Source: an optimization exercise on an open RTL-to-GDS flow (aim: a short achievable clock period and few clock cycles). Production flows keep margins and buffers that such runs may drop.
Only simulation tests tie the RTL to the original design; equivalence was not proved.
Some runs may be left out. An edit can pass the tests and still lose a function that they never use.

Fig. 1: run 1, top view of the die
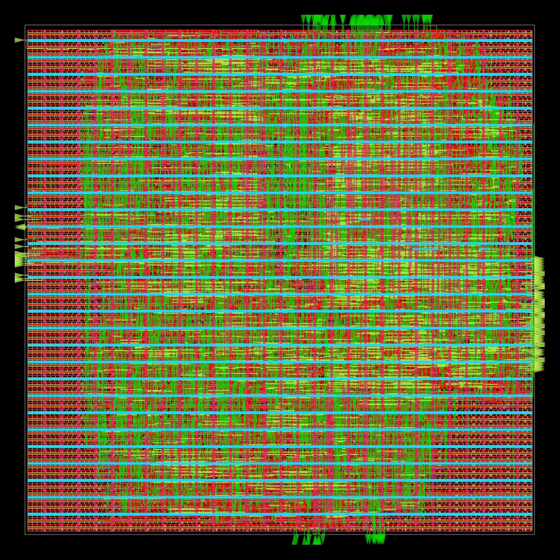
Fig. 2: run 1, gate-type map
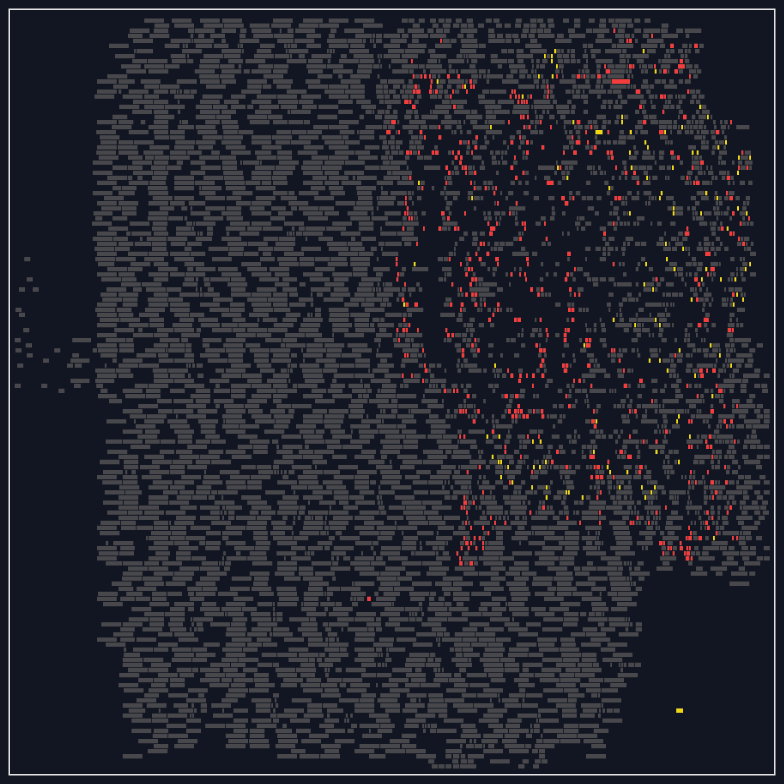
Fig. 3: run 1, I/O nets highlighted
The bar under the picture is 100 um long.
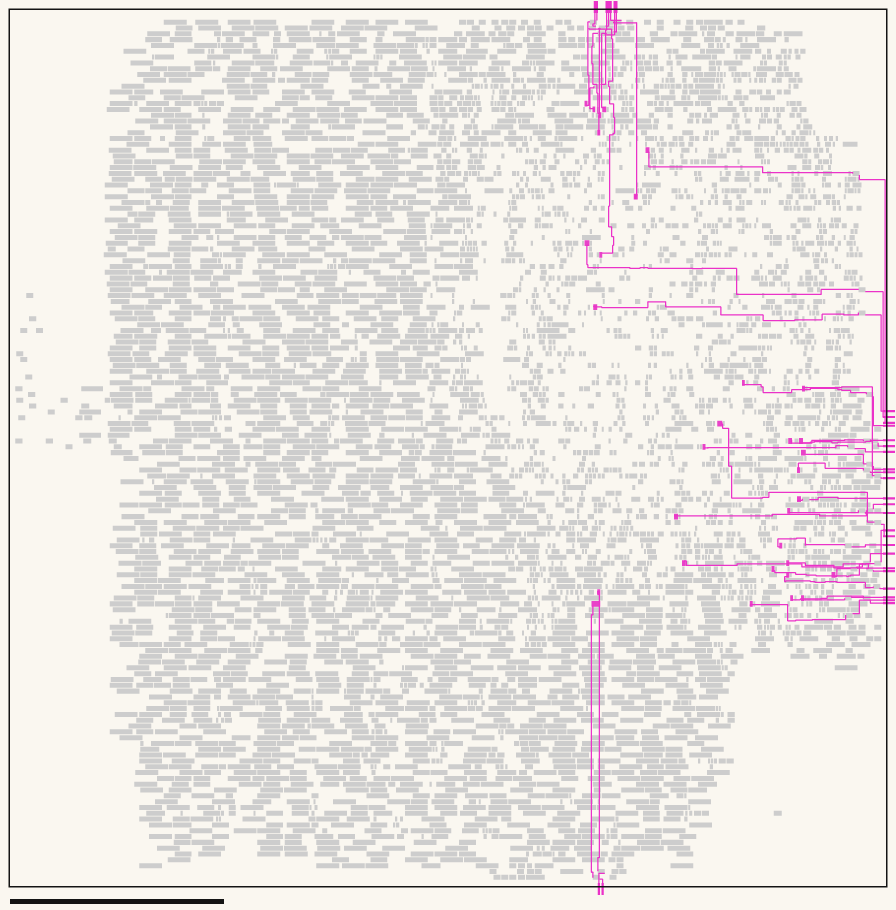
==> flow/design.v <==
 localparam
    LW      = 10'b0000011_010,
    SW      = 10'b0100011_010,
    ALU     = 10'b0110011_xxx,
    BEQ     = 10'b1100011_000,
    JAL     = 10'b1101111_xxx,
    ADDI    = 10'b0010011_000;
 localparam
    PC_ALU = 1'b1,
    PC_INC = 1'b0;
 localparam
    IMM_B   = 2'b00,
    IMM_J   = 2'b01,
    IMM_S   = 2'b10,
    IMM_L   = 2'b11;
 localparam
    ALUA_PCC = 2'b00,
    ALUA_REG = 2'b01,
    ALUA_ALUOUT = 2'b10;
 localparam
    ALUB_IMM = 2'b00,
    ALUB_REG = 2'b01,
    ALUB_ONE = 2'b10;
 localparam
    ALU_ADD = 4'b000_0,
    ALU_SUB = 4'b000_1,
    ALU_SLL = 4'b001_0,
    ALU_SLT = 4'b010_0,
    ALU_SLTU= 4'b011_0,
    ALU_XOR = 4'b100_0,
    ALU_SRL = 4'b101_0,
    ALU_SRA = 4'b101_1,
    ALU_OR  = 4'b110_0,
    ALU_AND = 4'b111_0;
 localparam
    WB_MDR      = 2'b00,
    WB_ALUOUT   = 2'b01,
    WB_PC       = 2'b10;
 module rv_dp
    #(parameter
        DPWIDTH = 32,
        RFSIZE  = 32
    )
 (
     output logic [DPWIDTH-1:0] imem_addr,
     output logic [DPWIDTH-1:0] dmem_addr,
     output logic [DPWIDTH-1:0] dmem_dataout,
     input logic [DPWIDTH-1:0] dmem_datain,
     input logic [DPWIDTH-1:0] imem_datain,
     output logic [DPWIDTH-1:0] instr,
     output logic zero,
     input logic pcsourse,
     input logic pcwrite,
     input logic pccen,
     input logic irwrite,
     input logic [1:0] wbsel,
     input logic regwen,
     input logic [1:0] immsel,
     input logic [1:0] asel,
     input logic [1:0] bsel,
     input logic [3:0] alusel,
     input logic mdrwrite,
     input logic memrw,
     input logic clk,
     input logic rst
 );
 localparam
    LW      = 10'b0000011_010,
    SW      = 10'b0100011_010,
    ALU     = 10'b0110011_xxx,
    BEQ     = 10'b1100011_000,
    JAL     = 10'b1101111_xxx,
    ADDI    = 10'b0010011_000;
 localparam
    PC_ALU = 1'b1,
    PC_INC = 1'b0;
 localparam
    IMM_B   = 2'b00,
    IMM_J   = 2'b01,
    IMM_S   = 2'b10,
    IMM_L   = 2'b11;
 localparam
    ALUA_PCC = 2'b00,
    ALUA_REG = 2'b01,
    ALUA_ALUOUT = 2'b10;
 localparam
    ALUB_IMM = 2'b00,
    ALUB_REG = 2'b01,
    ALUB_ONE = 2'b10;
 localparam
    ALU_ADD = 4'b000_0,
    ALU_SUB = 4'b000_1,
    ALU_SLL = 4'b001_0,
    ALU_SLT = 4'b010_0,
    ALU_SLTU= 4'b011_0,
    ALU_XOR = 4'b100_0,
    ALU_SRL = 4'b101_0,
    ALU_SRA = 4'b101_1,
    ALU_OR  = 4'b110_0,
    ALU_AND = 4'b111_0;
 localparam
    WB_MDR      = 2'b00,
    WB_ALUOUT   = 2'b01,
    WB_PC       = 2'b10;
 logic [DPWIDTH-1:0] pc, pcc, ir, a, b, aluout, mdr;
 logic [DPWIDTH-1:0] pc_next;
 always_comb
     if (rst)
         pc_next = 0;
     else if (pcwrite)
         pc_next = (pcsourse == PC_ALU) ? aluout : pc + 4;
     else
         pc_next = pc;
 always_ff @(posedge clk or posedge rst)
     if (rst)
         pc     <= 0;
     else
         pc     <= pc_next;
 assign imem_addr = pc_next;
 always_ff @(posedge clk or posedge rst)
     if (rst)
         pcc    <= 0;
     else if (pccen)
         pcc    <= pc;
 always_ff @(posedge clk or posedge rst)
     if (rst)
         ir     <= 0;
     else if (irwrite)
         ir     <= imem_datain;
 assign instr = ir;
 logic [DPWIDTH-1:0] datad;
 always_comb
    case (wbsel)
        WB_MDR:     datad = mdr;
        WB_ALUOUT:  datad = aluout;
        WB_PC:      datad = pc;
        default:    datad = pc;
    endcase
 logic [4:0] addra, addrb, addrd;
 assign addra = ir[19:15];
 assign addrb = ir[24:20];
 assign addrd = ir[11:7];
 logic [DPWIDTH-1:0] rf [RFSIZE-1:1];
 always_ff @(posedge clk)
     if (regwen && (addrd != 0))  
         rf[addrd]    <= datad;
 always_ff @(posedge clk or posedge rst)
     if (rst)
     begin
         a      <= 0;
         b      <= 0;
     end
     else
     begin
         a      <= (addra == 0) ? 0 : rf[addra];
         b      <= (addrb == 0) ? 0 : rf[addrb];
     end
 logic [DPWIDTH-1:0] imm;
 always_comb
 begin
     case(immsel)
         IMM_J: imm = {{12{ir[31]}},ir[19:12],ir[20],ir[30:21],1'b0};
         IMM_B: imm = {{20{ir[31]}},ir[7],ir[30:25],ir[11:8],1'b0};
         IMM_S: imm = {{21{ir[31]}},ir[30:25],ir[11:7]};
         IMM_L: imm = {{21{ir[31]}},ir[30:20]};
     endcase
 end
 logic [DPWIDTH-1:0] alu_a;
 always @* begin
 if (asel == ALUA_ALUOUT) 
    alu_a = aluout;
 else 
    alu_a = (asel == ALUA_REG) ? a : pcc;
 end
 logic [DPWIDTH-1:0] alu_b;
 always @* begin
 if (bsel == ALUB_ONE) 
    alu_b = 32'hFFFFFFFF;
 else
    alu_b = (bsel == ALUB_REG) ? b : imm;
 end
 integer alu_as;
 always_comb alu_as = alu_a;
 integer alu_bs;
 always_comb alu_bs = alu_b;
 logic [DPWIDTH-1:0] alu_result;
 always_comb
     case (alusel)
         ALU_ADD: alu_result = alu_a + alu_b;
         ALU_SUB: alu_result = alu_a - alu_b;
         ALU_SLL: alu_result = alu_a << alu_b;
         ALU_SLT: alu_result = (alu_as < alu_bs) ? 1 : 0;
         ALU_SLTU:alu_result = (alu_a < alu_b) ? 1 : 0;
         ALU_XOR: alu_result = alu_a ^ alu_b;
         ALU_SRL: alu_result = alu_a >> alu_b;
         ALU_SRA: alu_result = alu_a >>> alu_b;
         ALU_OR : alu_result = alu_a | alu_b;
         ALU_AND: alu_result = alu_a & alu_b;
         default: alu_result = alu_a + alu_b;
     endcase
 assign zero = (alu_result == 0);
 always_ff @(posedge clk or posedge rst)
     if (rst)
         aluout     <= 0;
     else
         aluout     <= alu_result;
 assign dmem_addr = memrw ? aluout : alu_result;
 assign dmem_dataout = b;
 always_ff @(posedge clk or posedge rst)
     if (rst)
         mdr    <= 0;
     else if (mdrwrite)
         mdr    <= dmem_datain;
endmodule
 module rv_ctl
 (
     output logic memrw,
     input logic [31:0] instr,
     input logic zero,
     output logic pcsourse,
     output logic pcwrite,
     output logic pccen,
     output logic irwrite,
     output logic [1:0] wbsel,
     output logic regwen,
     output logic [1:0] immsel,
     output logic [1:0] asel,
     output logic [1:0] bsel,
     output logic [3:0] alusel,
     output logic mdrwrite,
     input logic clk,
     input logic rst
 );
 localparam
    LW      = 10'b0000011_010,
    SW      = 10'b0100011_010,
    ALU     = 10'b0110011_xxx,
    BEQ     = 10'b1100011_000,
    JAL     = 10'b1101111_xxx,
    ADDI    = 10'b0010011_000;
 localparam
    PC_ALU = 1'b1,
    PC_INC = 1'b0;
 localparam
    IMM_B   = 2'b00,
    IMM_J   = 2'b01,
    IMM_S   = 2'b10,
    IMM_L   = 2'b11;
 localparam
    ALUA_PCC = 2'b00,
    ALUA_REG = 2'b01,
    ALUA_ALUOUT = 2'b10;
 localparam
    ALUB_IMM = 2'b00,
    ALUB_REG = 2'b01,
    ALUB_ONE = 2'b10;
 localparam
    ALU_ADD = 4'b000_0,
    ALU_SUB = 4'b000_1,
    ALU_SLL = 4'b001_0,
    ALU_SLT = 4'b010_0,
    ALU_SLTU= 4'b011_0,
    ALU_XOR = 4'b100_0,
    ALU_SRL = 4'b101_0,
    ALU_SRA = 4'b101_1,
    ALU_OR  = 4'b110_0,
    ALU_AND = 4'b111_0;
 localparam
    WB_MDR      = 2'b00,
    WB_ALUOUT   = 2'b01,
    WB_PC       = 2'b10;
 typedef enum{
    FETCH       = 0,
    DECODE      = 1,
    LSW_ADDR    = 2,
    LW_MEM      = 3,
    LW_WB       = 4,
    SW_MEM      = 5,
    RTYPE_ALU   = 6,
    RTYPE_WB    = 7,
    BEQ_EXEC    = 8,
    JAL_EXEC    = 9,
    ADDI_EXEC   = 10
	} sm_type;
sm_type current,next;
 logic [9:0] opcode_funct3;
 always_ff @(posedge clk or posedge rst)
     if (rst)            current <= FETCH;
     else                current <= next;
 assign opcode_funct3 = {instr[6:0], instr[14:12]};
 always_comb
 begin
    case (current)
        FETCH:
            next = DECODE;
        DECODE: begin
            casex (opcode_funct3)
                LW:     next = LSW_ADDR;
                SW:     next = LSW_ADDR;
                ALU:    next = RTYPE_ALU;
                BEQ:    next = BEQ_EXEC;
                JAL:    next = JAL_EXEC;
                ADDI :  next = LSW_ADDR;
                default:next = FETCH; 
            endcase
        end
        LSW_ADDR: begin
            casex (opcode_funct3)
                LW:     next = LW_MEM;
                SW:     next = SW_MEM;
                ADDI:   next = ADDI_EXEC;
                default:next = SW_MEM;
            endcase
        end
        ADDI_EXEC:
            next = RTYPE_WB;
        LW_MEM:
            next = LW_WB;
        LW_WB:
            next = FETCH;
        SW_MEM:
            next = FETCH;
        RTYPE_ALU:
            next = RTYPE_WB;
        RTYPE_WB:
            next = FETCH;
        BEQ_EXEC:
            next = FETCH;
        JAL_EXEC:
            next = FETCH;
        default:  
            next = FETCH;
    endcase
 end
 always_comb
 begin
    pcsourse = PC_INC;
    pcwrite = 1'b0;
    pccen = 1'b0;
    irwrite = 1'b0;
    wbsel = WB_PC;
    regwen = 1'b0;
    immsel = IMM_B;
    asel = ALUA_REG;
    bsel = ALUB_REG;
    alusel = ALU_ADD;
    mdrwrite = 1'b0;
    memrw = 1'b0;
    case (current)
        FETCH:
        begin
            pccen       = 1'b1;
            pcwrite     = 1'b1;
            irwrite     = 1'b1;
            pcsourse    = PC_INC;
        end
        DECODE: begin
            immsel      = IMM_B;
            asel        = ALUA_PCC;
            bsel        = ALUB_IMM;
            alusel      = ALU_ADD;
        end
        LSW_ADDR: begin
            if (opcode_funct3 == ADDI) begin
                immsel = IMM_L;
            end
            else begin
                immsel      = (opcode_funct3 == LW) ? IMM_L : IMM_S;
            end
            asel        = ALUA_REG;
            bsel        = ALUB_IMM;
            alusel      = ALU_ADD;
        end
        ADDI_EXEC: begin
            asel = ALUA_ALUOUT;
            bsel = ALUB_ONE;
            alusel = ALU_XOR;
        end
        LW_MEM:
            mdrwrite    = 1'b1;
        LW_WB: begin
            wbsel       = WB_MDR;
            regwen      = 1'b1;
        end
        SW_MEM:
            memrw       = 1'b1;
        RTYPE_ALU: begin
            asel        = ALUA_REG;
            bsel        = ALUB_REG;
            alusel      = {instr[14:12],instr[30]};  
        end
        RTYPE_WB: begin
            wbsel       = WB_ALUOUT;
            regwen      = 1'b1;
        end
        BEQ_EXEC: begin
            asel        = ALUA_REG;
            bsel        = ALUB_REG;
            alusel      = ALU_SUB;
            pcsourse    = PC_ALU;
            if (zero)
                pcwrite = 1'b1;
        end
        JAL_EXEC: begin
            asel        = ALUA_PCC;
            bsel        = ALUB_IMM;
            alusel      = ALU_ADD;
            pcsourse    = PC_ALU;
            pcwrite     = 1'b1;
            regwen      = 1'b1;
            wbsel       = WB_PC;
        end
    endcase
 end
endmodule
 module rv_top
    #(parameter
        DPWIDTH = 32,
        RFSIZE  = 32
    )
 (
     output logic [DPWIDTH-1:0] imem_addr,
     output logic [DPWIDTH-1:0] dmem_addr,
     output logic [DPWIDTH-1:0] dmem_dataout,
     output logic memrw,
     input logic [DPWIDTH-1:0] dmem_datain,
     input logic [DPWIDTH-1:0] imem_datain,
     input logic clk,
     input logic rst
 );
 logic [DPWIDTH-1:0] instr;
 logic zero;
 logic pcsourse;
 logic pcwrite;
 logic pccen;
 logic irwrite;
 logic [1:0] wbsel;
 logic regwen;
 logic [1:0] immsel;
 logic [1:0] asel;
 logic [1:0] bsel;
 logic [3:0] alusel;
 logic mdrwrite;
 rv_dp
    #(
        .DPWIDTH(DPWIDTH),
        .RFSIZE(RFSIZE)
    ) dp
 (
     .imem_addr(imem_addr),
     .dmem_addr(dmem_addr),
     .dmem_dataout(dmem_dataout),
     .dmem_datain(dmem_datain),
     .imem_datain(imem_datain),
     .instr(instr),
     .zero(zero),
     .pcsourse(pcsourse),
     .pcwrite(pcwrite),
     .pccen(pccen),
     .irwrite(irwrite),
     .wbsel(wbsel),
     .regwen(regwen),
     .immsel(immsel),
     .asel(asel),
     .bsel(bsel),
     .alusel(alusel),
     .mdrwrite(mdrwrite),
     .memrw(memrw),
     .clk(clk),
     .rst(rst)
 );
 rv_ctl ctl
 (
     .memrw(memrw),
     .instr(instr),
     .zero(zero),
     .pcsourse(pcsourse),
     .pcwrite(pcwrite),
     .pccen(pccen),
     .irwrite(irwrite),
     .wbsel(wbsel),
     .regwen(regwen),
     .immsel(immsel),
     .asel(asel),
     .bsel(bsel),
     .alusel(alusel),
     .mdrwrite(mdrwrite),
     .clk(clk),
     .rst(rst)
 );
 endmodule
==> flow/run.sh <==
#!/bin/bash
# synth_recipe.tcl (not shown) runs the flow's synth.tcl, then flattens the netlist and writes it again
# the make line also repeats each setting of config.mk as NAME=value (left out here)
make -C /OpenROAD-flow-scripts/flow DESIGN_CONFIG=/design/flow/config.mk WORK_HOME=/design/flow/orfs CLKGATE_MAP_FILE= SYNTH_SCRIPT=/design/flow/synth_recipe.tcl finish
==> flow/config.mk <==
export PLATFORM = sky130hd
export DESIGN_NAME = rv_top
export DESIGN_NICKNAME = rv_top
export VERILOG_FILES = /design/flow/design.v
export SDC_FILE = /design/flow/constraint.sdc
export NUM_CORES = 4
export LEC_CHECK = 0
export CAP_MARGIN = 20
export CORE_MARGIN = 2
export CORE_UTILIZATION = 40
export PLACE_DENSITY = 0.6
export SLEW_MARGIN = 20
==> flow/constraint.sdc <==
create_clock -name core_clock -period 11.0 [get_ports {clk}]
set_input_delay 2.2000 -clock core_clock [delete_from_list [all_inputs] [get_ports {clk}]]
set_output_delay 2.2000 -clock core_clock [all_outputs]
set_load 0.01 [all_outputs]
==> flow_summary_export.csv, run 1 <==
group,metric,value,unit
yosys,synth.cell_area,0.0658,mm2
drt,drt_first_pass_iters,7,
die,die_y,410,um
timing,finalCritPeriodShare,97.7,%
setup_path,worst-r2r-cell-count,23,
timing,max-slew-margin-rel,9.75,%
drt,post-route-drc-count,0,
placement,standard_cell_area_after_detailed_placement,0.0706,mm2
placement,detailedPlace.worstSlack,843,ps
yosys,count_of_flip_flops_with_a_built_in_enable_after_synthesis,992,
setup_path,cp_common_cell,"sky130_fd_sc_hd__buf_4",
setup_path,cpLargestDelayFamily,"simple AND/OR/NAND/NOR gates",
clock_tree,insertion_delay,810,ps
layout,final_cell_area,0.0756,mm2
yosys,ys_types,101,
yosys,synth.top_cells.by_count,"992 x sky130_fd_sc_hd__edfxtp_1, 560 x sky130_fd_sc_hd__mux4_2, 446 x sky130_fd_sc_hd__nor2_1",
timing,clock.fmax,93.1,MHz
status,status,"finished clean",
setup_path,critical_path_class,"flop to output port",
clock_tree,root_buffer,"sky130_fd_sc_hd__clkbuf_16",
yosys,yosysMostFrequentCell,"sky130_fd_sc_hd__edfxtp_1",
clock_tree,h-tree-depth,4,
global_routing,grt_antenna_before_repair,13,
clock_tree,cts_tree,"done",
timing,final_hold_viol_count,0,
yosys,synth-seq-cells,1220,
timing,slew_viol_final,0,
global_routing,grt_max_degree,164,
global_routing,grt_overflow,0,
hold_path,hp-start,"dp.pcc[9]",
hold_path,timing.hold.worst.class,"flop to flop",
setup_path,path_depth,24,
setup_path,cp_num_buf_inv,5,
yosys,synthArstFlopShare,18.7,%
timing,grt_setup_unrepaired,"false",
setup_path,reg2reg_slack,3680,ps
layout,layout-drive-gt1-share,24.5,%
setup_path,worst-path-max-fanout,14,
drt,num_vias,47600,
drt,dr.first_iter.drc_count,7030,
die,width_of_the_die,410,um
yosys,share_of_the_yosys_chip_area_belonging_to_registers,53.9,%
setup_path,worstReg2RegStart,"ctl.current[2]",
clock_tree,maximum_clock_path_buffer_count,3,
yosys,syn_area_per_cell,13.9,um2
job,max_cap_violations,0,
clock_tree,clock-sinks,1220,
drt,drt-wirelength-per-cell,36.3,um
setup_path,worstPathRequired,8800,ps
yosys,synthTopCellsByArea,"sky130_fd_sc_hd__edfxtp_1 45%, sky130_fd_sc_hd__mux4_2 19%, sky130_fd_sc_hd__dfrtp_1 8.7%",
setup_path,r2r-end,"dp.pc[13]",
setup_path,kind_of_launch_point_of_the_worst_setup_path,"flop",
timing,finalClockSkew,41.3,ps
yosys,area_share_of_the_largest_cell_type_after_synthesis,45.3,%
yosys,leading_register_cell_type_out_of_synthesis,"sky130_fd_sc_hd__edfxtp_1",
yosys,syn_inst,4731,
timing,post-route-worst-setup-slack,257,ps
global_routing,grt_first_pass_wirelength,361000,um
drt,antenna_nets_post_route,0,
timing,worst_slew_pin_slew,1350,ps
layout,area.growth.synth_to_final,14.9,%
setup_path,crit_arrival,8540,ps
yosys,synthesis.nets,4896,
die,start_util,40.3,%
setup_path,critical_path.slowest_cell,"sky130_fd_sc_hd__a2111oi_1",
global_routing,grt_pass1_vias,45800,
placement,dp_hpwl,170000,um
timing,final_layout_setup_total_negative_slack,0,ps
die,placementRows,148,
hold_path,min_delay_worst_endpoint,"dp.pcc[9]",
clock_tree,clock_transition_at_the_registers_of_the_reported_paths,60,ps
setup_path,ordered_cell_list_for_the_critical_path,"buf_4 -> nor2b_1 -> a2111oi_1 -> nor2_1 -> buf_4 -> ha_1 -> or2_2 -> a221oi_1 -> nor3_1 -> or3b_2 -> a211oi_2 -> buf_4 -> o21ai_0 -> xnor2_1 -> nor2_1 -> or4_1 -> nor3_1 -> nand4_1 -> nor4_4 -> buf_4 -> o21ai_0 -> mux2i_1 -> nor2_1 -> clkdlybuf4s50_1",
yosys,yosys.area.top_type,"sky130_fd_sc_hd__edfxtp_1",
setup_path,cp_slowest_stage_delay,890,ps
yosys,synth-warning-count,2,
layout,finish.utilization,46.4,%
global_routing,grt_use_total,30.6,%
placement,gp_congestion,1.09,
timing,layout_min_cycle_time,10740,ps
timing,timing.final.setup_violations,0,
die,core,0.163,mm2
clock_tree,tritoncts.num_buffers,136,
layout,nets_final,5043,
setup_path,kind_of_end_point_of_the_critical_path,"output port",
hold_path,hold-path-cell-count,1,
drt,post_drt_via_cell_ratio,6.64,
Testbench counts for the RTL of run 1, summed over its fixed seeds: cycles 162,776.
Notes on Fig. 1 above:
total routed wirelength: 260,000 um
number of ports placed on the die boundary: 163
Die Outline Area: 0.168 mm2

Notes on Fig. 2 above:
| color | family | cells |
|---|---|---|
| red | NAND gates | 501 |
| yellow | inverters | 121 |
final cell count without fillers: 7,164
multi-input logic portion of the cell area: 38.1%
most common library cell in the layout ignoring fill and taps: sky130_fd_sc_hd__edfxtp_1

Notes on Fig. 3 above:
| color | port | bits | direction | edge | end cells | wire |
|---|---|---|---|---|---|---|
| magenta | dmem_addr | 32 | output | 23 right, 7 top, 2 bottom | 32 | 2,680 um |
IO Port Bufs: 162

-- run 1: metrics by stage --
step | instances | hold WS (ps)
after global routing | 7163 | 528
after detailed placement | 6899 | 496
final | 7164 | 509
after floorplan | 4731 | 480
after CTS | 7147 | 509
after global placement | 6897 | 489
-- run 1: worst reg2reg max path: cells and delay by family, from the launching register on --
kind	cells	cell delay, ps
and+or+nand+nor	12	3130
AOI/OAI and AO/OA	5	2190
buffers and inverters	4	850
DFF	1	490
adders and majority gates	1	410
xor gates and xnor gates	1	160
-- run 1: layer usage --
| layer | global-route usage [%] | share of wire, % | vias to the layer above |
|---|---|---|---|
| met3 | 7.58 | 11 | 600 |
| met2 | 46.0 | 45 | 3105 |
| li1 | - | - | 19100 |
| met5 | 0 | 0.013 | - |
| met1 | 42.3 | 39 | 24700 |
| met4 | 13.1 | 5.0 | 6 |
-- run 1: layout make-up --
cell class / instances / area (um2)
flip-flops and latches: 1220 / 35500
inverters: 121 / 469
fillers: 14200 / 87500
well taps: 2175 / 2720
diodes: 1 / 2.50
clock inverters: 60 / 812
clock buffers: 188 / 3880
multi-input cells: 3024 / 28800
repair buffers: 375 / 3420
-- run 1: cells in the final DEF (no fill, tap or decap), drive strengths merged, types with 100 or more instances in the layout --
master / netlist / routed
buf: 131 / 214
nor2: 447 / 447
edfxtp: 992 / 992
nand2: 284 / 284
clkbuf: 235 / 188
a21oi: 269 / 269
mux4: 560 / 560
mux2i: 195 / 195
nand3: 146 / 146
mux2: 100 / 100
o21ai: 182 / 182
dfrtp: 228 / 228
clkdlybuf4s50: 0 / 159
inv: 120 / 129
-- run 1: sequential cells by signal (all words and copies together) (netlist names) --
name,cells
ctl.current,4
dp.a,32
dp.mdr,32
dp.aluout,32
dp.rf,992
dp.ir,32
dp.pcc,32
dp.pc,32
dp.b,32
-- run 1: worst max-delay path by stage --
| stage | start | end | slack (ps) |
|---|---|---|---|
| after floorplan | rst | imem_addr[14] | 520 |
| after global placement | ctl.current[1] | imem_addr[13] | 810 |
| after detailed placement | ctl.current[1] | imem_addr[13] | 840 |
| after CTS | ctl.current[2] | imem_addr[13] | 40 |
| after global routing | ctl.current[2] | imem_addr[20] | 10 |
| final | ctl.current[2] | imem_addr[0] | 260 |
-- run 1: kinds of logic (layout without fill, tap and decap cells) --
kind of cell / count (synthesis) / in the layout / share of synthesized area, %
buf+inv: 487 / 744 / 3.03
fa+ha+maj: 99 / 99 / 1.91
compound gates: 899 / 899 / 8.95
other cells: 0 / 1 / 0
simple gates: 1147 / 1147 / 8.02
mux: 855 / 855 / 23.8
xor+xnor: 24 / 24 / 0.319
flops: 1220 / 1220 / 53.9
-- run 1: repair_timing --
action                                  in CTS  in global routing
buffers inserted                             0                  8
gates resized for setup                      1                 20
pin swaps                                    0                  2
hold buffers                                 0                  0
endpoints found under the setup margin       2                 32
cloned                                       0                  0
## Run 2: files that changed since run 1, shown whole
==> flow/design.v <==
 module rv_top
    #(parameter
        DPWIDTH = 32,
        RFSIZE  = 32
    )
 (
     output logic [DPWIDTH-1:0] imem_addr,
     output logic [DPWIDTH-1:0] dmem_addr,
     output logic [DPWIDTH-1:0] dmem_dataout,
     output logic memrw,
     input logic [DPWIDTH-1:0] dmem_datain,
     input logic [DPWIDTH-1:0] imem_datain,
     input logic clk,
     input logic rst
 );
 logic [31:0] fa;                  
 logic        f1_v;
 logic [31:0] f1_pc;
 logic        d_v;
 logic [31:0] d_pc, d_tgt, d_imm;
 logic [4:0]  d_rs1, d_rs2, d_rd;
 logic        d_use1, d_use2, d_wr, d_ld, d_st, d_cond, d_jal, d_bimm;
 logic [9:0]  d_op;                
 logic        e_v;
 logic [31:0] e_a, e_b, e_s, e_tgt;
 logic        e_fa_m, e_fa_w, e_fb_m, e_fb_w, e_fs_m, e_fs_w;
 logic [4:0]  e_rd;
 logic        e_wr, e_ld, e_st, e_cond;
 logic [9:0]  e_op;
 logic [31:0] m_res, m_sd;
 logic [4:0]  m_rd;
 logic        m_wr, m_ld, m_st;
 logic [31:0] w_res;
 logic [4:0]  w_rd;
 logic        w_wr, w_ld;
 localparam OP_ADD = 0, OP_SUB = 1, OP_SLL = 2, OP_SLT = 3, OP_SLTU = 4,
            OP_XOR = 5, OP_SRL = 6, OP_OR = 7, OP_AND = 8, OP_INV = 9;
 logic        red_e, red_d, take_f;
 logic [31:0] tgt_f;
 logic [31:0] fi;
 assign fi = imem_datain;
 logic f_jal, f_beq, f_same, f_r, f_addi, f_lw, f_sw;
 assign f_jal  = (fi[6:0] == 7'b1101111);
 assign f_beq  = (fi[6:0] == 7'b1100011) && (fi[14:12] == 3'b000);
 assign f_r    = (fi[6:0] == 7'b0110011);
 assign f_addi = (fi[6:0] == 7'b0010011) && (fi[14:12] == 3'b000);
 assign f_lw   = (fi[6:0] == 7'b0000011) && (fi[14:12] == 3'b010);
 assign f_sw   = (fi[6:0] == 7'b0100011) && (fi[14:12] == 3'b010);
 assign f_same = (fi[19:15] == fi[24:20]);
 logic [31:0] immb;
 assign immb = {{20{fi[31]}}, fi[7], fi[30:25], fi[11:8], 1'b0};
 logic [13:0] tlo;
 logic [18:0] phi, phi_p1, phi_m1;
 assign tlo    = {1'b0, f1_pc[12:0]} + {1'b0, immb[12:0]};
 assign phi    = f1_pc[31:13];
 assign phi_p1 = phi + 19'd1;
 assign phi_m1 = phi - 19'd1;
 always_comb begin
     tgt_f[12:0] = tlo[12:0];
     case ({fi[31], tlo[13]})
         2'b00: tgt_f[31:13] = phi;
         2'b01: tgt_f[31:13] = phi_p1;
         2'b10: tgt_f[31:13] = phi_m1;
         2'b11: tgt_f[31:13] = phi;
     endcase
 end
 assign take_f = f1_v && (f_jal || (f_beq && f_same));
 logic [9:0] f_op;
 always_comb begin
     f_op = '0;
     if (f_r) begin
         case ({fi[14:12], fi[30]})
             4'b0001: f_op[OP_SUB]  = 1'b1;
             4'b0010: f_op[OP_SLL]  = 1'b1;
             4'b0100: f_op[OP_SLT]  = 1'b1;
             4'b0110: f_op[OP_SLTU] = 1'b1;
             4'b1000: f_op[OP_XOR]  = 1'b1;
             4'b1010: f_op[OP_SRL]  = 1'b1;
             4'b1011: f_op[OP_SRL]  = 1'b1;
             4'b1100: f_op[OP_OR]   = 1'b1;
             4'b1110: f_op[OP_AND]  = 1'b1;
             default: f_op[OP_ADD]  = 1'b1;
         endcase
     end
     else if (f_addi)
         f_op[OP_INV] = 1'b1;
     else
         f_op[OP_ADD] = 1'b1;
 end
 logic [31:0] f_imm;
 always_comb
     if (f_jal)      f_imm = 32'd4;
     else if (f_sw)  f_imm = {{21{fi[31]}}, fi[30:25], fi[11:7]};
     else            f_imm = {{21{fi[31]}}, fi[30:20]};
 always_ff @(posedge clk or posedge rst)
     if (rst) begin
         fa   <= 0;
         f1_v <= 1'b0;
     end
     else begin
         if (red_e)       fa <= e_tgt;
         else if (red_d)  fa <= d_pc;
         else if (take_f) fa <= tgt_f;
         else             fa <= fa + 32'd4;
         f1_v <= !(red_e || red_d || take_f);
     end
 always_ff @(posedge clk)
     f1_pc <= fa;
 assign imem_addr = fa;
 always_ff @(posedge clk or posedge rst)
     if (rst) d_v <= 1'b0;
     else     d_v <= f1_v && !red_e && !red_d;
 always_ff @(posedge clk) begin
     d_pc   <= f1_pc;
     d_tgt  <= tgt_f;
     d_imm  <= f_imm;
     d_rs1  <= fi[19:15];
     d_rs2  <= fi[24:20];
     d_rd   <= fi[11:7];
     d_use1 <= (f_r || f_addi || f_lw || f_sw || f_beq) && (fi[19:15] != 5'd0);
     d_use2 <= (f_r || f_sw || f_beq) && (fi[24:20] != 5'd0);
     d_wr   <= (f_r || f_addi || f_lw || f_jal) && (fi[11:7] != 5'd0);
     d_ld   <= f_lw;
     d_st   <= f_sw;
     d_cond <= f_beq && !f_same;
     d_jal  <= f_jal;
     d_bimm <= !(f_r || f_beq);
     d_op   <= f_op;
 end
 logic [31:0] rf [1:31];
 logic [31:0] wd;
 assign wd = w_ld ? dmem_datain : w_res;
 always_ff @(posedge clk)
     if (w_wr)
         rf[w_rd] <= wd;
 logic [31:0] r1, r2;
 always_comb begin
     if (d_rs1 == 5'd0)                 r1 = 32'd0;
     else if (w_wr && w_rd == d_rs1)    r1 = wd;
     else                               r1 = rf[d_rs1];
     if (d_rs2 == 5'd0)                 r2 = 32'd0;
     else if (w_wr && w_rd == d_rs2)    r2 = wd;
     else                               r2 = rf[d_rs2];
 end
 logic m1e, m2e, m1m, m2m;
 assign m1e = d_use1 && e_v && e_wr && (e_rd == d_rs1);
 assign m2e = d_use2 && e_v && e_wr && (e_rd == d_rs2);
 assign m1m = d_use1 && m_wr && (m_rd == d_rs1);
 assign m2m = d_use2 && m_wr && (m_rd == d_rs2);
 assign red_d = d_v && ((m1e && e_ld) || (m2e && e_ld) || (m1m && m_ld) || (m2m && m_ld));
 always_ff @(posedge clk or posedge rst)
     if (rst) e_v <= 1'b0;
     else     e_v <= d_v && !red_e && !red_d;
 always_ff @(posedge clk) begin
     e_a    <= d_jal ? d_pc : r1;
     e_b    <= d_bimm ? d_imm : r2;
     e_s    <= r2;
     e_tgt  <= d_tgt;
     e_fa_m <= m1e;
     e_fa_w <= m1m && !m1e;
     e_fb_m <= m2e && !d_bimm;
     e_fb_w <= m2m && !m2e && !d_bimm;
     e_fs_m <= m2e;
     e_fs_w <= m2m && !m2e;
     e_rd   <= d_rd;
     e_wr   <= d_wr;
     e_ld   <= d_ld;
     e_st   <= d_st;
     e_cond <= d_cond;
     e_op   <= d_op;
 end
 logic [31:0] a, b, s;
 always_comb begin
     a = e_fa_m ? m_res : e_fa_w ? w_res : e_a;
     b = e_fb_m ? m_res : e_fb_w ? w_res : e_b;
     s = e_fs_m ? m_res : e_fs_w ? w_res : e_s;
 end
 logic [31:0] sum, dif, shl, shr, res;
 logic        lts, ltu, big;
 assign sum = a + b;
 assign dif = a - b;
 logic        lt31;
 assign lt31 = a[30:0] < b[30:0];
 assign lts = (a[31] ^ b[31]) ? a[31] : lt31;
 assign ltu = (a[31] ^ b[31]) ? b[31] : lt31;
 assign big = |b[31:5];
 assign shl = big ? 32'd0 : (a << b[4:0]);
 assign shr = big ? 32'd0 : (a >> b[4:0]);
 always_comb
     res = ({32{e_op[OP_ADD]}}  & sum)
         | ({32{e_op[OP_INV]}}  & ~sum)
         | ({32{e_op[OP_SUB]}}  & dif)
         | ({32{e_op[OP_SLL]}}  & shl)
         | ({32{e_op[OP_SRL]}}  & shr)
         | ({32{e_op[OP_SLT]}}  & {31'd0, lts})
         | ({32{e_op[OP_SLTU]}} & {31'd0, ltu})
         | ({32{e_op[OP_XOR]}}  & (a ^ b))
         | ({32{e_op[OP_OR]}}   & (a | b))
         | ({32{e_op[OP_AND]}}  & (a & b));
 assign red_e = e_v && e_cond && (a == s);
 always_ff @(posedge clk or posedge rst)
     if (rst) begin
         m_wr <= 1'b0;
         m_st <= 1'b0;
         m_ld <= 1'b0;
     end
     else begin
         m_wr <= e_v && e_wr;
         m_st <= e_v && e_st;
         m_ld <= e_v && e_ld;
     end
 always_ff @(posedge clk) begin
     m_res <= res;
     m_sd  <= s;
     m_rd  <= e_rd;
 end
 assign dmem_addr    = m_res;
 assign dmem_dataout = m_sd;
 assign memrw        = m_st;
 always_ff @(posedge clk or posedge rst)
     if (rst) begin
         w_wr <= 1'b0;
         w_ld <= 1'b0;
     end
     else begin
         w_wr <= m_wr;
         w_ld <= m_ld;
     end
 always_ff @(posedge clk) begin
     w_res <= m_res;
     w_rd  <= m_rd;
 end
 endmodule
==> flow/config.mk <==
export PLATFORM = sky130hd
export DESIGN_NAME = rv_top
export DESIGN_NICKNAME = rv_top
export VERILOG_FILES = /design/flow/design.v
export SDC_FILE = /design/flow/constraint.sdc
export NUM_CORES = 4
export LEC_CHECK = 0
export ABC_CLOCK_PERIOD_IN_PS = 3000
export CAP_MARGIN = 20
export CORE_MARGIN = 2
export CORE_UTILIZATION = 40
export PLACE_DENSITY = 0.6
export SETUP_SLACK_MARGIN = 5
export SLEW_MARGIN = 20
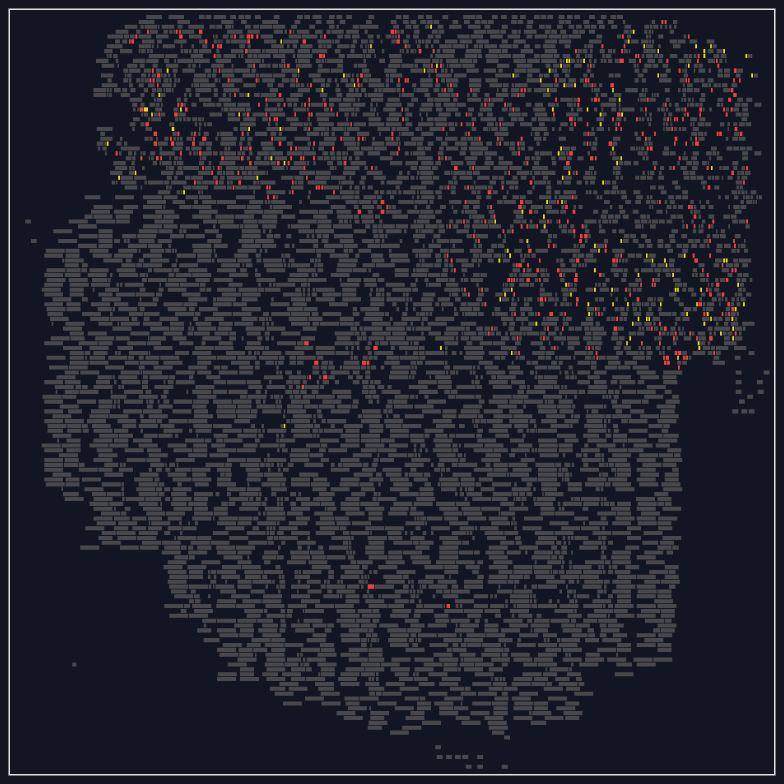
Fig. 4. Gate-type map (run 2).
| color | family | cells |
|---|---|---|
| red | NAND gates | 433 |
| yellow | inverters | 128 |
final cell count without fillers: 7,902
multi-input logic portion of the cell area: 38.3%

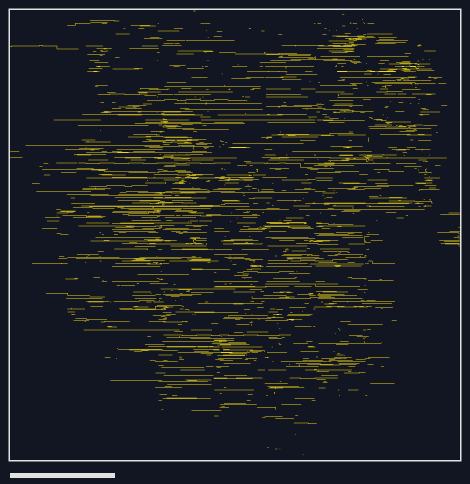
Fig. 5. The metal 3 layer (run 2).
The bar under the picture is 100 um long.
main direction: horizontal
share of all routed wire: 8.5%
via total after detailed routing: 49,600
met3 Use GR: 5.04%

==> run 2 against run 1 <==
  * Wire length decreased by 3.3%
  * First-iteration DRC count decreased by 8.7%
  * Clock-buffer cell count increased by 15
  * Via count increased by 4.2%
  * Final cell count increased by 10%
  * Maximum frequency increased by 81%
  * Setup slack improved by 4800 ps
  * Critical endpoint is now fa[23]
  * Highest routed layer unchanged
==> flow_summary_export.csv, run 2 <==
group,metric,value,unit
status,status,"finished clean",
yosys,count_of_flip_flops_with_a_built_in_enable_after_synthesis,992,
layout,leading_cell_types_in_the_layout_fill_and_taps_excluded,"992 x sky130_fd_sc_hd__edfxtp_1, 432 x sky130_fd_sc_hd__mux2i_1, 426 x sky130_fd_sc_hd__mux4_2",
yosys,ys_types,88,
yosys,synthArstFlopShare,2.80,%
setup_path,cp_num_buf_inv,2,
layout,largest-register,"rf",
setup_path,crit_arrival,6650,ps
timing,finalCritPeriodShare,53.9,%
clock_tree,root_buffer,"sky130_fd_sc_hd__clkbuf_16",
yosys,synth.top_cells.by_count,"992 x sky130_fd_sc_hd__edfxtp_1, 434 x sky130_fd_sc_hd__mux2i_1, 426 x sky130_fd_sc_hd__mux4_2",
layout,largest_register_ff_count,992,
clock_tree,clock_transition_at_the_registers_of_the_reported_paths,60,ps
setup_path,critical_path_class,"input port to flop",
timing,finalClockSkew,36.0,ps
yosys,synthTopCellsByArea,"sky130_fd_sc_hd__edfxtp_1 42%, sky130_fd_sc_hd__mux4_2 13%, sky130_fd_sc_hd__dfxtp_1 11%",
timing,max-slew-margin-rel,16.8,%
layout,most_common_library_cell_in_the_layout_ignoring_fill_and_taps,"sky130_fd_sc_hd__edfxtp_1",
setup_path,cpLargestDelayFamily,"compound AO/OA/AOI/OAI gates",
global_routing,grt_first_pass_wirelength,358000,um
timing,grt_setup_unrepaired,"true",
yosys,synth-seq-cells,1431,
drt,antenna_nets_post_route,0,
timing,layout_min_cycle_time,5930,ps
yosys,area_share_of_the_largest_cell_type_after_synthesis,41.6,%
timing,whs,325,ps
yosys,synth-warning-count,1,
timing,slew_viol_final,0,
die,width_of_the_die,427,um
yosys,synth.cell_area,0.0715,mm2
timing,final_hold_viol_count,0,
clock_tree,cts_tree,"done",
drt,drt_first_pass_iters,8,
setup_path,kind_of_launch_point_of_the_worst_setup_path,"input port",
global_routing,grt_pass1_vias,49000,
yosys,synthesis.nets,5558,
hold_path,timing.hold.worst.class,"flop to flop",
placement,dp_hpwl,164000,um
job,max_cap_violations,0,
yosys,yosys.area.top_type,"sky130_fd_sc_hd__edfxtp_1",
yosys,syn_area_per_cell,13.3,um2
global_routing,grt_overflow,0,
setup_path,cp_slowest_stage_delay,370,ps
die,placementRows,155,
placement,gp_congestion,0.951,
setup_path,kind_of_end_point_of_the_critical_path,"flop",
yosys,share_of_the_yosys_chip_area_belonging_to_registers,54.2,%
yosys,leading_register_cell_type_out_of_synthesis,"sky130_fd_sc_hd__edfxtp_1",
die,start_util,40.2,%
layout,layout-drive-gt1-share,19.5,%
global_routing,grt_antenna_before_repair,13,
yosys,yosysMostFrequentCell,"sky130_fd_sc_hd__edfxtp_1",
timing,final_layout_setup_total_negative_slack,0,ps
setup_path,worstPathRequired,11720,ps
timing,clock.fmax,169,MHz
layout,area.growth.synth_to_final,13.4,%
setup_path,critical_path.slowest_cell,"sky130_fd_sc_hd__a2111oi_2",
yosys,syn_inst,5372,
die,ios,163,
clock_tree,h-tree-depth,4,
drt,post_drt_via_cell_ratio,6.28,
placement,port_buffers,162,
drt,post-route-drc-count,0,
clock_tree,insertion_delay,820,ps
clock_tree,maximum_clock_path_buffer_count,3,
clock_tree,hold_buffers,0,
timing,timing.final.setup_violations,0,
layout,finish.utilization,45.6,%
clock_tree,tritoncts.num_buffers,156,
drt,dr.first_iter.drc_count,6418,
clock_tree,clock-sinks,1431,
timing,worst_slew_pin_slew,1230,ps
setup_path,ordered_cell_list_for_the_critical_path,"buf_8 -> ha_4 -> fa_2 -> a21o_1 -> a21oi_2 -> o21bai_1 -> a2111oi_2 -> o31ai_1 -> a21oi_1 -> o21bai_1 -> a21oi_2 -> ha_4 -> buf_6 -> xor2_1 -> ha_2 -> and3b_1 -> o21ai_2 -> a21oi_4 -> or3_1 -> a31oi_2 -> xor2_1 -> nor2_1 -> a211o_1 -> o211ai_2",
global_routing,grt_max_degree,99,
placement,place.detailed.instances,7596,
die,core,0.178,mm2
layout,nets_final,5610,
setup_path,worst-path-max-fanout,5,
Testbench counts for the RTL of run 2, summed over its fixed seeds: cycles 47,231.
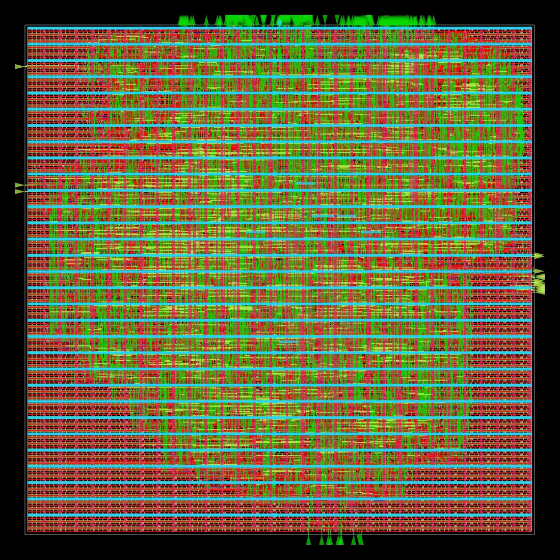
Fig. 6. Top view of the die (run 2).
Die Outline Area: 0.182 mm2
total routed wirelength: 252,000 um
total non-filler cell area in the finished layout: 0.0811 mm2
die height: 427 um

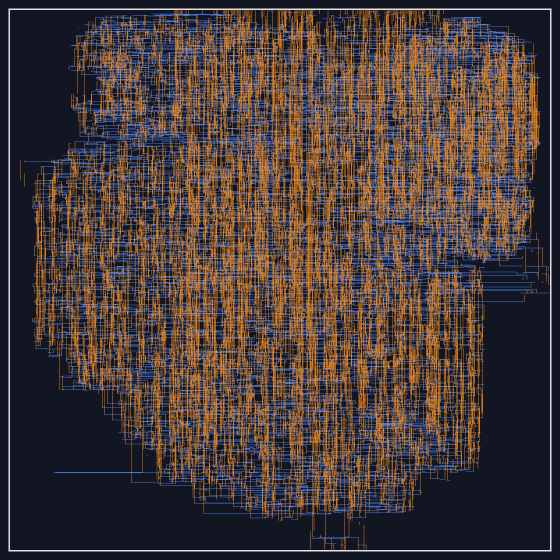
Fig. 7. Signal wires by layer (run 2).
Only two layers are drawn.
| color | layer | wire length |
|---|---|---|
| orange | metal 2 | 116 mm |
| blue | metal 1 | 100 mm |
Tot GR Track Use: 27.3%
detail-routed net length per standard cell: 31.8 um

==> run 2: changes by cell type in the layout (fill, tap and decap cells not counted), moves of 64 or more <==
cell / previous run / this run
sky130_fd_sc_hd__dfrtp_1: 216 / 39
sky130_fd_sc_hd__nand3_1: 146 / 66
sky130_fd_sc_hd__o21ai_0: 131 / 230
sky130_fd_sc_hd__nor2_1: 412 / 257
sky130_fd_sc_hd__a21oi_1: 266 / 350
sky130_fd_sc_hd__xor2_1: 3 / 67
sky130_fd_sc_hd__xnor2_1: 21 / 89
sky130_fd_sc_hd__dfxtp_1: 0 / 382
sky130_fd_sc_hd__buf_4: 192 / 125
sky130_fd_sc_hd__mux4_2: 560 / 426
sky130_fd_sc_hd__mux2i_1: 193 / 432
==> run 2: per-stage QoR <==
step | area (um2) | setup WS [ps]
2_1_floorplan | 71600 | 4350
3_3_place_gp | 75700 | 2830
3_5_place_dp | 75700 | 2770
4_1_cts | 80900 | 5010
5_1_grt | 81100 | 4810
6_report | 81100 | 5070
==> run 2: kinds of logic (layout without fill, tap and decap cells) <==
group | count (synthesis) | count (layout) | share of synthesized area [%]
buffers and inverters | 538 | 711 | 3.15
other | 0 | 2 | 0
flip-flops | 1431 | 1431 | 54.2
multiplexers | 1035 | 1035 | 22.4
AO/OA/AOI/OAI | 1103 | 1103 | 9.87
adder cells (fa/ha/maj) | 120 | 120 | 2.15
AND/OR/NAND/NOR | 988 | 988 | 6.29
XOR/XNOR | 157 | 157 | 1.92
==> run 2: cell type report <==
cell class | instances | area [um2]
tap | 2355 | 2950
multi-input combinational | 3403 | 31000
sequential | 1431 | 38800
inverter | 127 | 480
antenna | 2 | 5.00
timing repair inverter | 1 | 5.00
clock inverter | 76 | 728
clock buffer | 203 | 4210
timing repair buffer | 304 | 2860
fill | 15800 | 96900
==> run 2: worst reg2reg max path: stages, from the launching register on <==
cell	delay [ps]
sky130_fd_sc_hd__dfxtp_2	310
sky130_fd_sc_hd__buf_4	520
sky130_fd_sc_hd__o21a_2	290
sky130_fd_sc_hd__clkbuf_8	460
sky130_fd_sc_hd__ha_1	400
sky130_fd_sc_hd__o21ba_2	240
sky130_fd_sc_hd__o41a_1	320
sky130_fd_sc_hd__a21boi_0	330
sky130_fd_sc_hd__o311a_1	420
sky130_fd_sc_hd__a2111o_1	320
sky130_fd_sc_hd__a311oi_2	190
sky130_fd_sc_hd__o31ai_1	380
sky130_fd_sc_hd__a21oi_1	130
sky130_fd_sc_hd__o21bai_1	320
sky130_fd_sc_hd__fa_1	460
sky130_fd_sc_hd__a221o_1	320
sky130_fd_sc_hd__a31oi_1	140
sky130_fd_sc_hd__nand3_1	90
==> run 2: final timing paths <==
check,cells past startpoint,end,from,slack (ps)
worst max register to register,17,m_res[31],e_fb_m,5200
worst min-delay path,0,e_st,d_st,320
worst max-delay path,24,fa[23],imem_datain[8],5070
worst min register to register,0,e_st,d_st,320
max in group asynchronous,3,w_ld,rst,8600
min in group asynchronous,3,m_st,rst,1870
==> run 2: routing by layer <==
layer	GRT usage, %	part of all wire, %	wire length, um
met1	36.6	40	100000
met2	42.5	46	116000
met3	5.04	8.5	21400
met4	13.6	5.5	13900
met5	0	0.034	85
==> run 2: what timing repair did <==
| item | CTS | global route |
|---|---|---|
| buffers inserted | 17 | 6 |
| pin swaps | 24 | 21 |
| gates resized for setup | 26 | 23 |
| cloned | 1 | 0 |
| endpoints found under the setup margin | 35 | 23 |
## Run 3: what changed since run 2
--- a/flow/config.mk
+++ b/flow/config.mk
@@ -6,5 +6,5 @@
 export NUM_CORES = 4
 export LEC_CHECK = 0
-export ABC_CLOCK_PERIOD_IN_PS = 3000
+export ABC_CLOCK_PERIOD_IN_PS = 1000
 export CAP_MARGIN = 20
 export CORE_MARGIN = 2
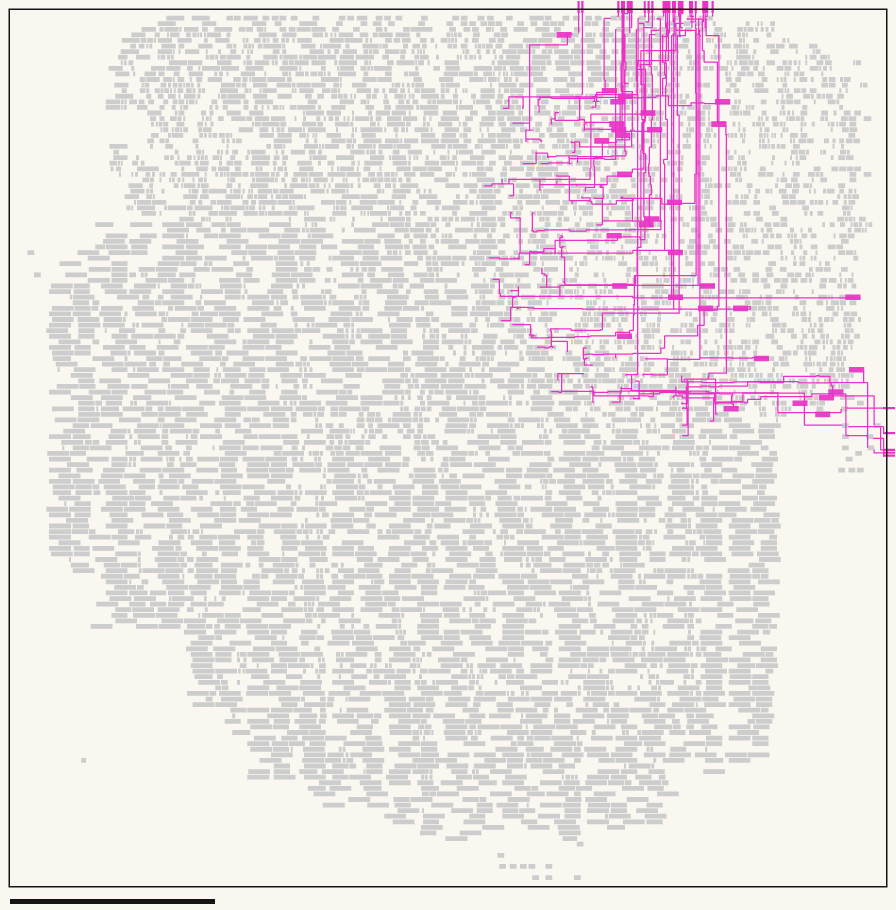
Fig. 8. I/O nets highlighted (run 3).
The bar under the picture is 100 um long.
| color | port | bits | direction | edge | end cells | wire |
|---|---|---|---|---|---|---|
| magenta | dmem_addr | 32 | output | 27 top, 5 right | 32 | 6,070 um |

==> run 3 against run 2 <==
  * Still clean
  * Cell area is the same
  * Worst hold slack is the same
  * Die area unchanged
  * Global-route usage is the same
  * Maximum frequency unchanged
  * Clock skew is the same
  * Clock-buffer cell count unchanged
  * Setup slack unchanged
  * Synthesized cell count is the same
==> flow_summary_export.csv, run 3 <==
group,metric,value,unit
drt,num_vias,49600,
timing,worst_slew_pin_slew,1230,ps
clock_tree,hold_buffers,0,
timing,max-slew-margin-rel,16.8,%
setup_path,crit_arrival,6650,ps
setup_path,r2r-end,"m_res[31]",
timing,final_hold_viol_count,0,
drt,post-route-drc-count,0,
setup_path,worst-path-max-fanout,5,
timing,slew_viol_final,0,
yosys,share_of_the_yosys_chip_area_belonging_to_registers,54.2,%
status,status,"finished clean",
yosys,synth.cell_area,0.0715,mm2
clock_tree,h-tree-depth,4,
timing,finalClockSkew,36.0,ps
layout,largest_register_ff_count,992,
yosys,count_of_flip_flops_with_a_built_in_enable_after_synthesis,992,
die,placementRows,155,
yosys,leading_register_cell_type_out_of_synthesis,"sky130_fd_sc_hd__edfxtp_1",
placement,port_buffers,162,
die,core,0.178,mm2
global_routing,grt_antenna_before_repair,13,
layout,finish.utilization,45.6,%
clock_tree,clock_transition_at_the_registers_of_the_reported_paths,60,ps
die,ios,163,
timing,grt_setup_unrepaired,"true",
layout,leading_cell_types_in_the_layout_fill_and_taps_excluded,"992 x sky130_fd_sc_hd__edfxtp_1, 432 x sky130_fd_sc_hd__mux2i_1, 426 x sky130_fd_sc_hd__mux4_2",
clock_tree,insertion_delay,820,ps
yosys,syn_area_per_cell,13.3,um2
layout,layout-drive-gt1-share,19.5,%
drt,drt-wirelength-per-cell,31.8,um
setup_path,worst-r2r-cell-count,17,
clock_tree,cts_tree,"done",
clock_tree,root_buffer,"sky130_fd_sc_hd__clkbuf_16",
timing,final_layout_setup_total_negative_slack,0,ps
global_routing,grt_overflow,0,
hold_path,hp-start,"d_st",
layout,nets_final,5610,
timing,finalCritPeriodShare,53.9,%
setup_path,worstPathRequired,11720,ps
global_routing,grt_pass1_vias,49000,
clock_tree,clock-sinks,1431,
layout,fillerInstances,15800,
yosys,yosysMostFrequentCell,"sky130_fd_sc_hd__edfxtp_1",
timing,clock.fmax,169,MHz
global_routing,grt_first_pass_wirelength,358000,um
timing,whs,325,ps
placement,dp_hpwl,164000,um
die,die_y,427,um
job,max_cap_violations,0,
placement,gp_congestion,0.951,
clock_tree,tritoncts.num_buffers,156,
yosys,syn_inst,5372,
clock_tree,maximum_clock_path_buffer_count,3,
yosys,synth-seq-cells,1431,
setup_path,kind_of_launch_point_of_the_worst_setup_path,"input port",
layout,largest-register,"rf",
yosys,synthTopCellsByArea,"sky130_fd_sc_hd__edfxtp_1 42%, sky130_fd_sc_hd__mux4_2 13%, sky130_fd_sc_hd__dfxtp_1 11%",
drt,drt_first_pass_iters,8,
die,start_util,40.2,%
global_routing,grt_use_total,27.3,%
yosys,area_share_of_the_largest_cell_type_after_synthesis,41.6,%
hold_path,min_delay_worst_endpoint,"e_st",
yosys,synthArstFlopShare,2.80,%
setup_path,critical_path_class,"input port to flop",
timing,layout_min_cycle_time,5930,ps
setup_path,reg2reg_slack,5200,ps
yosys,synthesis.nets,5558,
drt,route.final.wire_length,252000,um
layout,most_common_library_cell_in_the_layout_ignoring_fill_and_taps,"sky130_fd_sc_hd__edfxtp_1",
-- run 3: cell counts after synthesis --
Identical to the previous run, type by type.
-- run 3: timing repair --
action                                  in CTS  in global routing
endpoints found under the setup margin      35                 23
resized for setup                           26                 23
pin swaps                                   24                 21
setup buffers                               17                  6
cloned                                       1                  0
-- run 3: metal layers --
layer  GRT usage, %  routed length [um]  up-vias
li1               -                   -    21000
met1           36.6              100000    25500
met2           42.5              116000     2573
met3           5.04               21400      523
met4           13.6               13900       12
met5              0                  85        -
-- run 3: worst max-delay path by stage --
stage | start | endpoint | slack, ps | depth (start not counted)
6_report | imem_datain[8] | fa[23] | 5070 | 24
5_1_grt | imem_datain[8] | fa[27] | 4810 | 25
4_1_cts | e_fb_w | m_res[31] | 5010 | 18
3_5_place_dp | imem_datain[8] | fa[28] | 2770 | 21
3_3_place_gp | imem_datain[8] | fa[28] | 2830 | 21
2_1_floorplan | imem_datain[8] | fa[23] | 4350 | 26
-- run 3: logic make-up after synthesis --
group / count (synthesis) / share of synthesized area, %
AOI/OAI and AO/OA: 1103 / 9.87
and+or+nand+nor: 988 / 6.29
buffers and inverters: 538 / 3.15
DFF: 1431 / 54.2
adders and majority gates: 120 / 2.15
muxes: 1035 / 22.4
xor gates and xnor gates: 157 / 1.92
-- run 3: worst max-delay path: stages --
cell	delay, ps
sky130_fd_sc_hd__buf_8	100
sky130_fd_sc_hd__ha_4	150
sky130_fd_sc_hd__fa_2	340
sky130_fd_sc_hd__a21o_1	180
sky130_fd_sc_hd__a21oi_2	160
sky130_fd_sc_hd__o21bai_1	120
sky130_fd_sc_hd__a2111oi_2	370
sky130_fd_sc_hd__o31ai_1	150
sky130_fd_sc_hd__a21oi_1	190
sky130_fd_sc_hd__o21bai_1	130
sky130_fd_sc_hd__a21oi_2	270
sky130_fd_sc_hd__ha_4	230
sky130_fd_sc_hd__buf_6	120
sky130_fd_sc_hd__xor2_1	60
sky130_fd_sc_hd__ha_2	210
sky130_fd_sc_hd__and3b_1	190
sky130_fd_sc_hd__o21ai_2	210
sky130_fd_sc_hd__a21oi_4	120
sky130_fd_sc_hd__or3_1	330
sky130_fd_sc_hd__a31oi_2	210
sky130_fd_sc_hd__xor2_1	210
sky130_fd_sc_hd__nor2_1	70
sky130_fd_sc_hd__a211o_1	260
sky130_fd_sc_hd__o211ai_2	60
-- run 3: stage by stage --
step           instance area [um2]  setup slack, ps
2_1_floorplan                71600             4350
3_3_place_gp                 75700             2830
3_5_place_dp                 75700             2770
4_1_cts                      80900             5010
5_1_grt                      81100             4810
6_report                     81100             5070
-- run 3: layout make-up --
cell class / instances / area [um2] / area share, %
Clock buffer: 203 / 4210 / 5.19
Clock inverter: 76 / 728 / 0.898
Timing Repair inverter: 1 / 5.00 / 0.00617
Timing Repair Buffer: 304 / 2860 / 3.53
Sequential cell: 1431 / 38800 / 47.9
Multi-Input combinational cell: 3403 / 31000 / 38.3
Tap cell: 2355 / 2950 / 3.63
Antenna cell: 2 / 5.00 / 0.00617
Inverter: 127 / 480 / 0.592
## Run 4: what changed since run 3
--- a/flow/config.mk
+++ b/flow/config.mk
@@ -6,5 +6,5 @@
 export NUM_CORES = 4
 export LEC_CHECK = 0
-export ABC_CLOCK_PERIOD_IN_PS = 1000
+export ABC_CLOCK_PERIOD_IN_PS = 10
 export CAP_MARGIN = 20
 export CORE_MARGIN = 2
==> run 4 against run 3 <==
  * Cell area did not move
  * Area after synthesis is the same
  * Die area is the same
  * Non-clock buffer count unchanged
  * Global-route usage unchanged
  * Setup slack stayed put
  * Via count unchanged
  * Final cell count is the same
  * Sequential share of layout area unchanged
  * Synthesized cell count is the same
  * Clock-buffer cell count unchanged
==> flow_summary_export.csv, run 4 <==
group,metric,value,unit
status,status,"finished clean",
timing,layout_min_cycle_time,5930,ps
layout,leading_cell_types_in_the_layout_fill_and_taps_excluded,"992 x sky130_fd_sc_hd__edfxtp_1, 432 x sky130_fd_sc_hd__mux2i_1, 426 x sky130_fd_sc_hd__mux4_2",
yosys,ys_types,88,
yosys,synth.cell_area,0.0715,mm2
placement,port_buffers,162,
placement,dp_hpwl,164000,um
yosys,syn_area_per_cell,13.3,um2
yosys,synth.top_cells.by_count,"992 x sky130_fd_sc_hd__edfxtp_1, 434 x sky130_fd_sc_hd__mux2i_1, 426 x sky130_fd_sc_hd__mux4_2",
clock_tree,clock-sinks,1431,
global_routing,grt_pass1_vias,49000,
clock_tree,clock_transition_at_the_registers_of_the_reported_paths,60,ps
yosys,synthTopCellsByArea,"sky130_fd_sc_hd__edfxtp_1 42%, sky130_fd_sc_hd__mux4_2 13%, sky130_fd_sc_hd__dfxtp_1 11%",
placement,detailedPlace.worstSlack,2770,ps
yosys,synthesis.nets,5558,
die,placementRows,155,
drt,drt-wirelength-per-cell,31.8,um
placement,gp_congestion,0.951,
yosys,leading_register_cell_type_out_of_synthesis,"sky130_fd_sc_hd__edfxtp_1",
layout,largest-register,"rf",
layout,largest_register_ff_count,992,
hold_path,timing.hold.worst.class,"flop to flop",
timing,final_layout_setup_total_negative_slack,0,ps
layout,area.sequential,0.0388,mm2
drt,antenna_nets_post_route,0,
layout,most_common_library_cell_in_the_layout_ignoring_fill_and_taps,"sky130_fd_sc_hd__edfxtp_1",
drt,num_vias,49600,
layout,multiInputGateArea,0.0310,mm2
layout,fillerInstances,15800,
setup_path,critical_path.slowest_cell,"sky130_fd_sc_hd__a2111oi_2",
drt,drt_first_pass_iters,8,
setup_path,cp_num_buf_inv,2,
timing,worst_slew_pin_slew,1230,ps
setup_path,critical_path_class,"input port to flop",
layout,area.growth.synth_to_final,13.4,%
timing,timing.final.setup_violations,0,
global_routing,grt_antenna_before_repair,13,
setup_path,cp_slowest_stage_delay,370,ps
setup_path,cpLargestDelayFamily,"compound AO/OA/AOI/OAI gates",
drt,post-route-drc-count,0,
yosys,yosysMostFrequentCell,"sky130_fd_sc_hd__edfxtp_1",
die,floorplan.die_area,0.182,mm2
yosys,synth-warning-count,1,
global_routing,grt_overflow,0,
timing,finalCritPeriodShare,53.9,%
drt,route.final.wire_length,252000,um
clock_tree,tritoncts.num_buffers,156,
die,width_of_the_die,427,um
yosys,syn_inst,5372,
global_routing,grt_max_degree,99,
die,core,0.178,mm2
setup_path,kind_of_launch_point_of_the_worst_setup_path,"input port",
setup_path,ordered_cell_list_for_the_critical_path,"buf_8 -> ha_4 -> fa_2 -> a21o_1 -> a21oi_2 -> o21bai_1 -> a2111oi_2 -> o31ai_1 -> a21oi_1 -> o21bai_1 -> a21oi_2 -> ha_4 -> buf_6 -> xor2_1 -> ha_2 -> and3b_1 -> o21ai_2 -> a21oi_4 -> or3_1 -> a31oi_2 -> xor2_1 -> nor2_1 -> a211o_1 -> o211ai_2",
setup_path,crit_arrival,6650,ps
setup_path,reg2reg_slack,5200,ps
yosys,area_share_of_the_largest_cell_type_after_synthesis,41.6,%
drt,post_drt_via_cell_ratio,6.28,
yosys,synth-seq-cells,1431,
yosys,share_of_the_yosys_chip_area_belonging_to_registers,54.2,%
clock_tree,h-tree-depth,4,
timing,clock.fmax,169,MHz
yosys,count_of_flip_flops_with_a_built_in_enable_after_synthesis,992,
die,ios,163,
layout,layout-drive-gt1-share,19.5,%
yosys,yosys.area.top_type,"sky130_fd_sc_hd__edfxtp_1",
global_routing,grt_first_pass_wirelength,358000,um
clock_tree,root_buffer,"sky130_fd_sc_hd__clkbuf_16",
setup_path,worstPathRequired,11720,ps
die,start_util,40.2,%
die,die_y,427,um
clock_tree,maximum_clock_path_buffer_count,3,
yosys,synthArstFlopShare,2.80,%
clock_tree,cts_tree,"done",
timing,slew_viol_final,0,
timing,finalClockSkew,36.0,ps
setup_path,worst-path-max-fanout,5,
drt,dr.first_iter.drc_count,6418,
layout,nets_final,5610,
timing,max-slew-margin-rel,16.8,%
global_routing,grt_use_total,27.3,%
timing,post-route-worst-setup-slack,5070,ps
job,max_cap_violations,0,
clock_tree,insertion_delay,820,ps
timing,final_hold_viol_count,0,
timing,grt_setup_unrepaired,"true",
setup_path,kind_of_end_point_of_the_critical_path,"flop",
==> run 4: cell counts after synthesis <==
Identical to the previous run, type by type.
==> run 4: area by class of cell <==
class                           instances  area share, %
Antenna cell                            2        0.00617
Clock buffer                          203           5.19
Clock inverter                         76          0.898
Inverter                              127          0.592
Multi-Input combinational cell       3403           38.3
Sequential cell                      1431           47.9
Tap cell                             2355           3.63
Timing Repair Buffer                  304           3.53
Timing Repair inverter                  1        0.00617
==> run 4: path summary, 6_finish.rpt <==
kind                                 from         to  cells after the start
setup / recovery           imem_datain[8]     fa[23]                     24
hold / removal                       d_st       e_st                      0
setup reg to reg                   e_fb_m  m_res[31]                     17
hold reg to reg                      d_st       e_st                      0
max in group asynchronous             rst       w_ld                      3
min in group asynchronous             rst       m_st                      3
==> run 4: stage by stage <==
stage	utilization, %	cells	cell area (um2)	hold slack, ps
global route	45.5	7901	81100	329
floorplan	-	5372	71600	310
CTS	45.5	7893	80900	323
finish	45.6	7902	81100	325
detailed placement	42.5	7596	75700	312
global placement	42.5	7594	75700	310
==> run 4: timing repair <==
item                       CTS  global route
pin swaps                   24            21
setup endpoints to repair   35            23
hold buffers                 0             0
buffers inserted            17             6
cloned                       1             0
resized for setup           26            23
==> run 4: worst reg2reg max path: cells and delay by family (launching register included) <==
| family | cells | cell delay [ps] |
|---|---|---|
| DFF | 1 | 310 |
| AOI/OAI and AO/OA | 12 | 3400 |
| and+or+nand+nor | 1 | 90 |
| adders and majority gates | 2 | 860 |
| buffers and inverters | 2 | 980 |
==> run 4: kinds of logic after synthesis <==
family          synth area share [%]
compound gates                  9.87
buf+inv                         3.15
mux                             22.4
xor+xnor                        1.92
simple gates                    6.29
flops                           54.2
fa+ha+maj                       2.15
==> run 4: metal layers <==
layer	wire (um)	track usage, %
met2	116000	42.5
met3	21400	5.04
met1	100000	36.6
met4	13900	13.6
met5	85	0
## Run 5: what changed since run 4
--- a/flow/config.mk
+++ b/flow/config.mk
@@ -6,9 +6,7 @@
 export NUM_CORES = 4
 export LEC_CHECK = 0
-export ABC_CLOCK_PERIOD_IN_PS = 10
 export CAP_MARGIN = 20
 export CORE_MARGIN = 2
 export CORE_UTILIZATION = 40
 export PLACE_DENSITY = 0.6
-export SETUP_SLACK_MARGIN = 5
 export SLEW_MARGIN = 20
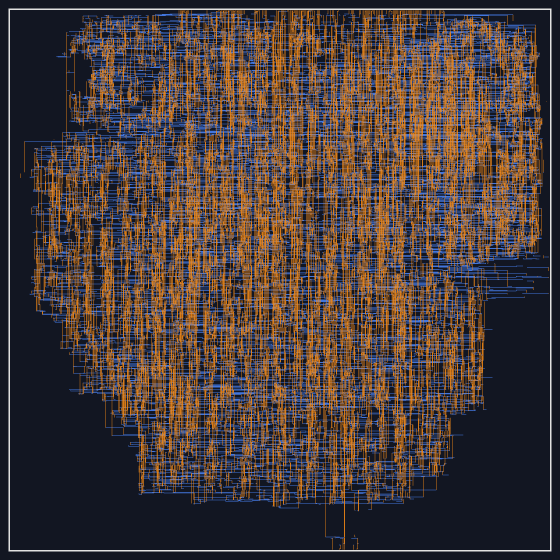
Fig. 9. Signal wires by layer (run 5).
Only two layers are drawn.
| color | layer | wire length |
|---|---|---|
| blue | metal 1 | 102 mm |
| orange | metal 2 | 116 mm |
Tot GR Track Use: 27.2%
via total after detailed routing: 49,700

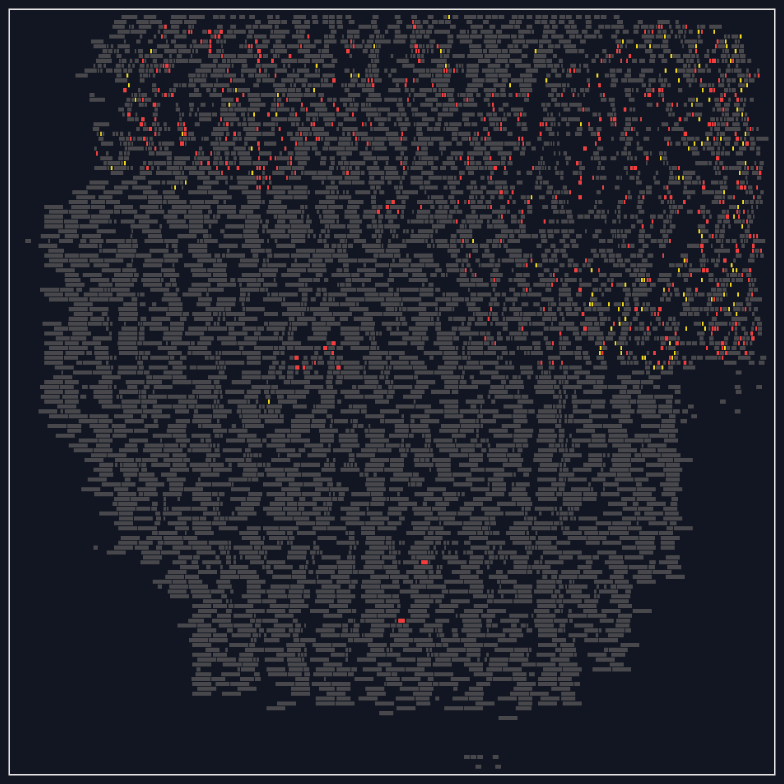
Fig. 10. Gate-type map (run 5).
| color | family | cells |
|---|---|---|
| yellow | inverters | 127 |
| red | NAND gates | 433 |
multi-input logic portion of the cell area: 38.2%
final cell count without fillers: 7,882

==> run 5 against run 4 <==
  * Utilization shrank 0.27 points
  * Via count is 0.28% higher
  * Sequential cell count stayed put
  * Final cell count shrank 0.25%
  * Critical path depth stayed put
  * Synthesized cell count is the same
  * Maximum frequency down 25%
  * Sequential share of layout area rose by 0.29 points
  * First-iteration DRC count is 9.1% lower
  * Critical endpoint is now fa[31]
  * Largest cell class unchanged
  * Highest routed layer unchanged
==> flow_summary_export.csv, run 5 <==
group,metric,value,unit
setup_path,critical_path_class,"input port to flop",
timing,max-slew-margin-rel,18.2,%
clock_tree,root_buffer,"sky130_fd_sc_hd__clkbuf_16",
yosys,post_synth_and_or_nand_nor_area_fraction,6.29,%
global_routing,grt_antenna_before_repair,7,
drt,drt-wirelength-per-cell,32.1,um
clock_tree,clock_transition_at_the_registers_of_the_reported_paths,60,ps
yosys,syn_inst,5372,
placement,gp_congestion,0.970,
yosys,syn_area_per_cell,13.3,um2
drt,post-route-drc-count,0,
clock_tree,cts.repair_timing.setup_buffer_count,0,
setup_path,critical_path.slowest_cell,"sky130_fd_sc_hd__a2111oi_0",
drt,dr.first_iter.drc_count,5833,
layout,largest-register,"rf",
timing,clock.fmax,126,MHz
placement,dp_hpwl,164000,um
clock_tree,hold_buffers,0,
timing,final_layout_setup_total_negative_slack,0,ps
job,max_cap_violations,0,
yosys,ys_types,88,
global_routing,grt_overflow,0,
timing,final_hold_viol_count,0,
timing,layout_min_cycle_time,7930,ps
timing,post-route-worst-setup-slack,3070,ps
die,core,0.178,mm2
clock_tree,insertion_delay,810,ps
setup_path,worstReg2RegStart,"e_fb_w",
drt,antenna_nets_post_route,0,
die,start_util,40.2,%
setup_path,ordered_cell_list_for_the_critical_path,"clkdlybuf4s50_1 -> ha_1 -> fa_1 -> a21o_1 -> a21oi_1 -> o21bai_1 -> a2111oi_0 -> o31ai_1 -> a21oi_1 -> o21bai_1 -> a21oi_1 -> ha_1 -> buf_4 -> xor2_1 -> ha_1 -> and3b_1 -> o21ai_0 -> a21oi_1 -> o21ai_0 -> mux2i_1 -> nor2_1 -> or3_1 -> a21oi_1 -> o22a_1",
die,floorplan.die_area,0.182,mm2
timing,slew_viol_final,0,
setup_path,kind_of_launch_point_of_the_worst_setup_path,"input port",
setup_path,worst-path-max-fanout,38,
yosys,yosys.area.top_type,"sky130_fd_sc_hd__edfxtp_1",
clock_tree,cts_tree,"done",
timing,whs,317,ps
setup_path,kind_of_end_point_of_the_critical_path,"flop",
placement,detailedPlace.worstSlack,2370,ps
yosys,synth-seq-cells,1431,
global_routing,grt_first_pass_wirelength,356000,um
setup_path,cp_slowest_stage_delay,610,ps
yosys,synth.cell_area,0.0715,mm2
layout,largest_register_ff_count,992,
yosys,leading_register_cell_type_out_of_synthesis,"sky130_fd_sc_hd__edfxtp_1",
clock_tree,cts_repair_resize_count,0,
hold_path,timing.hold.worst.class,"flop to flop",
yosys,count_of_flip_flops_with_a_built_in_enable_after_synthesis,992,
yosys,synth-adder-area-share,2.15,%
layout,most_common_library_cell_in_the_layout_ignoring_fill_and_taps,"sky130_fd_sc_hd__edfxtp_1",
clock_tree,h-tree-depth,4,
setup_path,cp_common_cell,"sky130_fd_sc_hd__a21oi_1",
placement,port_buffers,162,
yosys,synth-warning-count,1,
setup_path,crit_arrival,8670,ps
setup_path,worstPathRequired,11740,ps
layout,leading_cell_types_in_the_layout_fill_and_taps_excluded,"992 x sky130_fd_sc_hd__edfxtp_1, 434 x sky130_fd_sc_hd__mux2i_1, 426 x sky130_fd_sc_hd__mux4_2",
timing,finalCritPeriodShare,72.1,%
yosys,synth.top_cells.by_count,"992 x sky130_fd_sc_hd__edfxtp_1, 434 x sky130_fd_sc_hd__mux2i_1, 426 x sky130_fd_sc_hd__mux4_2",
yosys,muxShareOfSynthArea,22.4,%
yosys,area_share_of_the_largest_cell_type_after_synthesis,41.6,%
die,ios,163,
yosys,post_synth_xor_area_fraction,1.92,%
global_routing,grt_max_degree,99,
timing,worst_slew_pin_slew,1220,ps
yosys,synthesis.nets,5558,
timing,grt_setup_unrepaired,"false",
setup_path,r2r-end,"m_res[31]",
layout,layout-drive-gt1-share,18.8,%
layout,nets_final,5586,
status,status,"finished clean",
clock_tree,maximum_clock_path_buffer_count,3,
drt,drt_first_pass_iters,8,
hold_path,hp-start,"d_op[9]",
clock_tree,clock-sinks,1431,
yosys,synthTopCellsByArea,"sky130_fd_sc_hd__edfxtp_1 42%, sky130_fd_sc_hd__mux4_2 13%, sky130_fd_sc_hd__dfxtp_1 11%",
hold_path,hold-path-cell-count,0,
timing,timing.final.setup_violations,0,
clock_tree,tritoncts.num_buffers,152,
drt,post_drt_via_cell_ratio,6.31,
layout,area.growth.synth_to_final,12.7,%
yosys,synth_compound_gate_area_share,9.87,%
hold_path,min_delay_worst_endpoint,"e_op[9]",
setup_path,reg2reg_slack,4350,ps
yosys,synthArstFlopShare,2.80,%
yosys,yosysMostFrequentCell,"sky130_fd_sc_hd__edfxtp_1",
yosys,share_of_the_yosys_chip_area_belonging_to_registers,54.2,%
timing,finalClockSkew,31.9,ps
global_routing,grt_pass1_vias,48200,
yosys,main_combinational_cell_family_by_area_after_synthesis,"multiplexers",
setup_path,worst-r2r-cell-count,19,
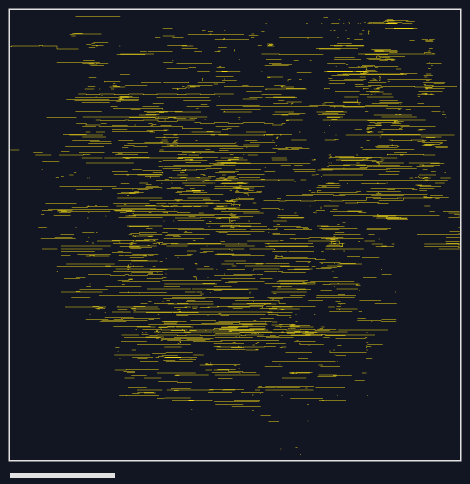
Fig. 11. The metal 3 layer (run 5).
The bar under the picture is 100 um long.
nets with wire on the layer: 680
longest straight run: 132 um
wire length on this layer: 23.2 mm
share of all routed wire: 9.1%
met3 Use GR: 5.00%
total routed wirelength: 253,000 um

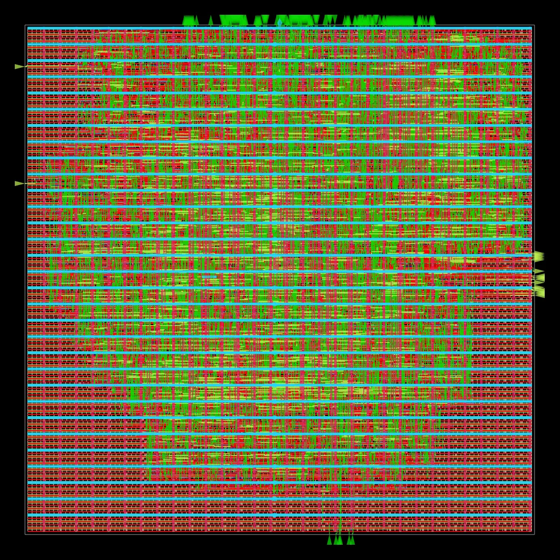
Fig. 12. Top view of the die (run 5).
total non-filler cell area in the finished layout: 0.0806 mm2
final standard cell utilization of the core: 45.3%
number of cell rows: 155
width of the die: 427 um

==> run 5: cell counts after synthesis <==
Identical to the previous run, type by type.
==> run 5: how the worst max path moves through the flow <==
| stage | slack, ps | endpoint | from |
|---|---|---|---|
| floorplan | 3180 | fa[31] | imem_datain[8] |
| global placement | 2370 | fa[31] | imem_datain[8] |
| detailed placement | 2370 | fa[31] | imem_datain[8] |
| CTS | 3210 | fa[31] | imem_datain[8] |
| global route | 2640 | fa[28] | imem_datain[8] |
| finish | 3070 | fa[31] | imem_datain[8] |
==> run 5: final cells by class <==
| class | instances | area [um2] |
|---|---|---|
| Timing Repair Buffer | 285 | 2610 |
| Fill cell | 15800 | 97400 |
| Inverter | 127 | 477 |
| Antenna cell | 4 | 10.0 |
| Clock buffer | 196 | 4170 |
| Clock inverter | 81 | 769 |
| Tap cell | 2355 | 2950 |
| Multi-Input combinational cell | 3403 | 30800 |
| Sequential cell | 1431 | 38800 |
==> run 5: per-layer routing <==
| metal | share of wire, % | up-vias | track usage (%) |
|---|---|---|---|
| li1 | - | 21000 | - |
| met1 | 40 | 25500 | 37.4 |
| met2 | 46 | 2731 | 42.0 |
| met3 | 9.1 | 494 | 5.00 |
| met4 | 4.9 | 2 | 12.3 |
| met5 | 0.0039 | - | 0.238 |
==> run 5: worst max-delay path: cells and delay by family <==
| kind | cells | cell delay (ps) |
|---|---|---|
| buffers and inverters | 2 | 790 |
| xor gates and xnor gates | 1 | 120 |
| muxes | 1 | 240 |
| adders and majority gates | 4 | 1120 |
| AOI/OAI and AO/OA | 13 | 3580 |
| and+or+nand+nor | 3 | 600 |
==> run 5: cell families after synthesis <==
logic type	after synthesis
adder cells (fa/ha/maj)	120
AO/OA/AOI/OAI	1103
AND/OR/NAND/NOR	988
XOR/XNOR	157
flip-flops	1431
buffers and inverters	538
multiplexers	1035
==> run 5: metrics by stage <==
step / utilization, % / instance area (um2) / cells
after global placement: 42.5 / 75700 / 7601
final: 45.3 / 80600 / 7882
after detailed placement: 42.5 / 75700 / 7601
after global routing: 45.3 / 80600 / 7880
after floorplan: - / 71500 / 5372
after CTS: 45.3 / 80600 / 7878
## Run 6: what changed since run 5
--- a/flow/design.v
+++ b/flow/design.v
@@ -24,5 +24,5 @@
  logic        e_v;
  logic [31:0] e_a, e_b, e_s, e_tgt;
- logic        e_fa_m, e_fa_w, e_fb_m, e_fb_w, e_fs_m, e_fs_w;
+ logic        e_su, e_sum;
  logic [4:0]  e_rd;
  logic        e_wr, e_ld, e_st, e_cond;
@@ -50,17 +50,14 @@
  logic [31:0] immb;
  assign immb = {{20{fi[31]}}, fi[7], fi[30:25], fi[11:8], 1'b0};
- logic [13:0] tlo;
- logic [18:0] phi, phi_p1, phi_m1;
- assign tlo    = {1'b0, f1_pc[12:0]} + {1'b0, immb[12:0]};
- assign phi    = f1_pc[31:13];
- assign phi_p1 = phi + 19'd1;
- assign phi_m1 = phi - 19'd1;
- always_comb begin
-     tgt_f[12:0] = tlo[12:0];
-     case ({fi[31], tlo[13]})
-         2'b00: tgt_f[31:13] = phi;
-         2'b01: tgt_f[31:13] = phi_p1;
-         2'b10: tgt_f[31:13] = phi_m1;
-         2'b11: tgt_f[31:13] = phi;
+ logic [12:0] tlo;
+ logic [19:0] f1_hip, f1_him;
+ assign tlo = {1'b0, f1_pc[11:0]} + {1'b0, immb[11:0]};
+ always_comb begin
+     tgt_f[11:0] = tlo[11:0];
+     case ({fi[31], tlo[12]})
+         2'b00: tgt_f[31:12] = f1_pc[31:12];
+         2'b01: tgt_f[31:12] = f1_hip;
+         2'b10: tgt_f[31:12] = f1_him;
+         2'b11: tgt_f[31:12] = f1_pc[31:12];
      endcase
  end
@@ -105,6 +102,9 @@
          f1_v <= !(red_e || red_d || take_f);
      end
- always_ff @(posedge clk)
-     f1_pc <= fa;
+ always_ff @(posedge clk) begin
+     f1_pc  <= fa;
+     f1_hip <= fa[31:12] + 20'd1;
+     f1_him <= fa[31:12] - 20'd1;
+ end
  assign imem_addr = fa;
  always_ff @(posedge clk or posedge rst)
@@ -149,18 +149,19 @@
  assign m2m = d_use2 && m_wr && (m_rd == d_rs2);
  assign red_d = d_v && ((m1e && e_ld) || (m2e && e_ld) || (m1m && m_ld) || (m2m && m_ld));
+ logic [31:0] res;
+ logic [31:0] oa_early, ob_early, os_early;
+ always_comb begin
+     oa_early = d_jal ? d_pc : (m1m ? m_res : r1);
+     os_early = m2m ? m_res : r2;
+     ob_early = d_bimm ? d_imm : os_early;
+ end
  always_ff @(posedge clk or posedge rst)
      if (rst) e_v <= 1'b0;
      else     e_v <= d_v && !red_e && !red_d;
  always_ff @(posedge clk) begin
-     e_a    <= d_jal ? d_pc : r1;
-     e_b    <= d_bimm ? d_imm : r2;
-     e_s    <= r2;
+     e_a    <= m1e ? res : oa_early;
+     e_b    <= (m2e && !d_bimm) ? res : ob_early;
+     e_s    <= m2e ? res : os_early;
      e_tgt  <= d_tgt;
-     e_fa_m <= m1e;
-     e_fa_w <= m1m && !m1e;
-     e_fb_m <= m2e && !d_bimm;
-     e_fb_w <= m2m && !m2e && !d_bimm;
-     e_fs_m <= m2e;
-     e_fs_w <= m2m && !m2e;
      e_rd   <= d_rd;
      e_wr   <= d_wr;
@@ -169,26 +170,22 @@
      e_cond <= d_cond;
      e_op   <= d_op;
+     e_su   <= d_op[OP_SUB] || d_op[OP_SLT] || d_op[OP_SLTU];
+     e_sum  <= d_op[OP_ADD] || d_op[OP_SUB];
  end
  logic [31:0] a, b, s;
- always_comb begin
-     a = e_fa_m ? m_res : e_fa_w ? w_res : e_a;
-     b = e_fb_m ? m_res : e_fb_w ? w_res : e_b;
-     s = e_fs_m ? m_res : e_fs_w ? w_res : e_s;
- end
- logic [31:0] sum, dif, shl, shr, res;
- logic        lts, ltu, big;
- assign sum = a + b;
- assign dif = a - b;
- logic        lt31;
- assign lt31 = a[30:0] < b[30:0];
- assign lts = (a[31] ^ b[31]) ? a[31] : lt31;
- assign ltu = (a[31] ^ b[31]) ? b[31] : lt31;
+ assign a = e_a;
+ assign b = e_b;
+ assign s = e_s;
+ logic [31:0] sum, shl, shr;
+ logic        cout, lts, ltu, big;
+ ks_add32 adder (.a(a), .b(b ^ {32{e_su}}), .cin(e_su), .s(sum), .cout(cout));
+ assign ltu = !cout;
+ assign lts = (a[31] ^ b[31]) ? a[31] : sum[31];
  assign big = |b[31:5];
  assign shl = big ? 32'd0 : (a << b[4:0]);
  assign shr = big ? 32'd0 : (a >> b[4:0]);
  always_comb
-     res = ({32{e_op[OP_ADD]}}  & sum)
+     res = ({32{e_sum}}         & sum)
          | ({32{e_op[OP_INV]}}  & ~sum)
-         | ({32{e_op[OP_SUB]}}  & dif)
          | ({32{e_op[OP_SLL]}}  & shl)
          | ({32{e_op[OP_SRL]}}  & shr)
@@ -232,2 +229,44 @@
  end
  endmodule
+ module ks_add32
+ (
+     input  logic [31:0] a,
+     input  logic [31:0] b,
+     input  logic        cin,
+     output logic [31:0] s,
+     output logic        cout
+ );
+ logic [32:0] g0, p0, g1, p1, g2, p2, g3, p3, g4, p4, g5;
+ assign g0 = {a & b, cin};
+ assign p0 = {a ^ b, 1'b0};
+ always_comb begin
+     for (int i = 0; i < 33; i++) begin
+         g1[i] = (i >= 1)  ? (g0[i] | (p0[i] & g0[i-1]))  : g0[i];
+         p1[i] = (i >= 1)  ? (p0[i] & p0[i-1])            : p0[i];
+     end
+ end
+ always_comb begin
+     for (int i = 0; i < 33; i++) begin
+         g2[i] = (i >= 2)  ? (g1[i] | (p1[i] & g1[i-2]))  : g1[i];
+         p2[i] = (i >= 2)  ? (p1[i] & p1[i-2])            : p1[i];
+     end
+ end
+ always_comb begin
+     for (int i = 0; i < 33; i++) begin
+         g3[i] = (i >= 4)  ? (g2[i] | (p2[i] & g2[i-4]))  : g2[i];
+         p3[i] = (i >= 4)  ? (p2[i] & p2[i-4])            : p2[i];
+     end
+ end
+ always_comb begin
+     for (int i = 0; i < 33; i++) begin
+         g4[i] = (i >= 8)  ? (g3[i] | (p3[i] & g3[i-8]))  : g3[i];
+         p4[i] = (i >= 8)  ? (p3[i] & p3[i-8])            : p3[i];
+     end
+ end
+ always_comb begin
+     for (int i = 0; i < 33; i++)
+         g5[i] = (i >= 16) ? (g4[i] | (p4[i] & g4[i-16])) : g4[i];
+ end
+ assign s    = p0[32:1] ^ g5[31:0];
+ assign cout = g5[32] | (p4[32] & p4[16] & g0[0]);
+ endmodule
==> flow/flow/run.sh (new file) <==
#!/bin/bash
export SETUP_SLACK_MARGIN=${MY_SETUP_MARGIN:-7.5}
bash standard.sh > standard.log 2>&1
==> flow/standard.sh (new file) <==
#!/bin/bash
# synth_recipe.tcl (not shown) runs the flow's synth.tcl, then flattens the netlist and writes it again
# the make line also repeats each setting of config.mk as NAME=value (left out here)
make -C /OpenROAD-flow-scripts/flow DESIGN_CONFIG=/design/flow/config.mk WORK_HOME=/design/flow/orfs CLKGATE_MAP_FILE= SYNTH_SCRIPT=/design/flow/synth_recipe.tcl "${@:-finish}"
removed: flow/run.sh
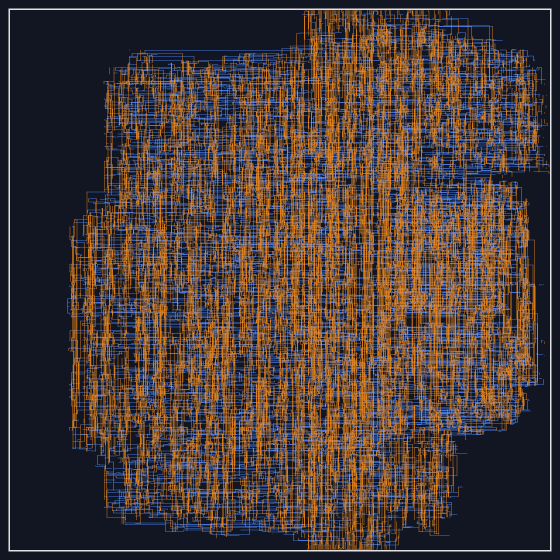
Fig. 13. Signal wires by layer (run 6).
Only two layers are drawn.
| color | layer | wire length |
|---|---|---|
| blue | metal 1 | 93.3 mm |
| orange | metal 2 | 121 mm |
total routed wirelength: 255,000 um
detail-routed net length per standard cell: 33.7 um
Tot GR Track Use: 27.6%
via total after detailed routing: 47,900

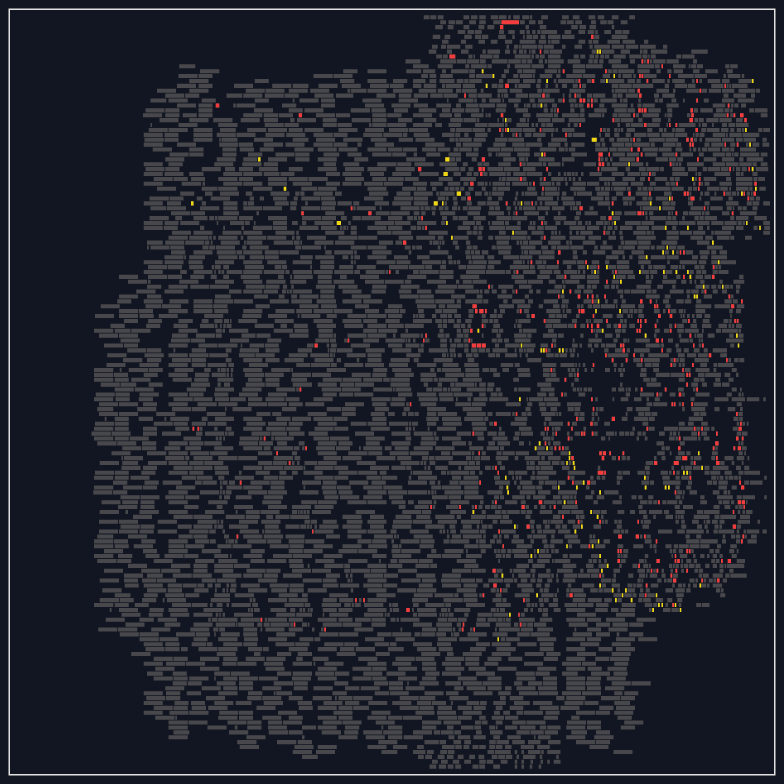
Fig. 14. Gate-type map (run 6).
| color | family | cells |
|---|---|---|
| red | NAND gates | 391 |
| yellow | inverters | 133 |
multi-input logic portion of the cell area: 36.8%
final cell count without fillers: 7,554

==> run 6 against run 5 <==
  * Still clean
  * Maximum frequency rose by 89%
  * Clock-buffer cell count rose by 3
  * Critical endpoint unchanged
==> flow_summary_export.csv, run 6 <==
group,metric,value,unit
status,status,"finished clean",
drt,wl_met2,121000,um
layout,largest_register_ff_count,992,
clock_tree,clock_transition_at_the_registers_of_the_reported_paths,60,ps
yosys,synth-seq-cells,1464,
timing,final_layout_setup_total_negative_slack,0,ps
setup_path,critical_path_class,"input port to flop",
yosys,synth.cell_area,0.0707,mm2
yosys,ys_types,91,
drt,dr.first_iter.drc_count,6124,
die,start_util,40.2,%
layout,layout-drive-gt1-share,32.1,%
setup_path,worst-path-max-fanout,6,
layout,most_common_library_cell_in_the_layout_ignoring_fill_and_taps,"sky130_fd_sc_hd__edfxtp_1",
die,core,0.176,mm2
drt,post_drt_via_cell_ratio,6.33,
layout,leading_cell_types_in_the_layout_fill_and_taps_excluded,"992 x sky130_fd_sc_hd__edfxtp_1, 586 x sky130_fd_sc_hd__mux4_2, 351 x sky130_fd_sc_hd__dfxtp_1",
clock_tree,clock-sinks,1464,
clock_tree,root_buffer,"sky130_fd_sc_hd__clkbuf_16",
die,floorplan.die_area,0.180,mm2
layout,largest-register,"rf",
yosys,yosysMostFrequentCell,"sky130_fd_sc_hd__edfxtp_1",
placement,gp_congestion,0.998,
yosys,synthesis.nets,5047,
die,width_of_the_die,424,um
die,ios,163,
drt,antenna_nets_post_route,0,
placement,dp_hpwl,152000,um
clock_tree,hold_buffers,0,
drt,route.met3.wl,22400,um
yosys,count_of_flip_flops_with_a_built_in_enable_after_synthesis,992,
timing,final_hold_viol_count,0,
yosys,share_of_the_yosys_chip_area_belonging_to_registers,55.8,%
layout,fillerInstances,15000,
yosys,synthArstFlopShare,2.73,%
clock_tree,tritoncts.num_buffers,153,
global_routing,grt_antenna_before_repair,8,
global_routing,grt_overflow,0,
clock_tree,h-tree-depth,4,
timing,grt_setup_unrepaired,"true",
placement,place.detailed.instances,7103,
yosys,synth-warning-count,2,
setup_path,kind_of_end_point_of_the_critical_path,"flop",
timing,slew_viol_final,0,
timing,timing.final.setup_violations,0,
global_routing,grt_pass1_vias,47000,
timing,worst_slew_pin_slew,1280,ps
die,die_y,424,um
yosys,area_share_of_the_largest_cell_type_after_synthesis,42.2,%
layout,nets_final,5270,
drt,drt_first_pass_iters,6,
timing,finalClockSkew,29.1,ps
global_routing,grt_first_pass_wirelength,352000,um
layout,multiInputGateArea,0.0308,mm2
drt,wl_met1,93300,um
yosys,synth.top_cells.by_count,"992 x sky130_fd_sc_hd__edfxtp_1, 586 x sky130_fd_sc_hd__mux4_2, 432 x sky130_fd_sc_hd__dfxtp_1",
clock_tree,maximum_clock_path_buffer_count,3,
timing,max-slew-margin-rel,13.5,%
timing,finalCritPeriodShare,38.1,%
yosys,synthTopCellsByArea,"sky130_fd_sc_hd__edfxtp_1 42%, sky130_fd_sc_hd__mux4_2 19%, sky130_fd_sc_hd__dfxtp_1 12%",
yosys,syn_inst,4861,
global_routing,grt_max_degree,121,
setup_path,worstPathRequired,11680,ps
drt,post-route-drc-count,0,
setup_path,crit_arrival,4880,ps
die,placementRows,154,
clock_tree,cts_tree,"done",
job,max_cap_violations,0,
yosys,syn_area_per_cell,14.5,um2
yosys,yosys.area.top_type,"sky130_fd_sc_hd__edfxtp_1",
setup_path,kind_of_launch_point_of_the_worst_setup_path,"input port",
timing,layout_min_cycle_time,4200,ps
drt,topRoutingLayerUsed,"met5",
yosys,leading_register_cell_type_out_of_synthesis,"sky130_fd_sc_hd__edfxtp_1",
timing,clock.fmax,238,MHz
layout,area.sequential,0.0397,mm2
placement,port_buffers,162,
Testbench counts for the RTL of run 6, summed over its fixed seeds: cycles 47,231.
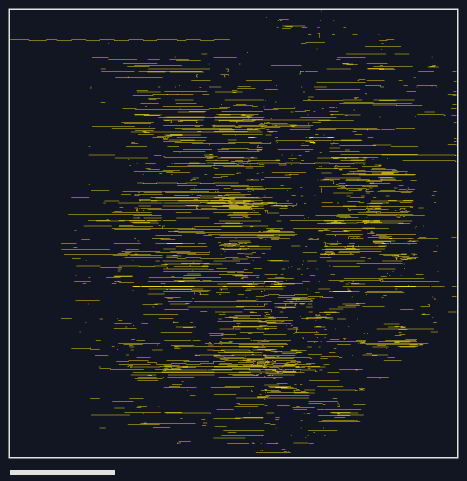
Fig. 15. The metal 3 layer (run 6).
The bar under the picture is 100 um long.
wire length on this layer: 22.4 mm
nets with wire on the layer: 663
share of all routed wire: 8.8%
met3 Use GR: 5.30%

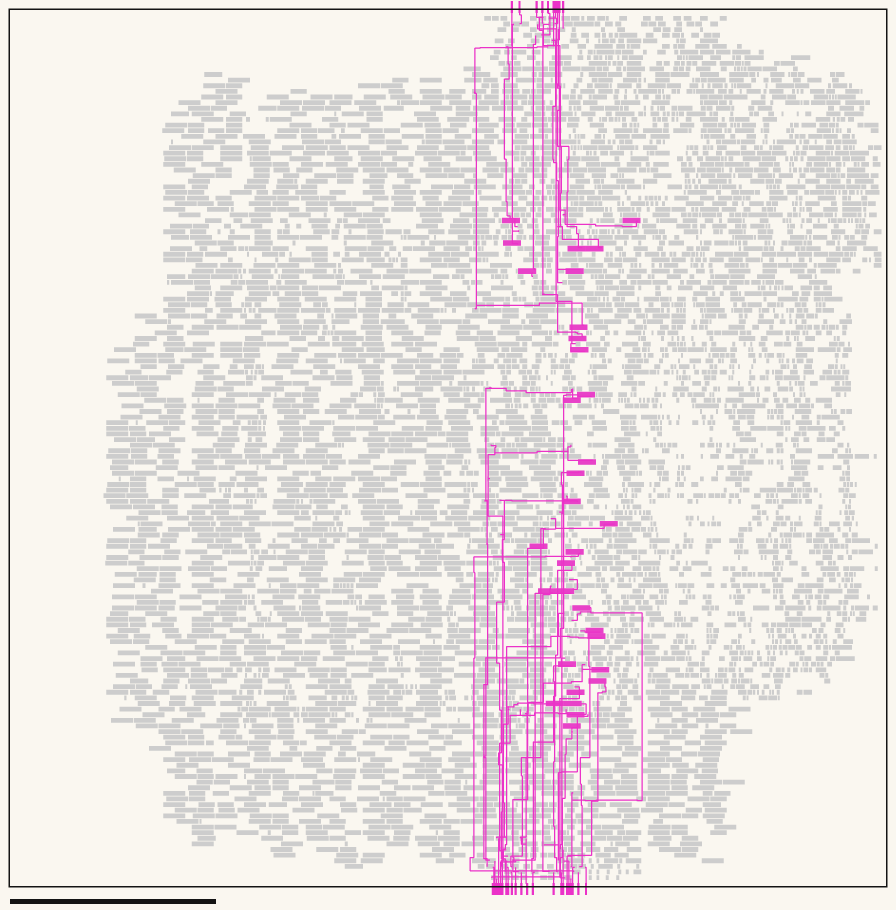
Fig. 16. I/O nets highlighted (run 6).
The bar under the picture is 100 um long.
| color | port | bits | direction | edge | end cells | wire |
|---|---|---|---|---|---|---|
| magenta | dmem_addr | 32 | output | 22 bottom, 10 top | 32 | 5,650 um |

[run 6: cell count changes in the layout (fill, tap and decap cells not counted), moves of 35 or more]
| cell | delta |
|---|---|
| sky130_fd_sc_hd__mux2i_1 | -266 |
| sky130_fd_sc_hd__clkdlybuf4s50_1 | -125 |
| sky130_fd_sc_hd__buf_6 | +98 |
| sky130_fd_sc_hd__o221ai_1 | -43 |
| sky130_fd_sc_hd__dfxtp_4 | +41 |
| sky130_fd_sc_hd__mux2_2 | -56 |
| sky130_fd_sc_hd__buf_4 | +75 |
| sky130_fd_sc_hd__nor2_1 | -71 |
| sky130_fd_sc_hd__a21oi_1 | -190 |
| sky130_fd_sc_hd__xor2_1 | +35 |
| sky130_fd_sc_hd__o21ai_1 | +36 |
| sky130_fd_sc_hd__nor3_1 | -73 |
| sky130_fd_sc_hd__mux4_2 | +160 |
| sky130_fd_sc_hd__o21ai_0 | -49 |
[run 6: final timing paths]
kind | end | cells past startpoint | slack [ps] | start
min in group asynchronous | fa[17] | 3 | 1890 | rst
max reg2reg | e_b[24] | 12 | 7440 | e_su
max in group asynchronous | w_ld | 3 | 8610 | rst
min | e_tgt[26] | 0 | 320 | d_tgt[26]
min reg2reg | e_tgt[26] | 0 | 320 | d_tgt[26]
max | fa[31] | 16 | 6800 | imem_datain[9]
[run 6: metrics by stage]
stage	utilization, %	cell area [um2]	setup WS, ps	hold slack, ps
final	47.6	83700	6800	322
after global routing	47.5	83700	6710	327
after CTS	46.8	82400	6730	323
after detailed placement	42.6	75000	4930	312
after global placement	42.6	75000	4960	310
after floorplan	-	70900	6320	310
[run 6: kinds of logic (layout without fill, tap and decap cells)]
group                      Yosys count  in the layout  synth area share [%]
AOI/OAI and AO/OA                  873            873                  8.20
and+or+nand+nor                    841            841                  5.57
muxes                              877            879                  23.0
DFF                               1464           1464                  55.8
other                                0              5                     0
adders and majority gates          120            120                  2.14
buffers and inverters              501            847                  2.99
xor gates and xnor gates           185            185                  2.29
[run 6: per-layer routing]
metal / global-route usage, % / up-vias
li1: - / 19700
met1: 34.6 / 24800
met2: 44.3 / 2693
met3: 5.30 / 658
met4: 16.8 / 6
met5: 0 / -
[run 6: repair_timing]
item                       4_1_cts  5_1_grt
setup endpoints to repair      282      232
pin swaps                       43       50
setup buffers                   93       47
gates resized for setup        813      194
hold endpoints to repair         0        0
cloned                          16       10
[run 6: final cells by class]
cell class                 instances  share of cell area [%]
tap                             2340                    3.50
sequential                      1464                    47.5
clock buffer                     199                    4.99
inverter                         129                   0.603
timing repair inverter             4                  0.0269
antenna                            5                  0.0150
timing repair buffer             434                    5.56
clock inverter                    81                    1.07
multi-input combinational       2898                    36.8
[run 6: worst max-delay path, stage by stage]
cell and delay, ps:
sky130_fd_sc_hd__buf_8 100, sky130_fd_sc_hd__ha_4 200, sky130_fd_sc_hd__a21o_1 210, sky130_fd_sc_hd__a211oi_4 240
sky130_fd_sc_hd__o21ai_2 80, sky130_fd_sc_hd__a31o_2 220, sky130_fd_sc_hd__a21oi_2 140, sky130_fd_sc_hd__o21bai_1 80
sky130_fd_sc_hd__a21o_1 210, sky130_fd_sc_hd__ha_4 320, sky130_fd_sc_hd__bufbuf_16 290, sky130_fd_sc_hd__a22oi_2 140
sky130_fd_sc_hd__o21ai_1 110, sky130_fd_sc_hd__nor2b_1 140, sky130_fd_sc_hd__o21ai_1 130, sky130_fd_sc_hd__nand3_1 70
## Run 7: what changed since run 6
==> flow/run.sh (new file) <==
#!/bin/bash
# synth_recipe.tcl (not shown) runs the flow's synth.tcl, then flattens the netlist and writes it again
# the make line also repeats each setting of config.mk as NAME=value (left out here)
make -C /OpenROAD-flow-scripts/flow DESIGN_CONFIG=/design/flow/config.mk WORK_HOME=/design/flow/orfs CLKGATE_MAP_FILE= SYNTH_SCRIPT=/design/flow/synth_recipe.tcl finish
--- a/flow/config.mk
+++ b/flow/config.mk
@@ -10,3 +10,4 @@
 export CORE_UTILIZATION = 40
 export PLACE_DENSITY = 0.6
+export SETUP_SLACK_MARGIN = 5
 export SLEW_MARGIN = 20
removed: flow/flow/run.sh
removed: flow/standard.sh
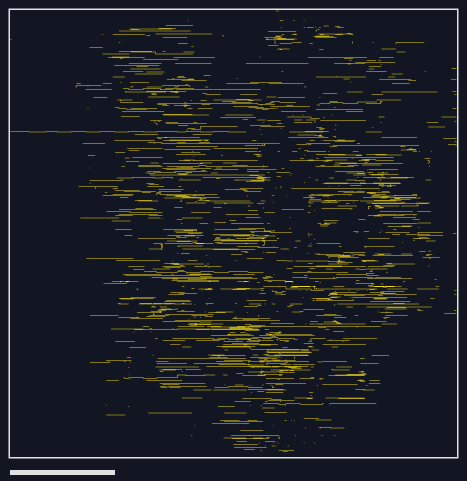
Fig. 17. The metal 3 layer (run 7).
The bar under the picture is 100 um long.
longest straight run: 136 um
main direction: horizontal
share of all routed wire: 7.7%
wire length on this layer: 18,600 um
met3 Use GR: 4.28%
total routed wirelength: 241,000 um

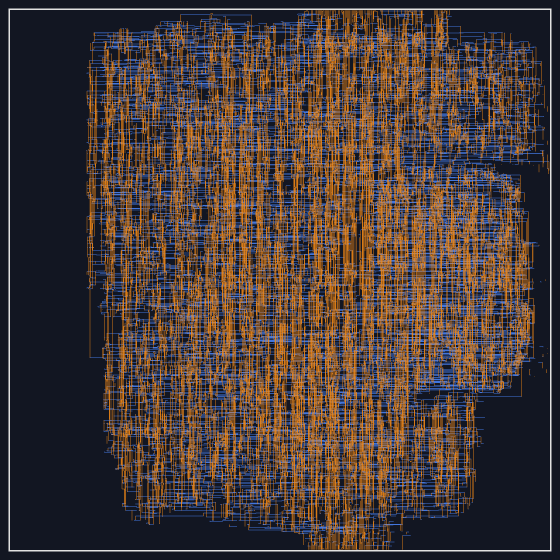
Fig. 18. Signal wires by layer (run 7).
Only two layers are drawn.
| color | layer | wire length |
|---|---|---|
| orange | metal 2 | 115 mm |
| blue | metal 1 | 92.5 mm |
via total after detailed routing: 46,000
Tot GR Track Use: 26.4%
detail-routed net length per standard cell: 32.7 um

==> run 7 against run 6 <==
  * First-iteration DRC count shrank 4.6%
  * Sequential share of layout area grew 1.9 points
  * Critical endpoint is now fa[13]
  * Clock skew grew 14 ps
  * Clock-buffer cell count shrank 7
  * Wire length shrank 5.4%
  * Via count shrank 3.8%
  * Critical path type unchanged
  * Final cell count shrank 2.3%
  * Setup slack lost 1400 ps
  * Worst hold slack lost 2.7 ps
  * Maximum frequency shrank 25%
==> flow_summary_export.csv, run 7 <==
group,metric,value,unit
status,status,"finished clean",
die,width_of_the_die,424,um
layout,largest-register,"rf",
global_routing,grt_overflow,0,
yosys,share_of_the_yosys_chip_area_belonging_to_registers,55.8,%
yosys,syn_area_per_cell,14.5,um2
timing,worst_slew_pin_slew,1310,ps
timing,clock.fmax,179,MHz
clock_tree,clock_transition_at_the_registers_of_the_reported_paths,60,ps
placement,dp_hpwl,157000,um
global_routing,grt_pass1_vias,45200,
timing,max-slew-margin-rel,11.9,%
drt,post_drt_via_cell_ratio,6.24,
layout,most_common_library_cell_in_the_layout_ignoring_fill_and_taps,"sky130_fd_sc_hd__edfxtp_1",
setup_path,worst-path-max-fanout,20,
timing,post-route-worst-setup-slack,5410,ps
clock_tree,cts_repair_resize_count,0,
yosys,leading_register_cell_type_out_of_synthesis,"sky130_fd_sc_hd__edfxtp_1",
yosys,yosys.area.top_type,"sky130_fd_sc_hd__edfxtp_1",
clock_tree,cts.repair_timing.setup_buffer_count,0,
timing,finalClockSkew,43.2,ps
setup_path,kind_of_launch_point_of_the_worst_setup_path,"input port",
timing,final_hold_viol_count,0,
setup_path,critical_path_class,"input port to flop",
drt,antenna_nets_post_route,0,
setup_path,worstPathRequired,11730,ps
yosys,synthesis.nets,5047,
yosys,yosysMostFrequentCell,"sky130_fd_sc_hd__edfxtp_1",
drt,drt_first_pass_iters,6,
setup_path,cp_slowest_stage_delay,840,ps
timing,slew_viol_final,0,
yosys,synth.cell_area,0.0707,mm2
die,core,0.176,mm2
yosys,count_of_flip_flops_with_a_built_in_enable_after_synthesis,992,
die,placementRows,154,
die,start_util,40.2,%
clock_tree,h-tree-depth,4,
clock_tree,maximum_clock_path_buffer_count,3,
yosys,synth.top_cells.by_count,"992 x sky130_fd_sc_hd__edfxtp_1, 586 x sky130_fd_sc_hd__mux4_2, 432 x sky130_fd_sc_hd__dfxtp_1",
layout,leading_cell_types_in_the_layout_fill_and_taps_excluded,"992 x sky130_fd_sc_hd__edfxtp_1, 586 x sky130_fd_sc_hd__mux4_2, 414 x sky130_fd_sc_hd__dfxtp_1",
setup_path,cp_common_cell,"sky130_fd_sc_hd__a211oi_1",
drt,post-route-drc-count,0,
clock_tree,cts_tree,"done",
timing,timing.final.setup_violations,0,
yosys,syn_inst,4861,
yosys,synth-seq-cells,1464,
clock_tree,hold_buffers,0,
yosys,ys_types,91,
die,die_y,424,um
die,floorplan.die_area,0.180,mm2
placement,place.detailed.instances,7096,
layout,fillerInstances,15200,
setup_path,ordered_cell_list_for_the_critical_path,"clkdlybuf4s50_1 -> ha_1 -> a21o_1 -> a211oi_1 -> o21ai_0 -> a31o_2 -> a21oi_1 -> o21bai_1 -> a21o_1 -> ha_1 -> a22oi_1 -> o21ai_0 -> nor2_1 -> a211oi_1 -> a211oi_1 -> a21oi_1",
yosys,synthArstFlopShare,2.73,%
setup_path,kind_of_end_point_of_the_critical_path,"flop",
layout,largest_register_ff_count,992,
clock_tree,root_buffer,"sky130_fd_sc_hd__clkbuf_16",
placement,detailedPlace.worstSlack,4660,ps
job,max_cap_violations,0,
placement,port_buffers,162,
setup_path,crit_arrival,6320,ps
yosys,synthTopCellsByArea,"sky130_fd_sc_hd__edfxtp_1 42%, sky130_fd_sc_hd__mux4_2 19%, sky130_fd_sc_hd__dfxtp_1 12%",
clock_tree,clock-sinks,1464,
timing,layout_min_cycle_time,5590,ps
die,ios,163,
layout,area.growth.synth_to_final,13.3,%
timing,finalCritPeriodShare,50.8,%
placement,gp_congestion,0.983,
global_routing,grt_antenna_before_repair,10,
layout,layout-drive-gt1-share,22.4,%
timing,grt_setup_unrepaired,"false",
setup_path,critical_path.slowest_cell,"sky130_fd_sc_hd__ha_1",
hold_path,timing.hold.worst.class,"flop to flop",
global_routing,grt_max_degree,92,
layout,nets_final,5096,
global_routing,grt_first_pass_wirelength,340000,um
yosys,area_share_of_the_largest_cell_type_after_synthesis,42.2,%
drt,dr.first_iter.drc_count,5844,
clock_tree,insertion_delay,820,ps
clock_tree,tritoncts.num_buffers,151,
timing,final_layout_setup_total_negative_slack,0,ps
yosys,synth-warning-count,2,
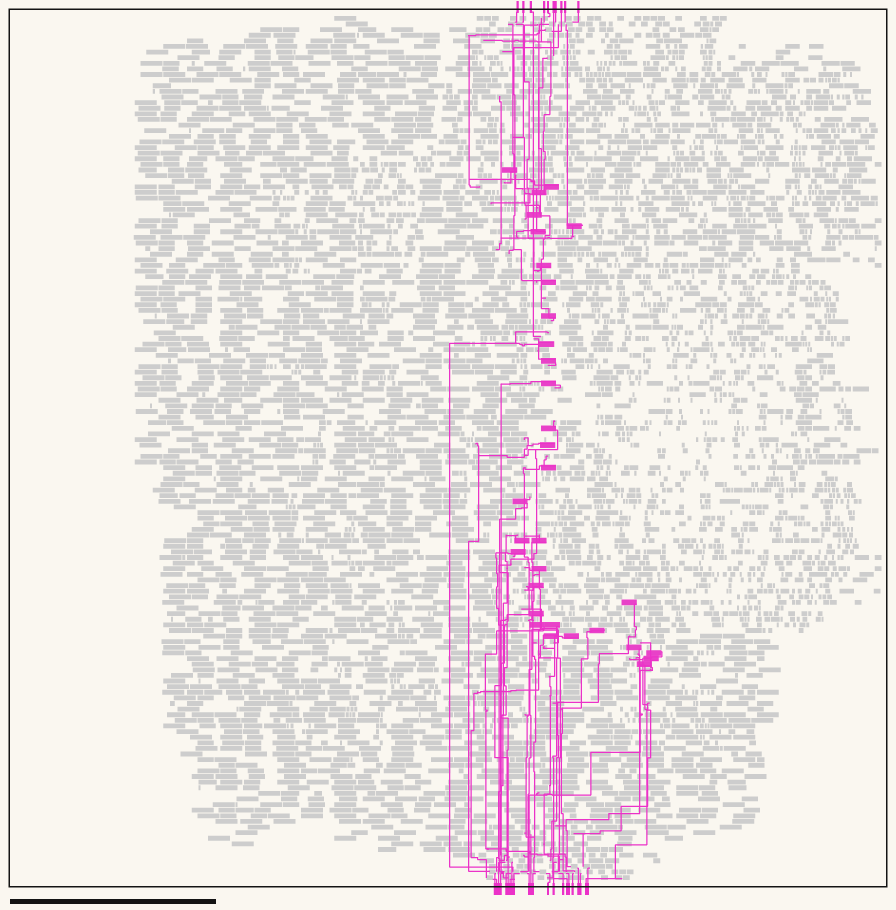
Fig. 19. I/O nets highlighted (run 7).
The bar under the picture is 100 um long.
| color | port | bits | direction | edge | end cells | wire |
|---|---|---|---|---|---|---|
| magenta | dmem_addr | 32 | output | 22 bottom, 10 top | 32 | 6,110 um |

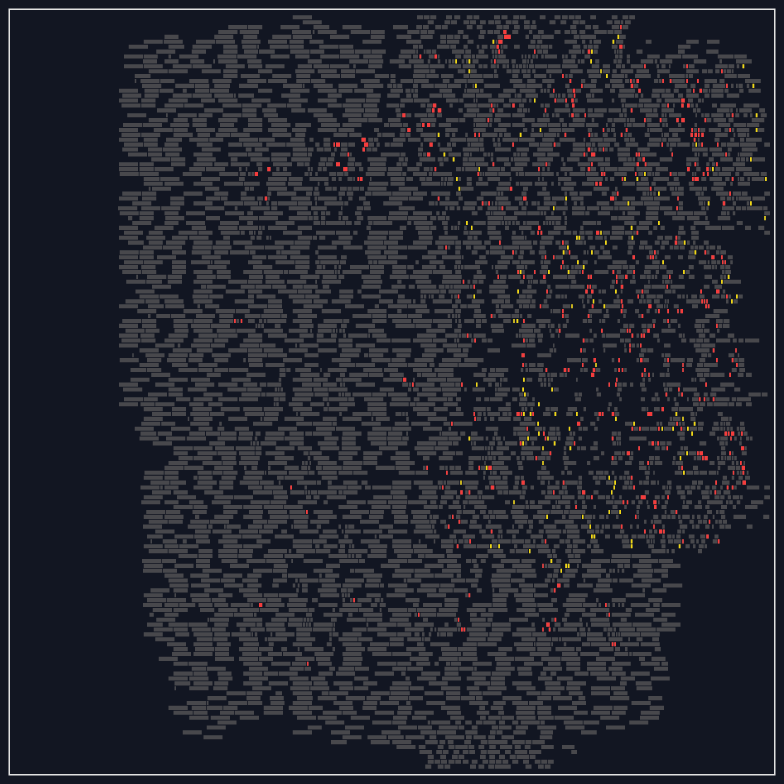
Fig. 20. Gate-type map (run 7).
| color | family | cells |
|---|---|---|
| red | NAND gates | 391 |
| yellow | inverters | 129 |
multi-input logic portion of the cell area: 36.8%
final cell count without fillers: 7,381

==> run 7: final cells by class <==
type                            instances  area, um2  share of cell area [%]
Clock inverter                         89       1120                    1.40
Timing Repair Buffer                  268       2460                    3.08
Multi-Input combinational cell       2896      29400                    36.8
Inverter                              129        484                   0.605
Sequential cell                      1464      39500                    49.3
Antenna cell                            3       7.51                 0.00938
Clock buffer                          192       4100                    5.12
Tap cell                             2340       2930                    3.66
==> run 7: through the flow <==
stage               area, um2  utilization [%]  hold slack [ps]
floorplan               70700                -              310
global placement        74800             42.5              311
detailed placement      74800             42.5              312
CTS                     80000             45.5              320
global route            80000             45.5              324
finish                  80000             45.5              320
==> run 7: kinds of logic after synthesis <==
family	after synthesis	share of synthesized area [%]
DFF	1464	55.8
muxes	877	23.0
AOI/OAI and AO/OA	873	8.20
and+or+nand+nor	841	5.57
buffers and inverters	501	2.99
xor gates and xnor gates	185	2.29
adders and majority gates	120	2.14
==> run 7: path summary, 6_finish.rpt <==
kind | startpoint | cells after the start | end | slack (ps)
setup / recovery | imem_datain[9] | 16 | fa[13] | 5410
hold / removal | d_tgt[28] | 0 | e_tgt[28] | 320
setup reg to reg | d_rs1[0] | 8 | e_a[27] | 6250
hold reg to reg | d_tgt[28] | 0 | e_tgt[28] | 320
max in group asynchronous | rst | 3 | w_ld | 8600
min in group asynchronous | rst | 3 | fa[23] | 1880
==> run 7: metal layers <==
metal / wire length [um] / part of all wire (%) / GRT usage (%) / up-vias
met5: 0 / 0 / 0 / -
met4: 14600 / 6.1 / 14.4 / 0
met3: 18600 / 7.7 / 4.28 / 473
met2: 115000 / 48 / 42.7 / 2314
met1: 92500 / 38 / 34.2 / 23900
li1: - / - / - / 19300
==> run 7: critical path, delay by kind of cell <==
kind	cells	cell delay, ps
AOI/OAI and AO/OA	12	2410
adders and majority gates	2	1170
buffers and inverters	1	460
and+or+nand+nor	1	60

-- port drivers added, routing unchanged --
In the flow no input, the clock included, has a driving cell. The finished layouts below were timed again as built, in two steps. Step 1 assumes that a clkbuf_16 drives the clock port and a buf_2 every other input. Step 2 also shifts input and output timing later by t, the mid clock arrival at the registers, as if the neighbouring blocks saw the same clock. Three values: no drivers, after step 1, after step 2; two values: the first two.
run	shift t [ns]	slack for setup (ns)	worst register clock-pin slew, ns	worst slew at a driven data input, ns
run 1	0.877	0.257 / 0.166 / 1.044	0.07 / 0.07	0.07
run 2	0.887	5.074 / 5.120 / 4.233	0.08 / 0.08	0.09
run 3	0.887	5.074 / 5.120 / 4.233	0.08 / 0.08	0.09
run 4	0.887	5.074 / 5.120 / 4.233	0.08 / 0.08	0.09
run 5	0.878	3.069 / 3.133 / 2.255	0.07 / 0.07	0.10
run 6	0.881	6.804 / 6.843 / 5.962	0.07 / 0.07	0.11
run 7	0.881	5.413 / 5.468 / 4.588	0.07 / 0.07	0.14
After both steps every run listed still meets setup and hold. The setup slack of run 6, which loses most, moves by +0.039 ns with the drivers and by -0.842 ns with both steps.
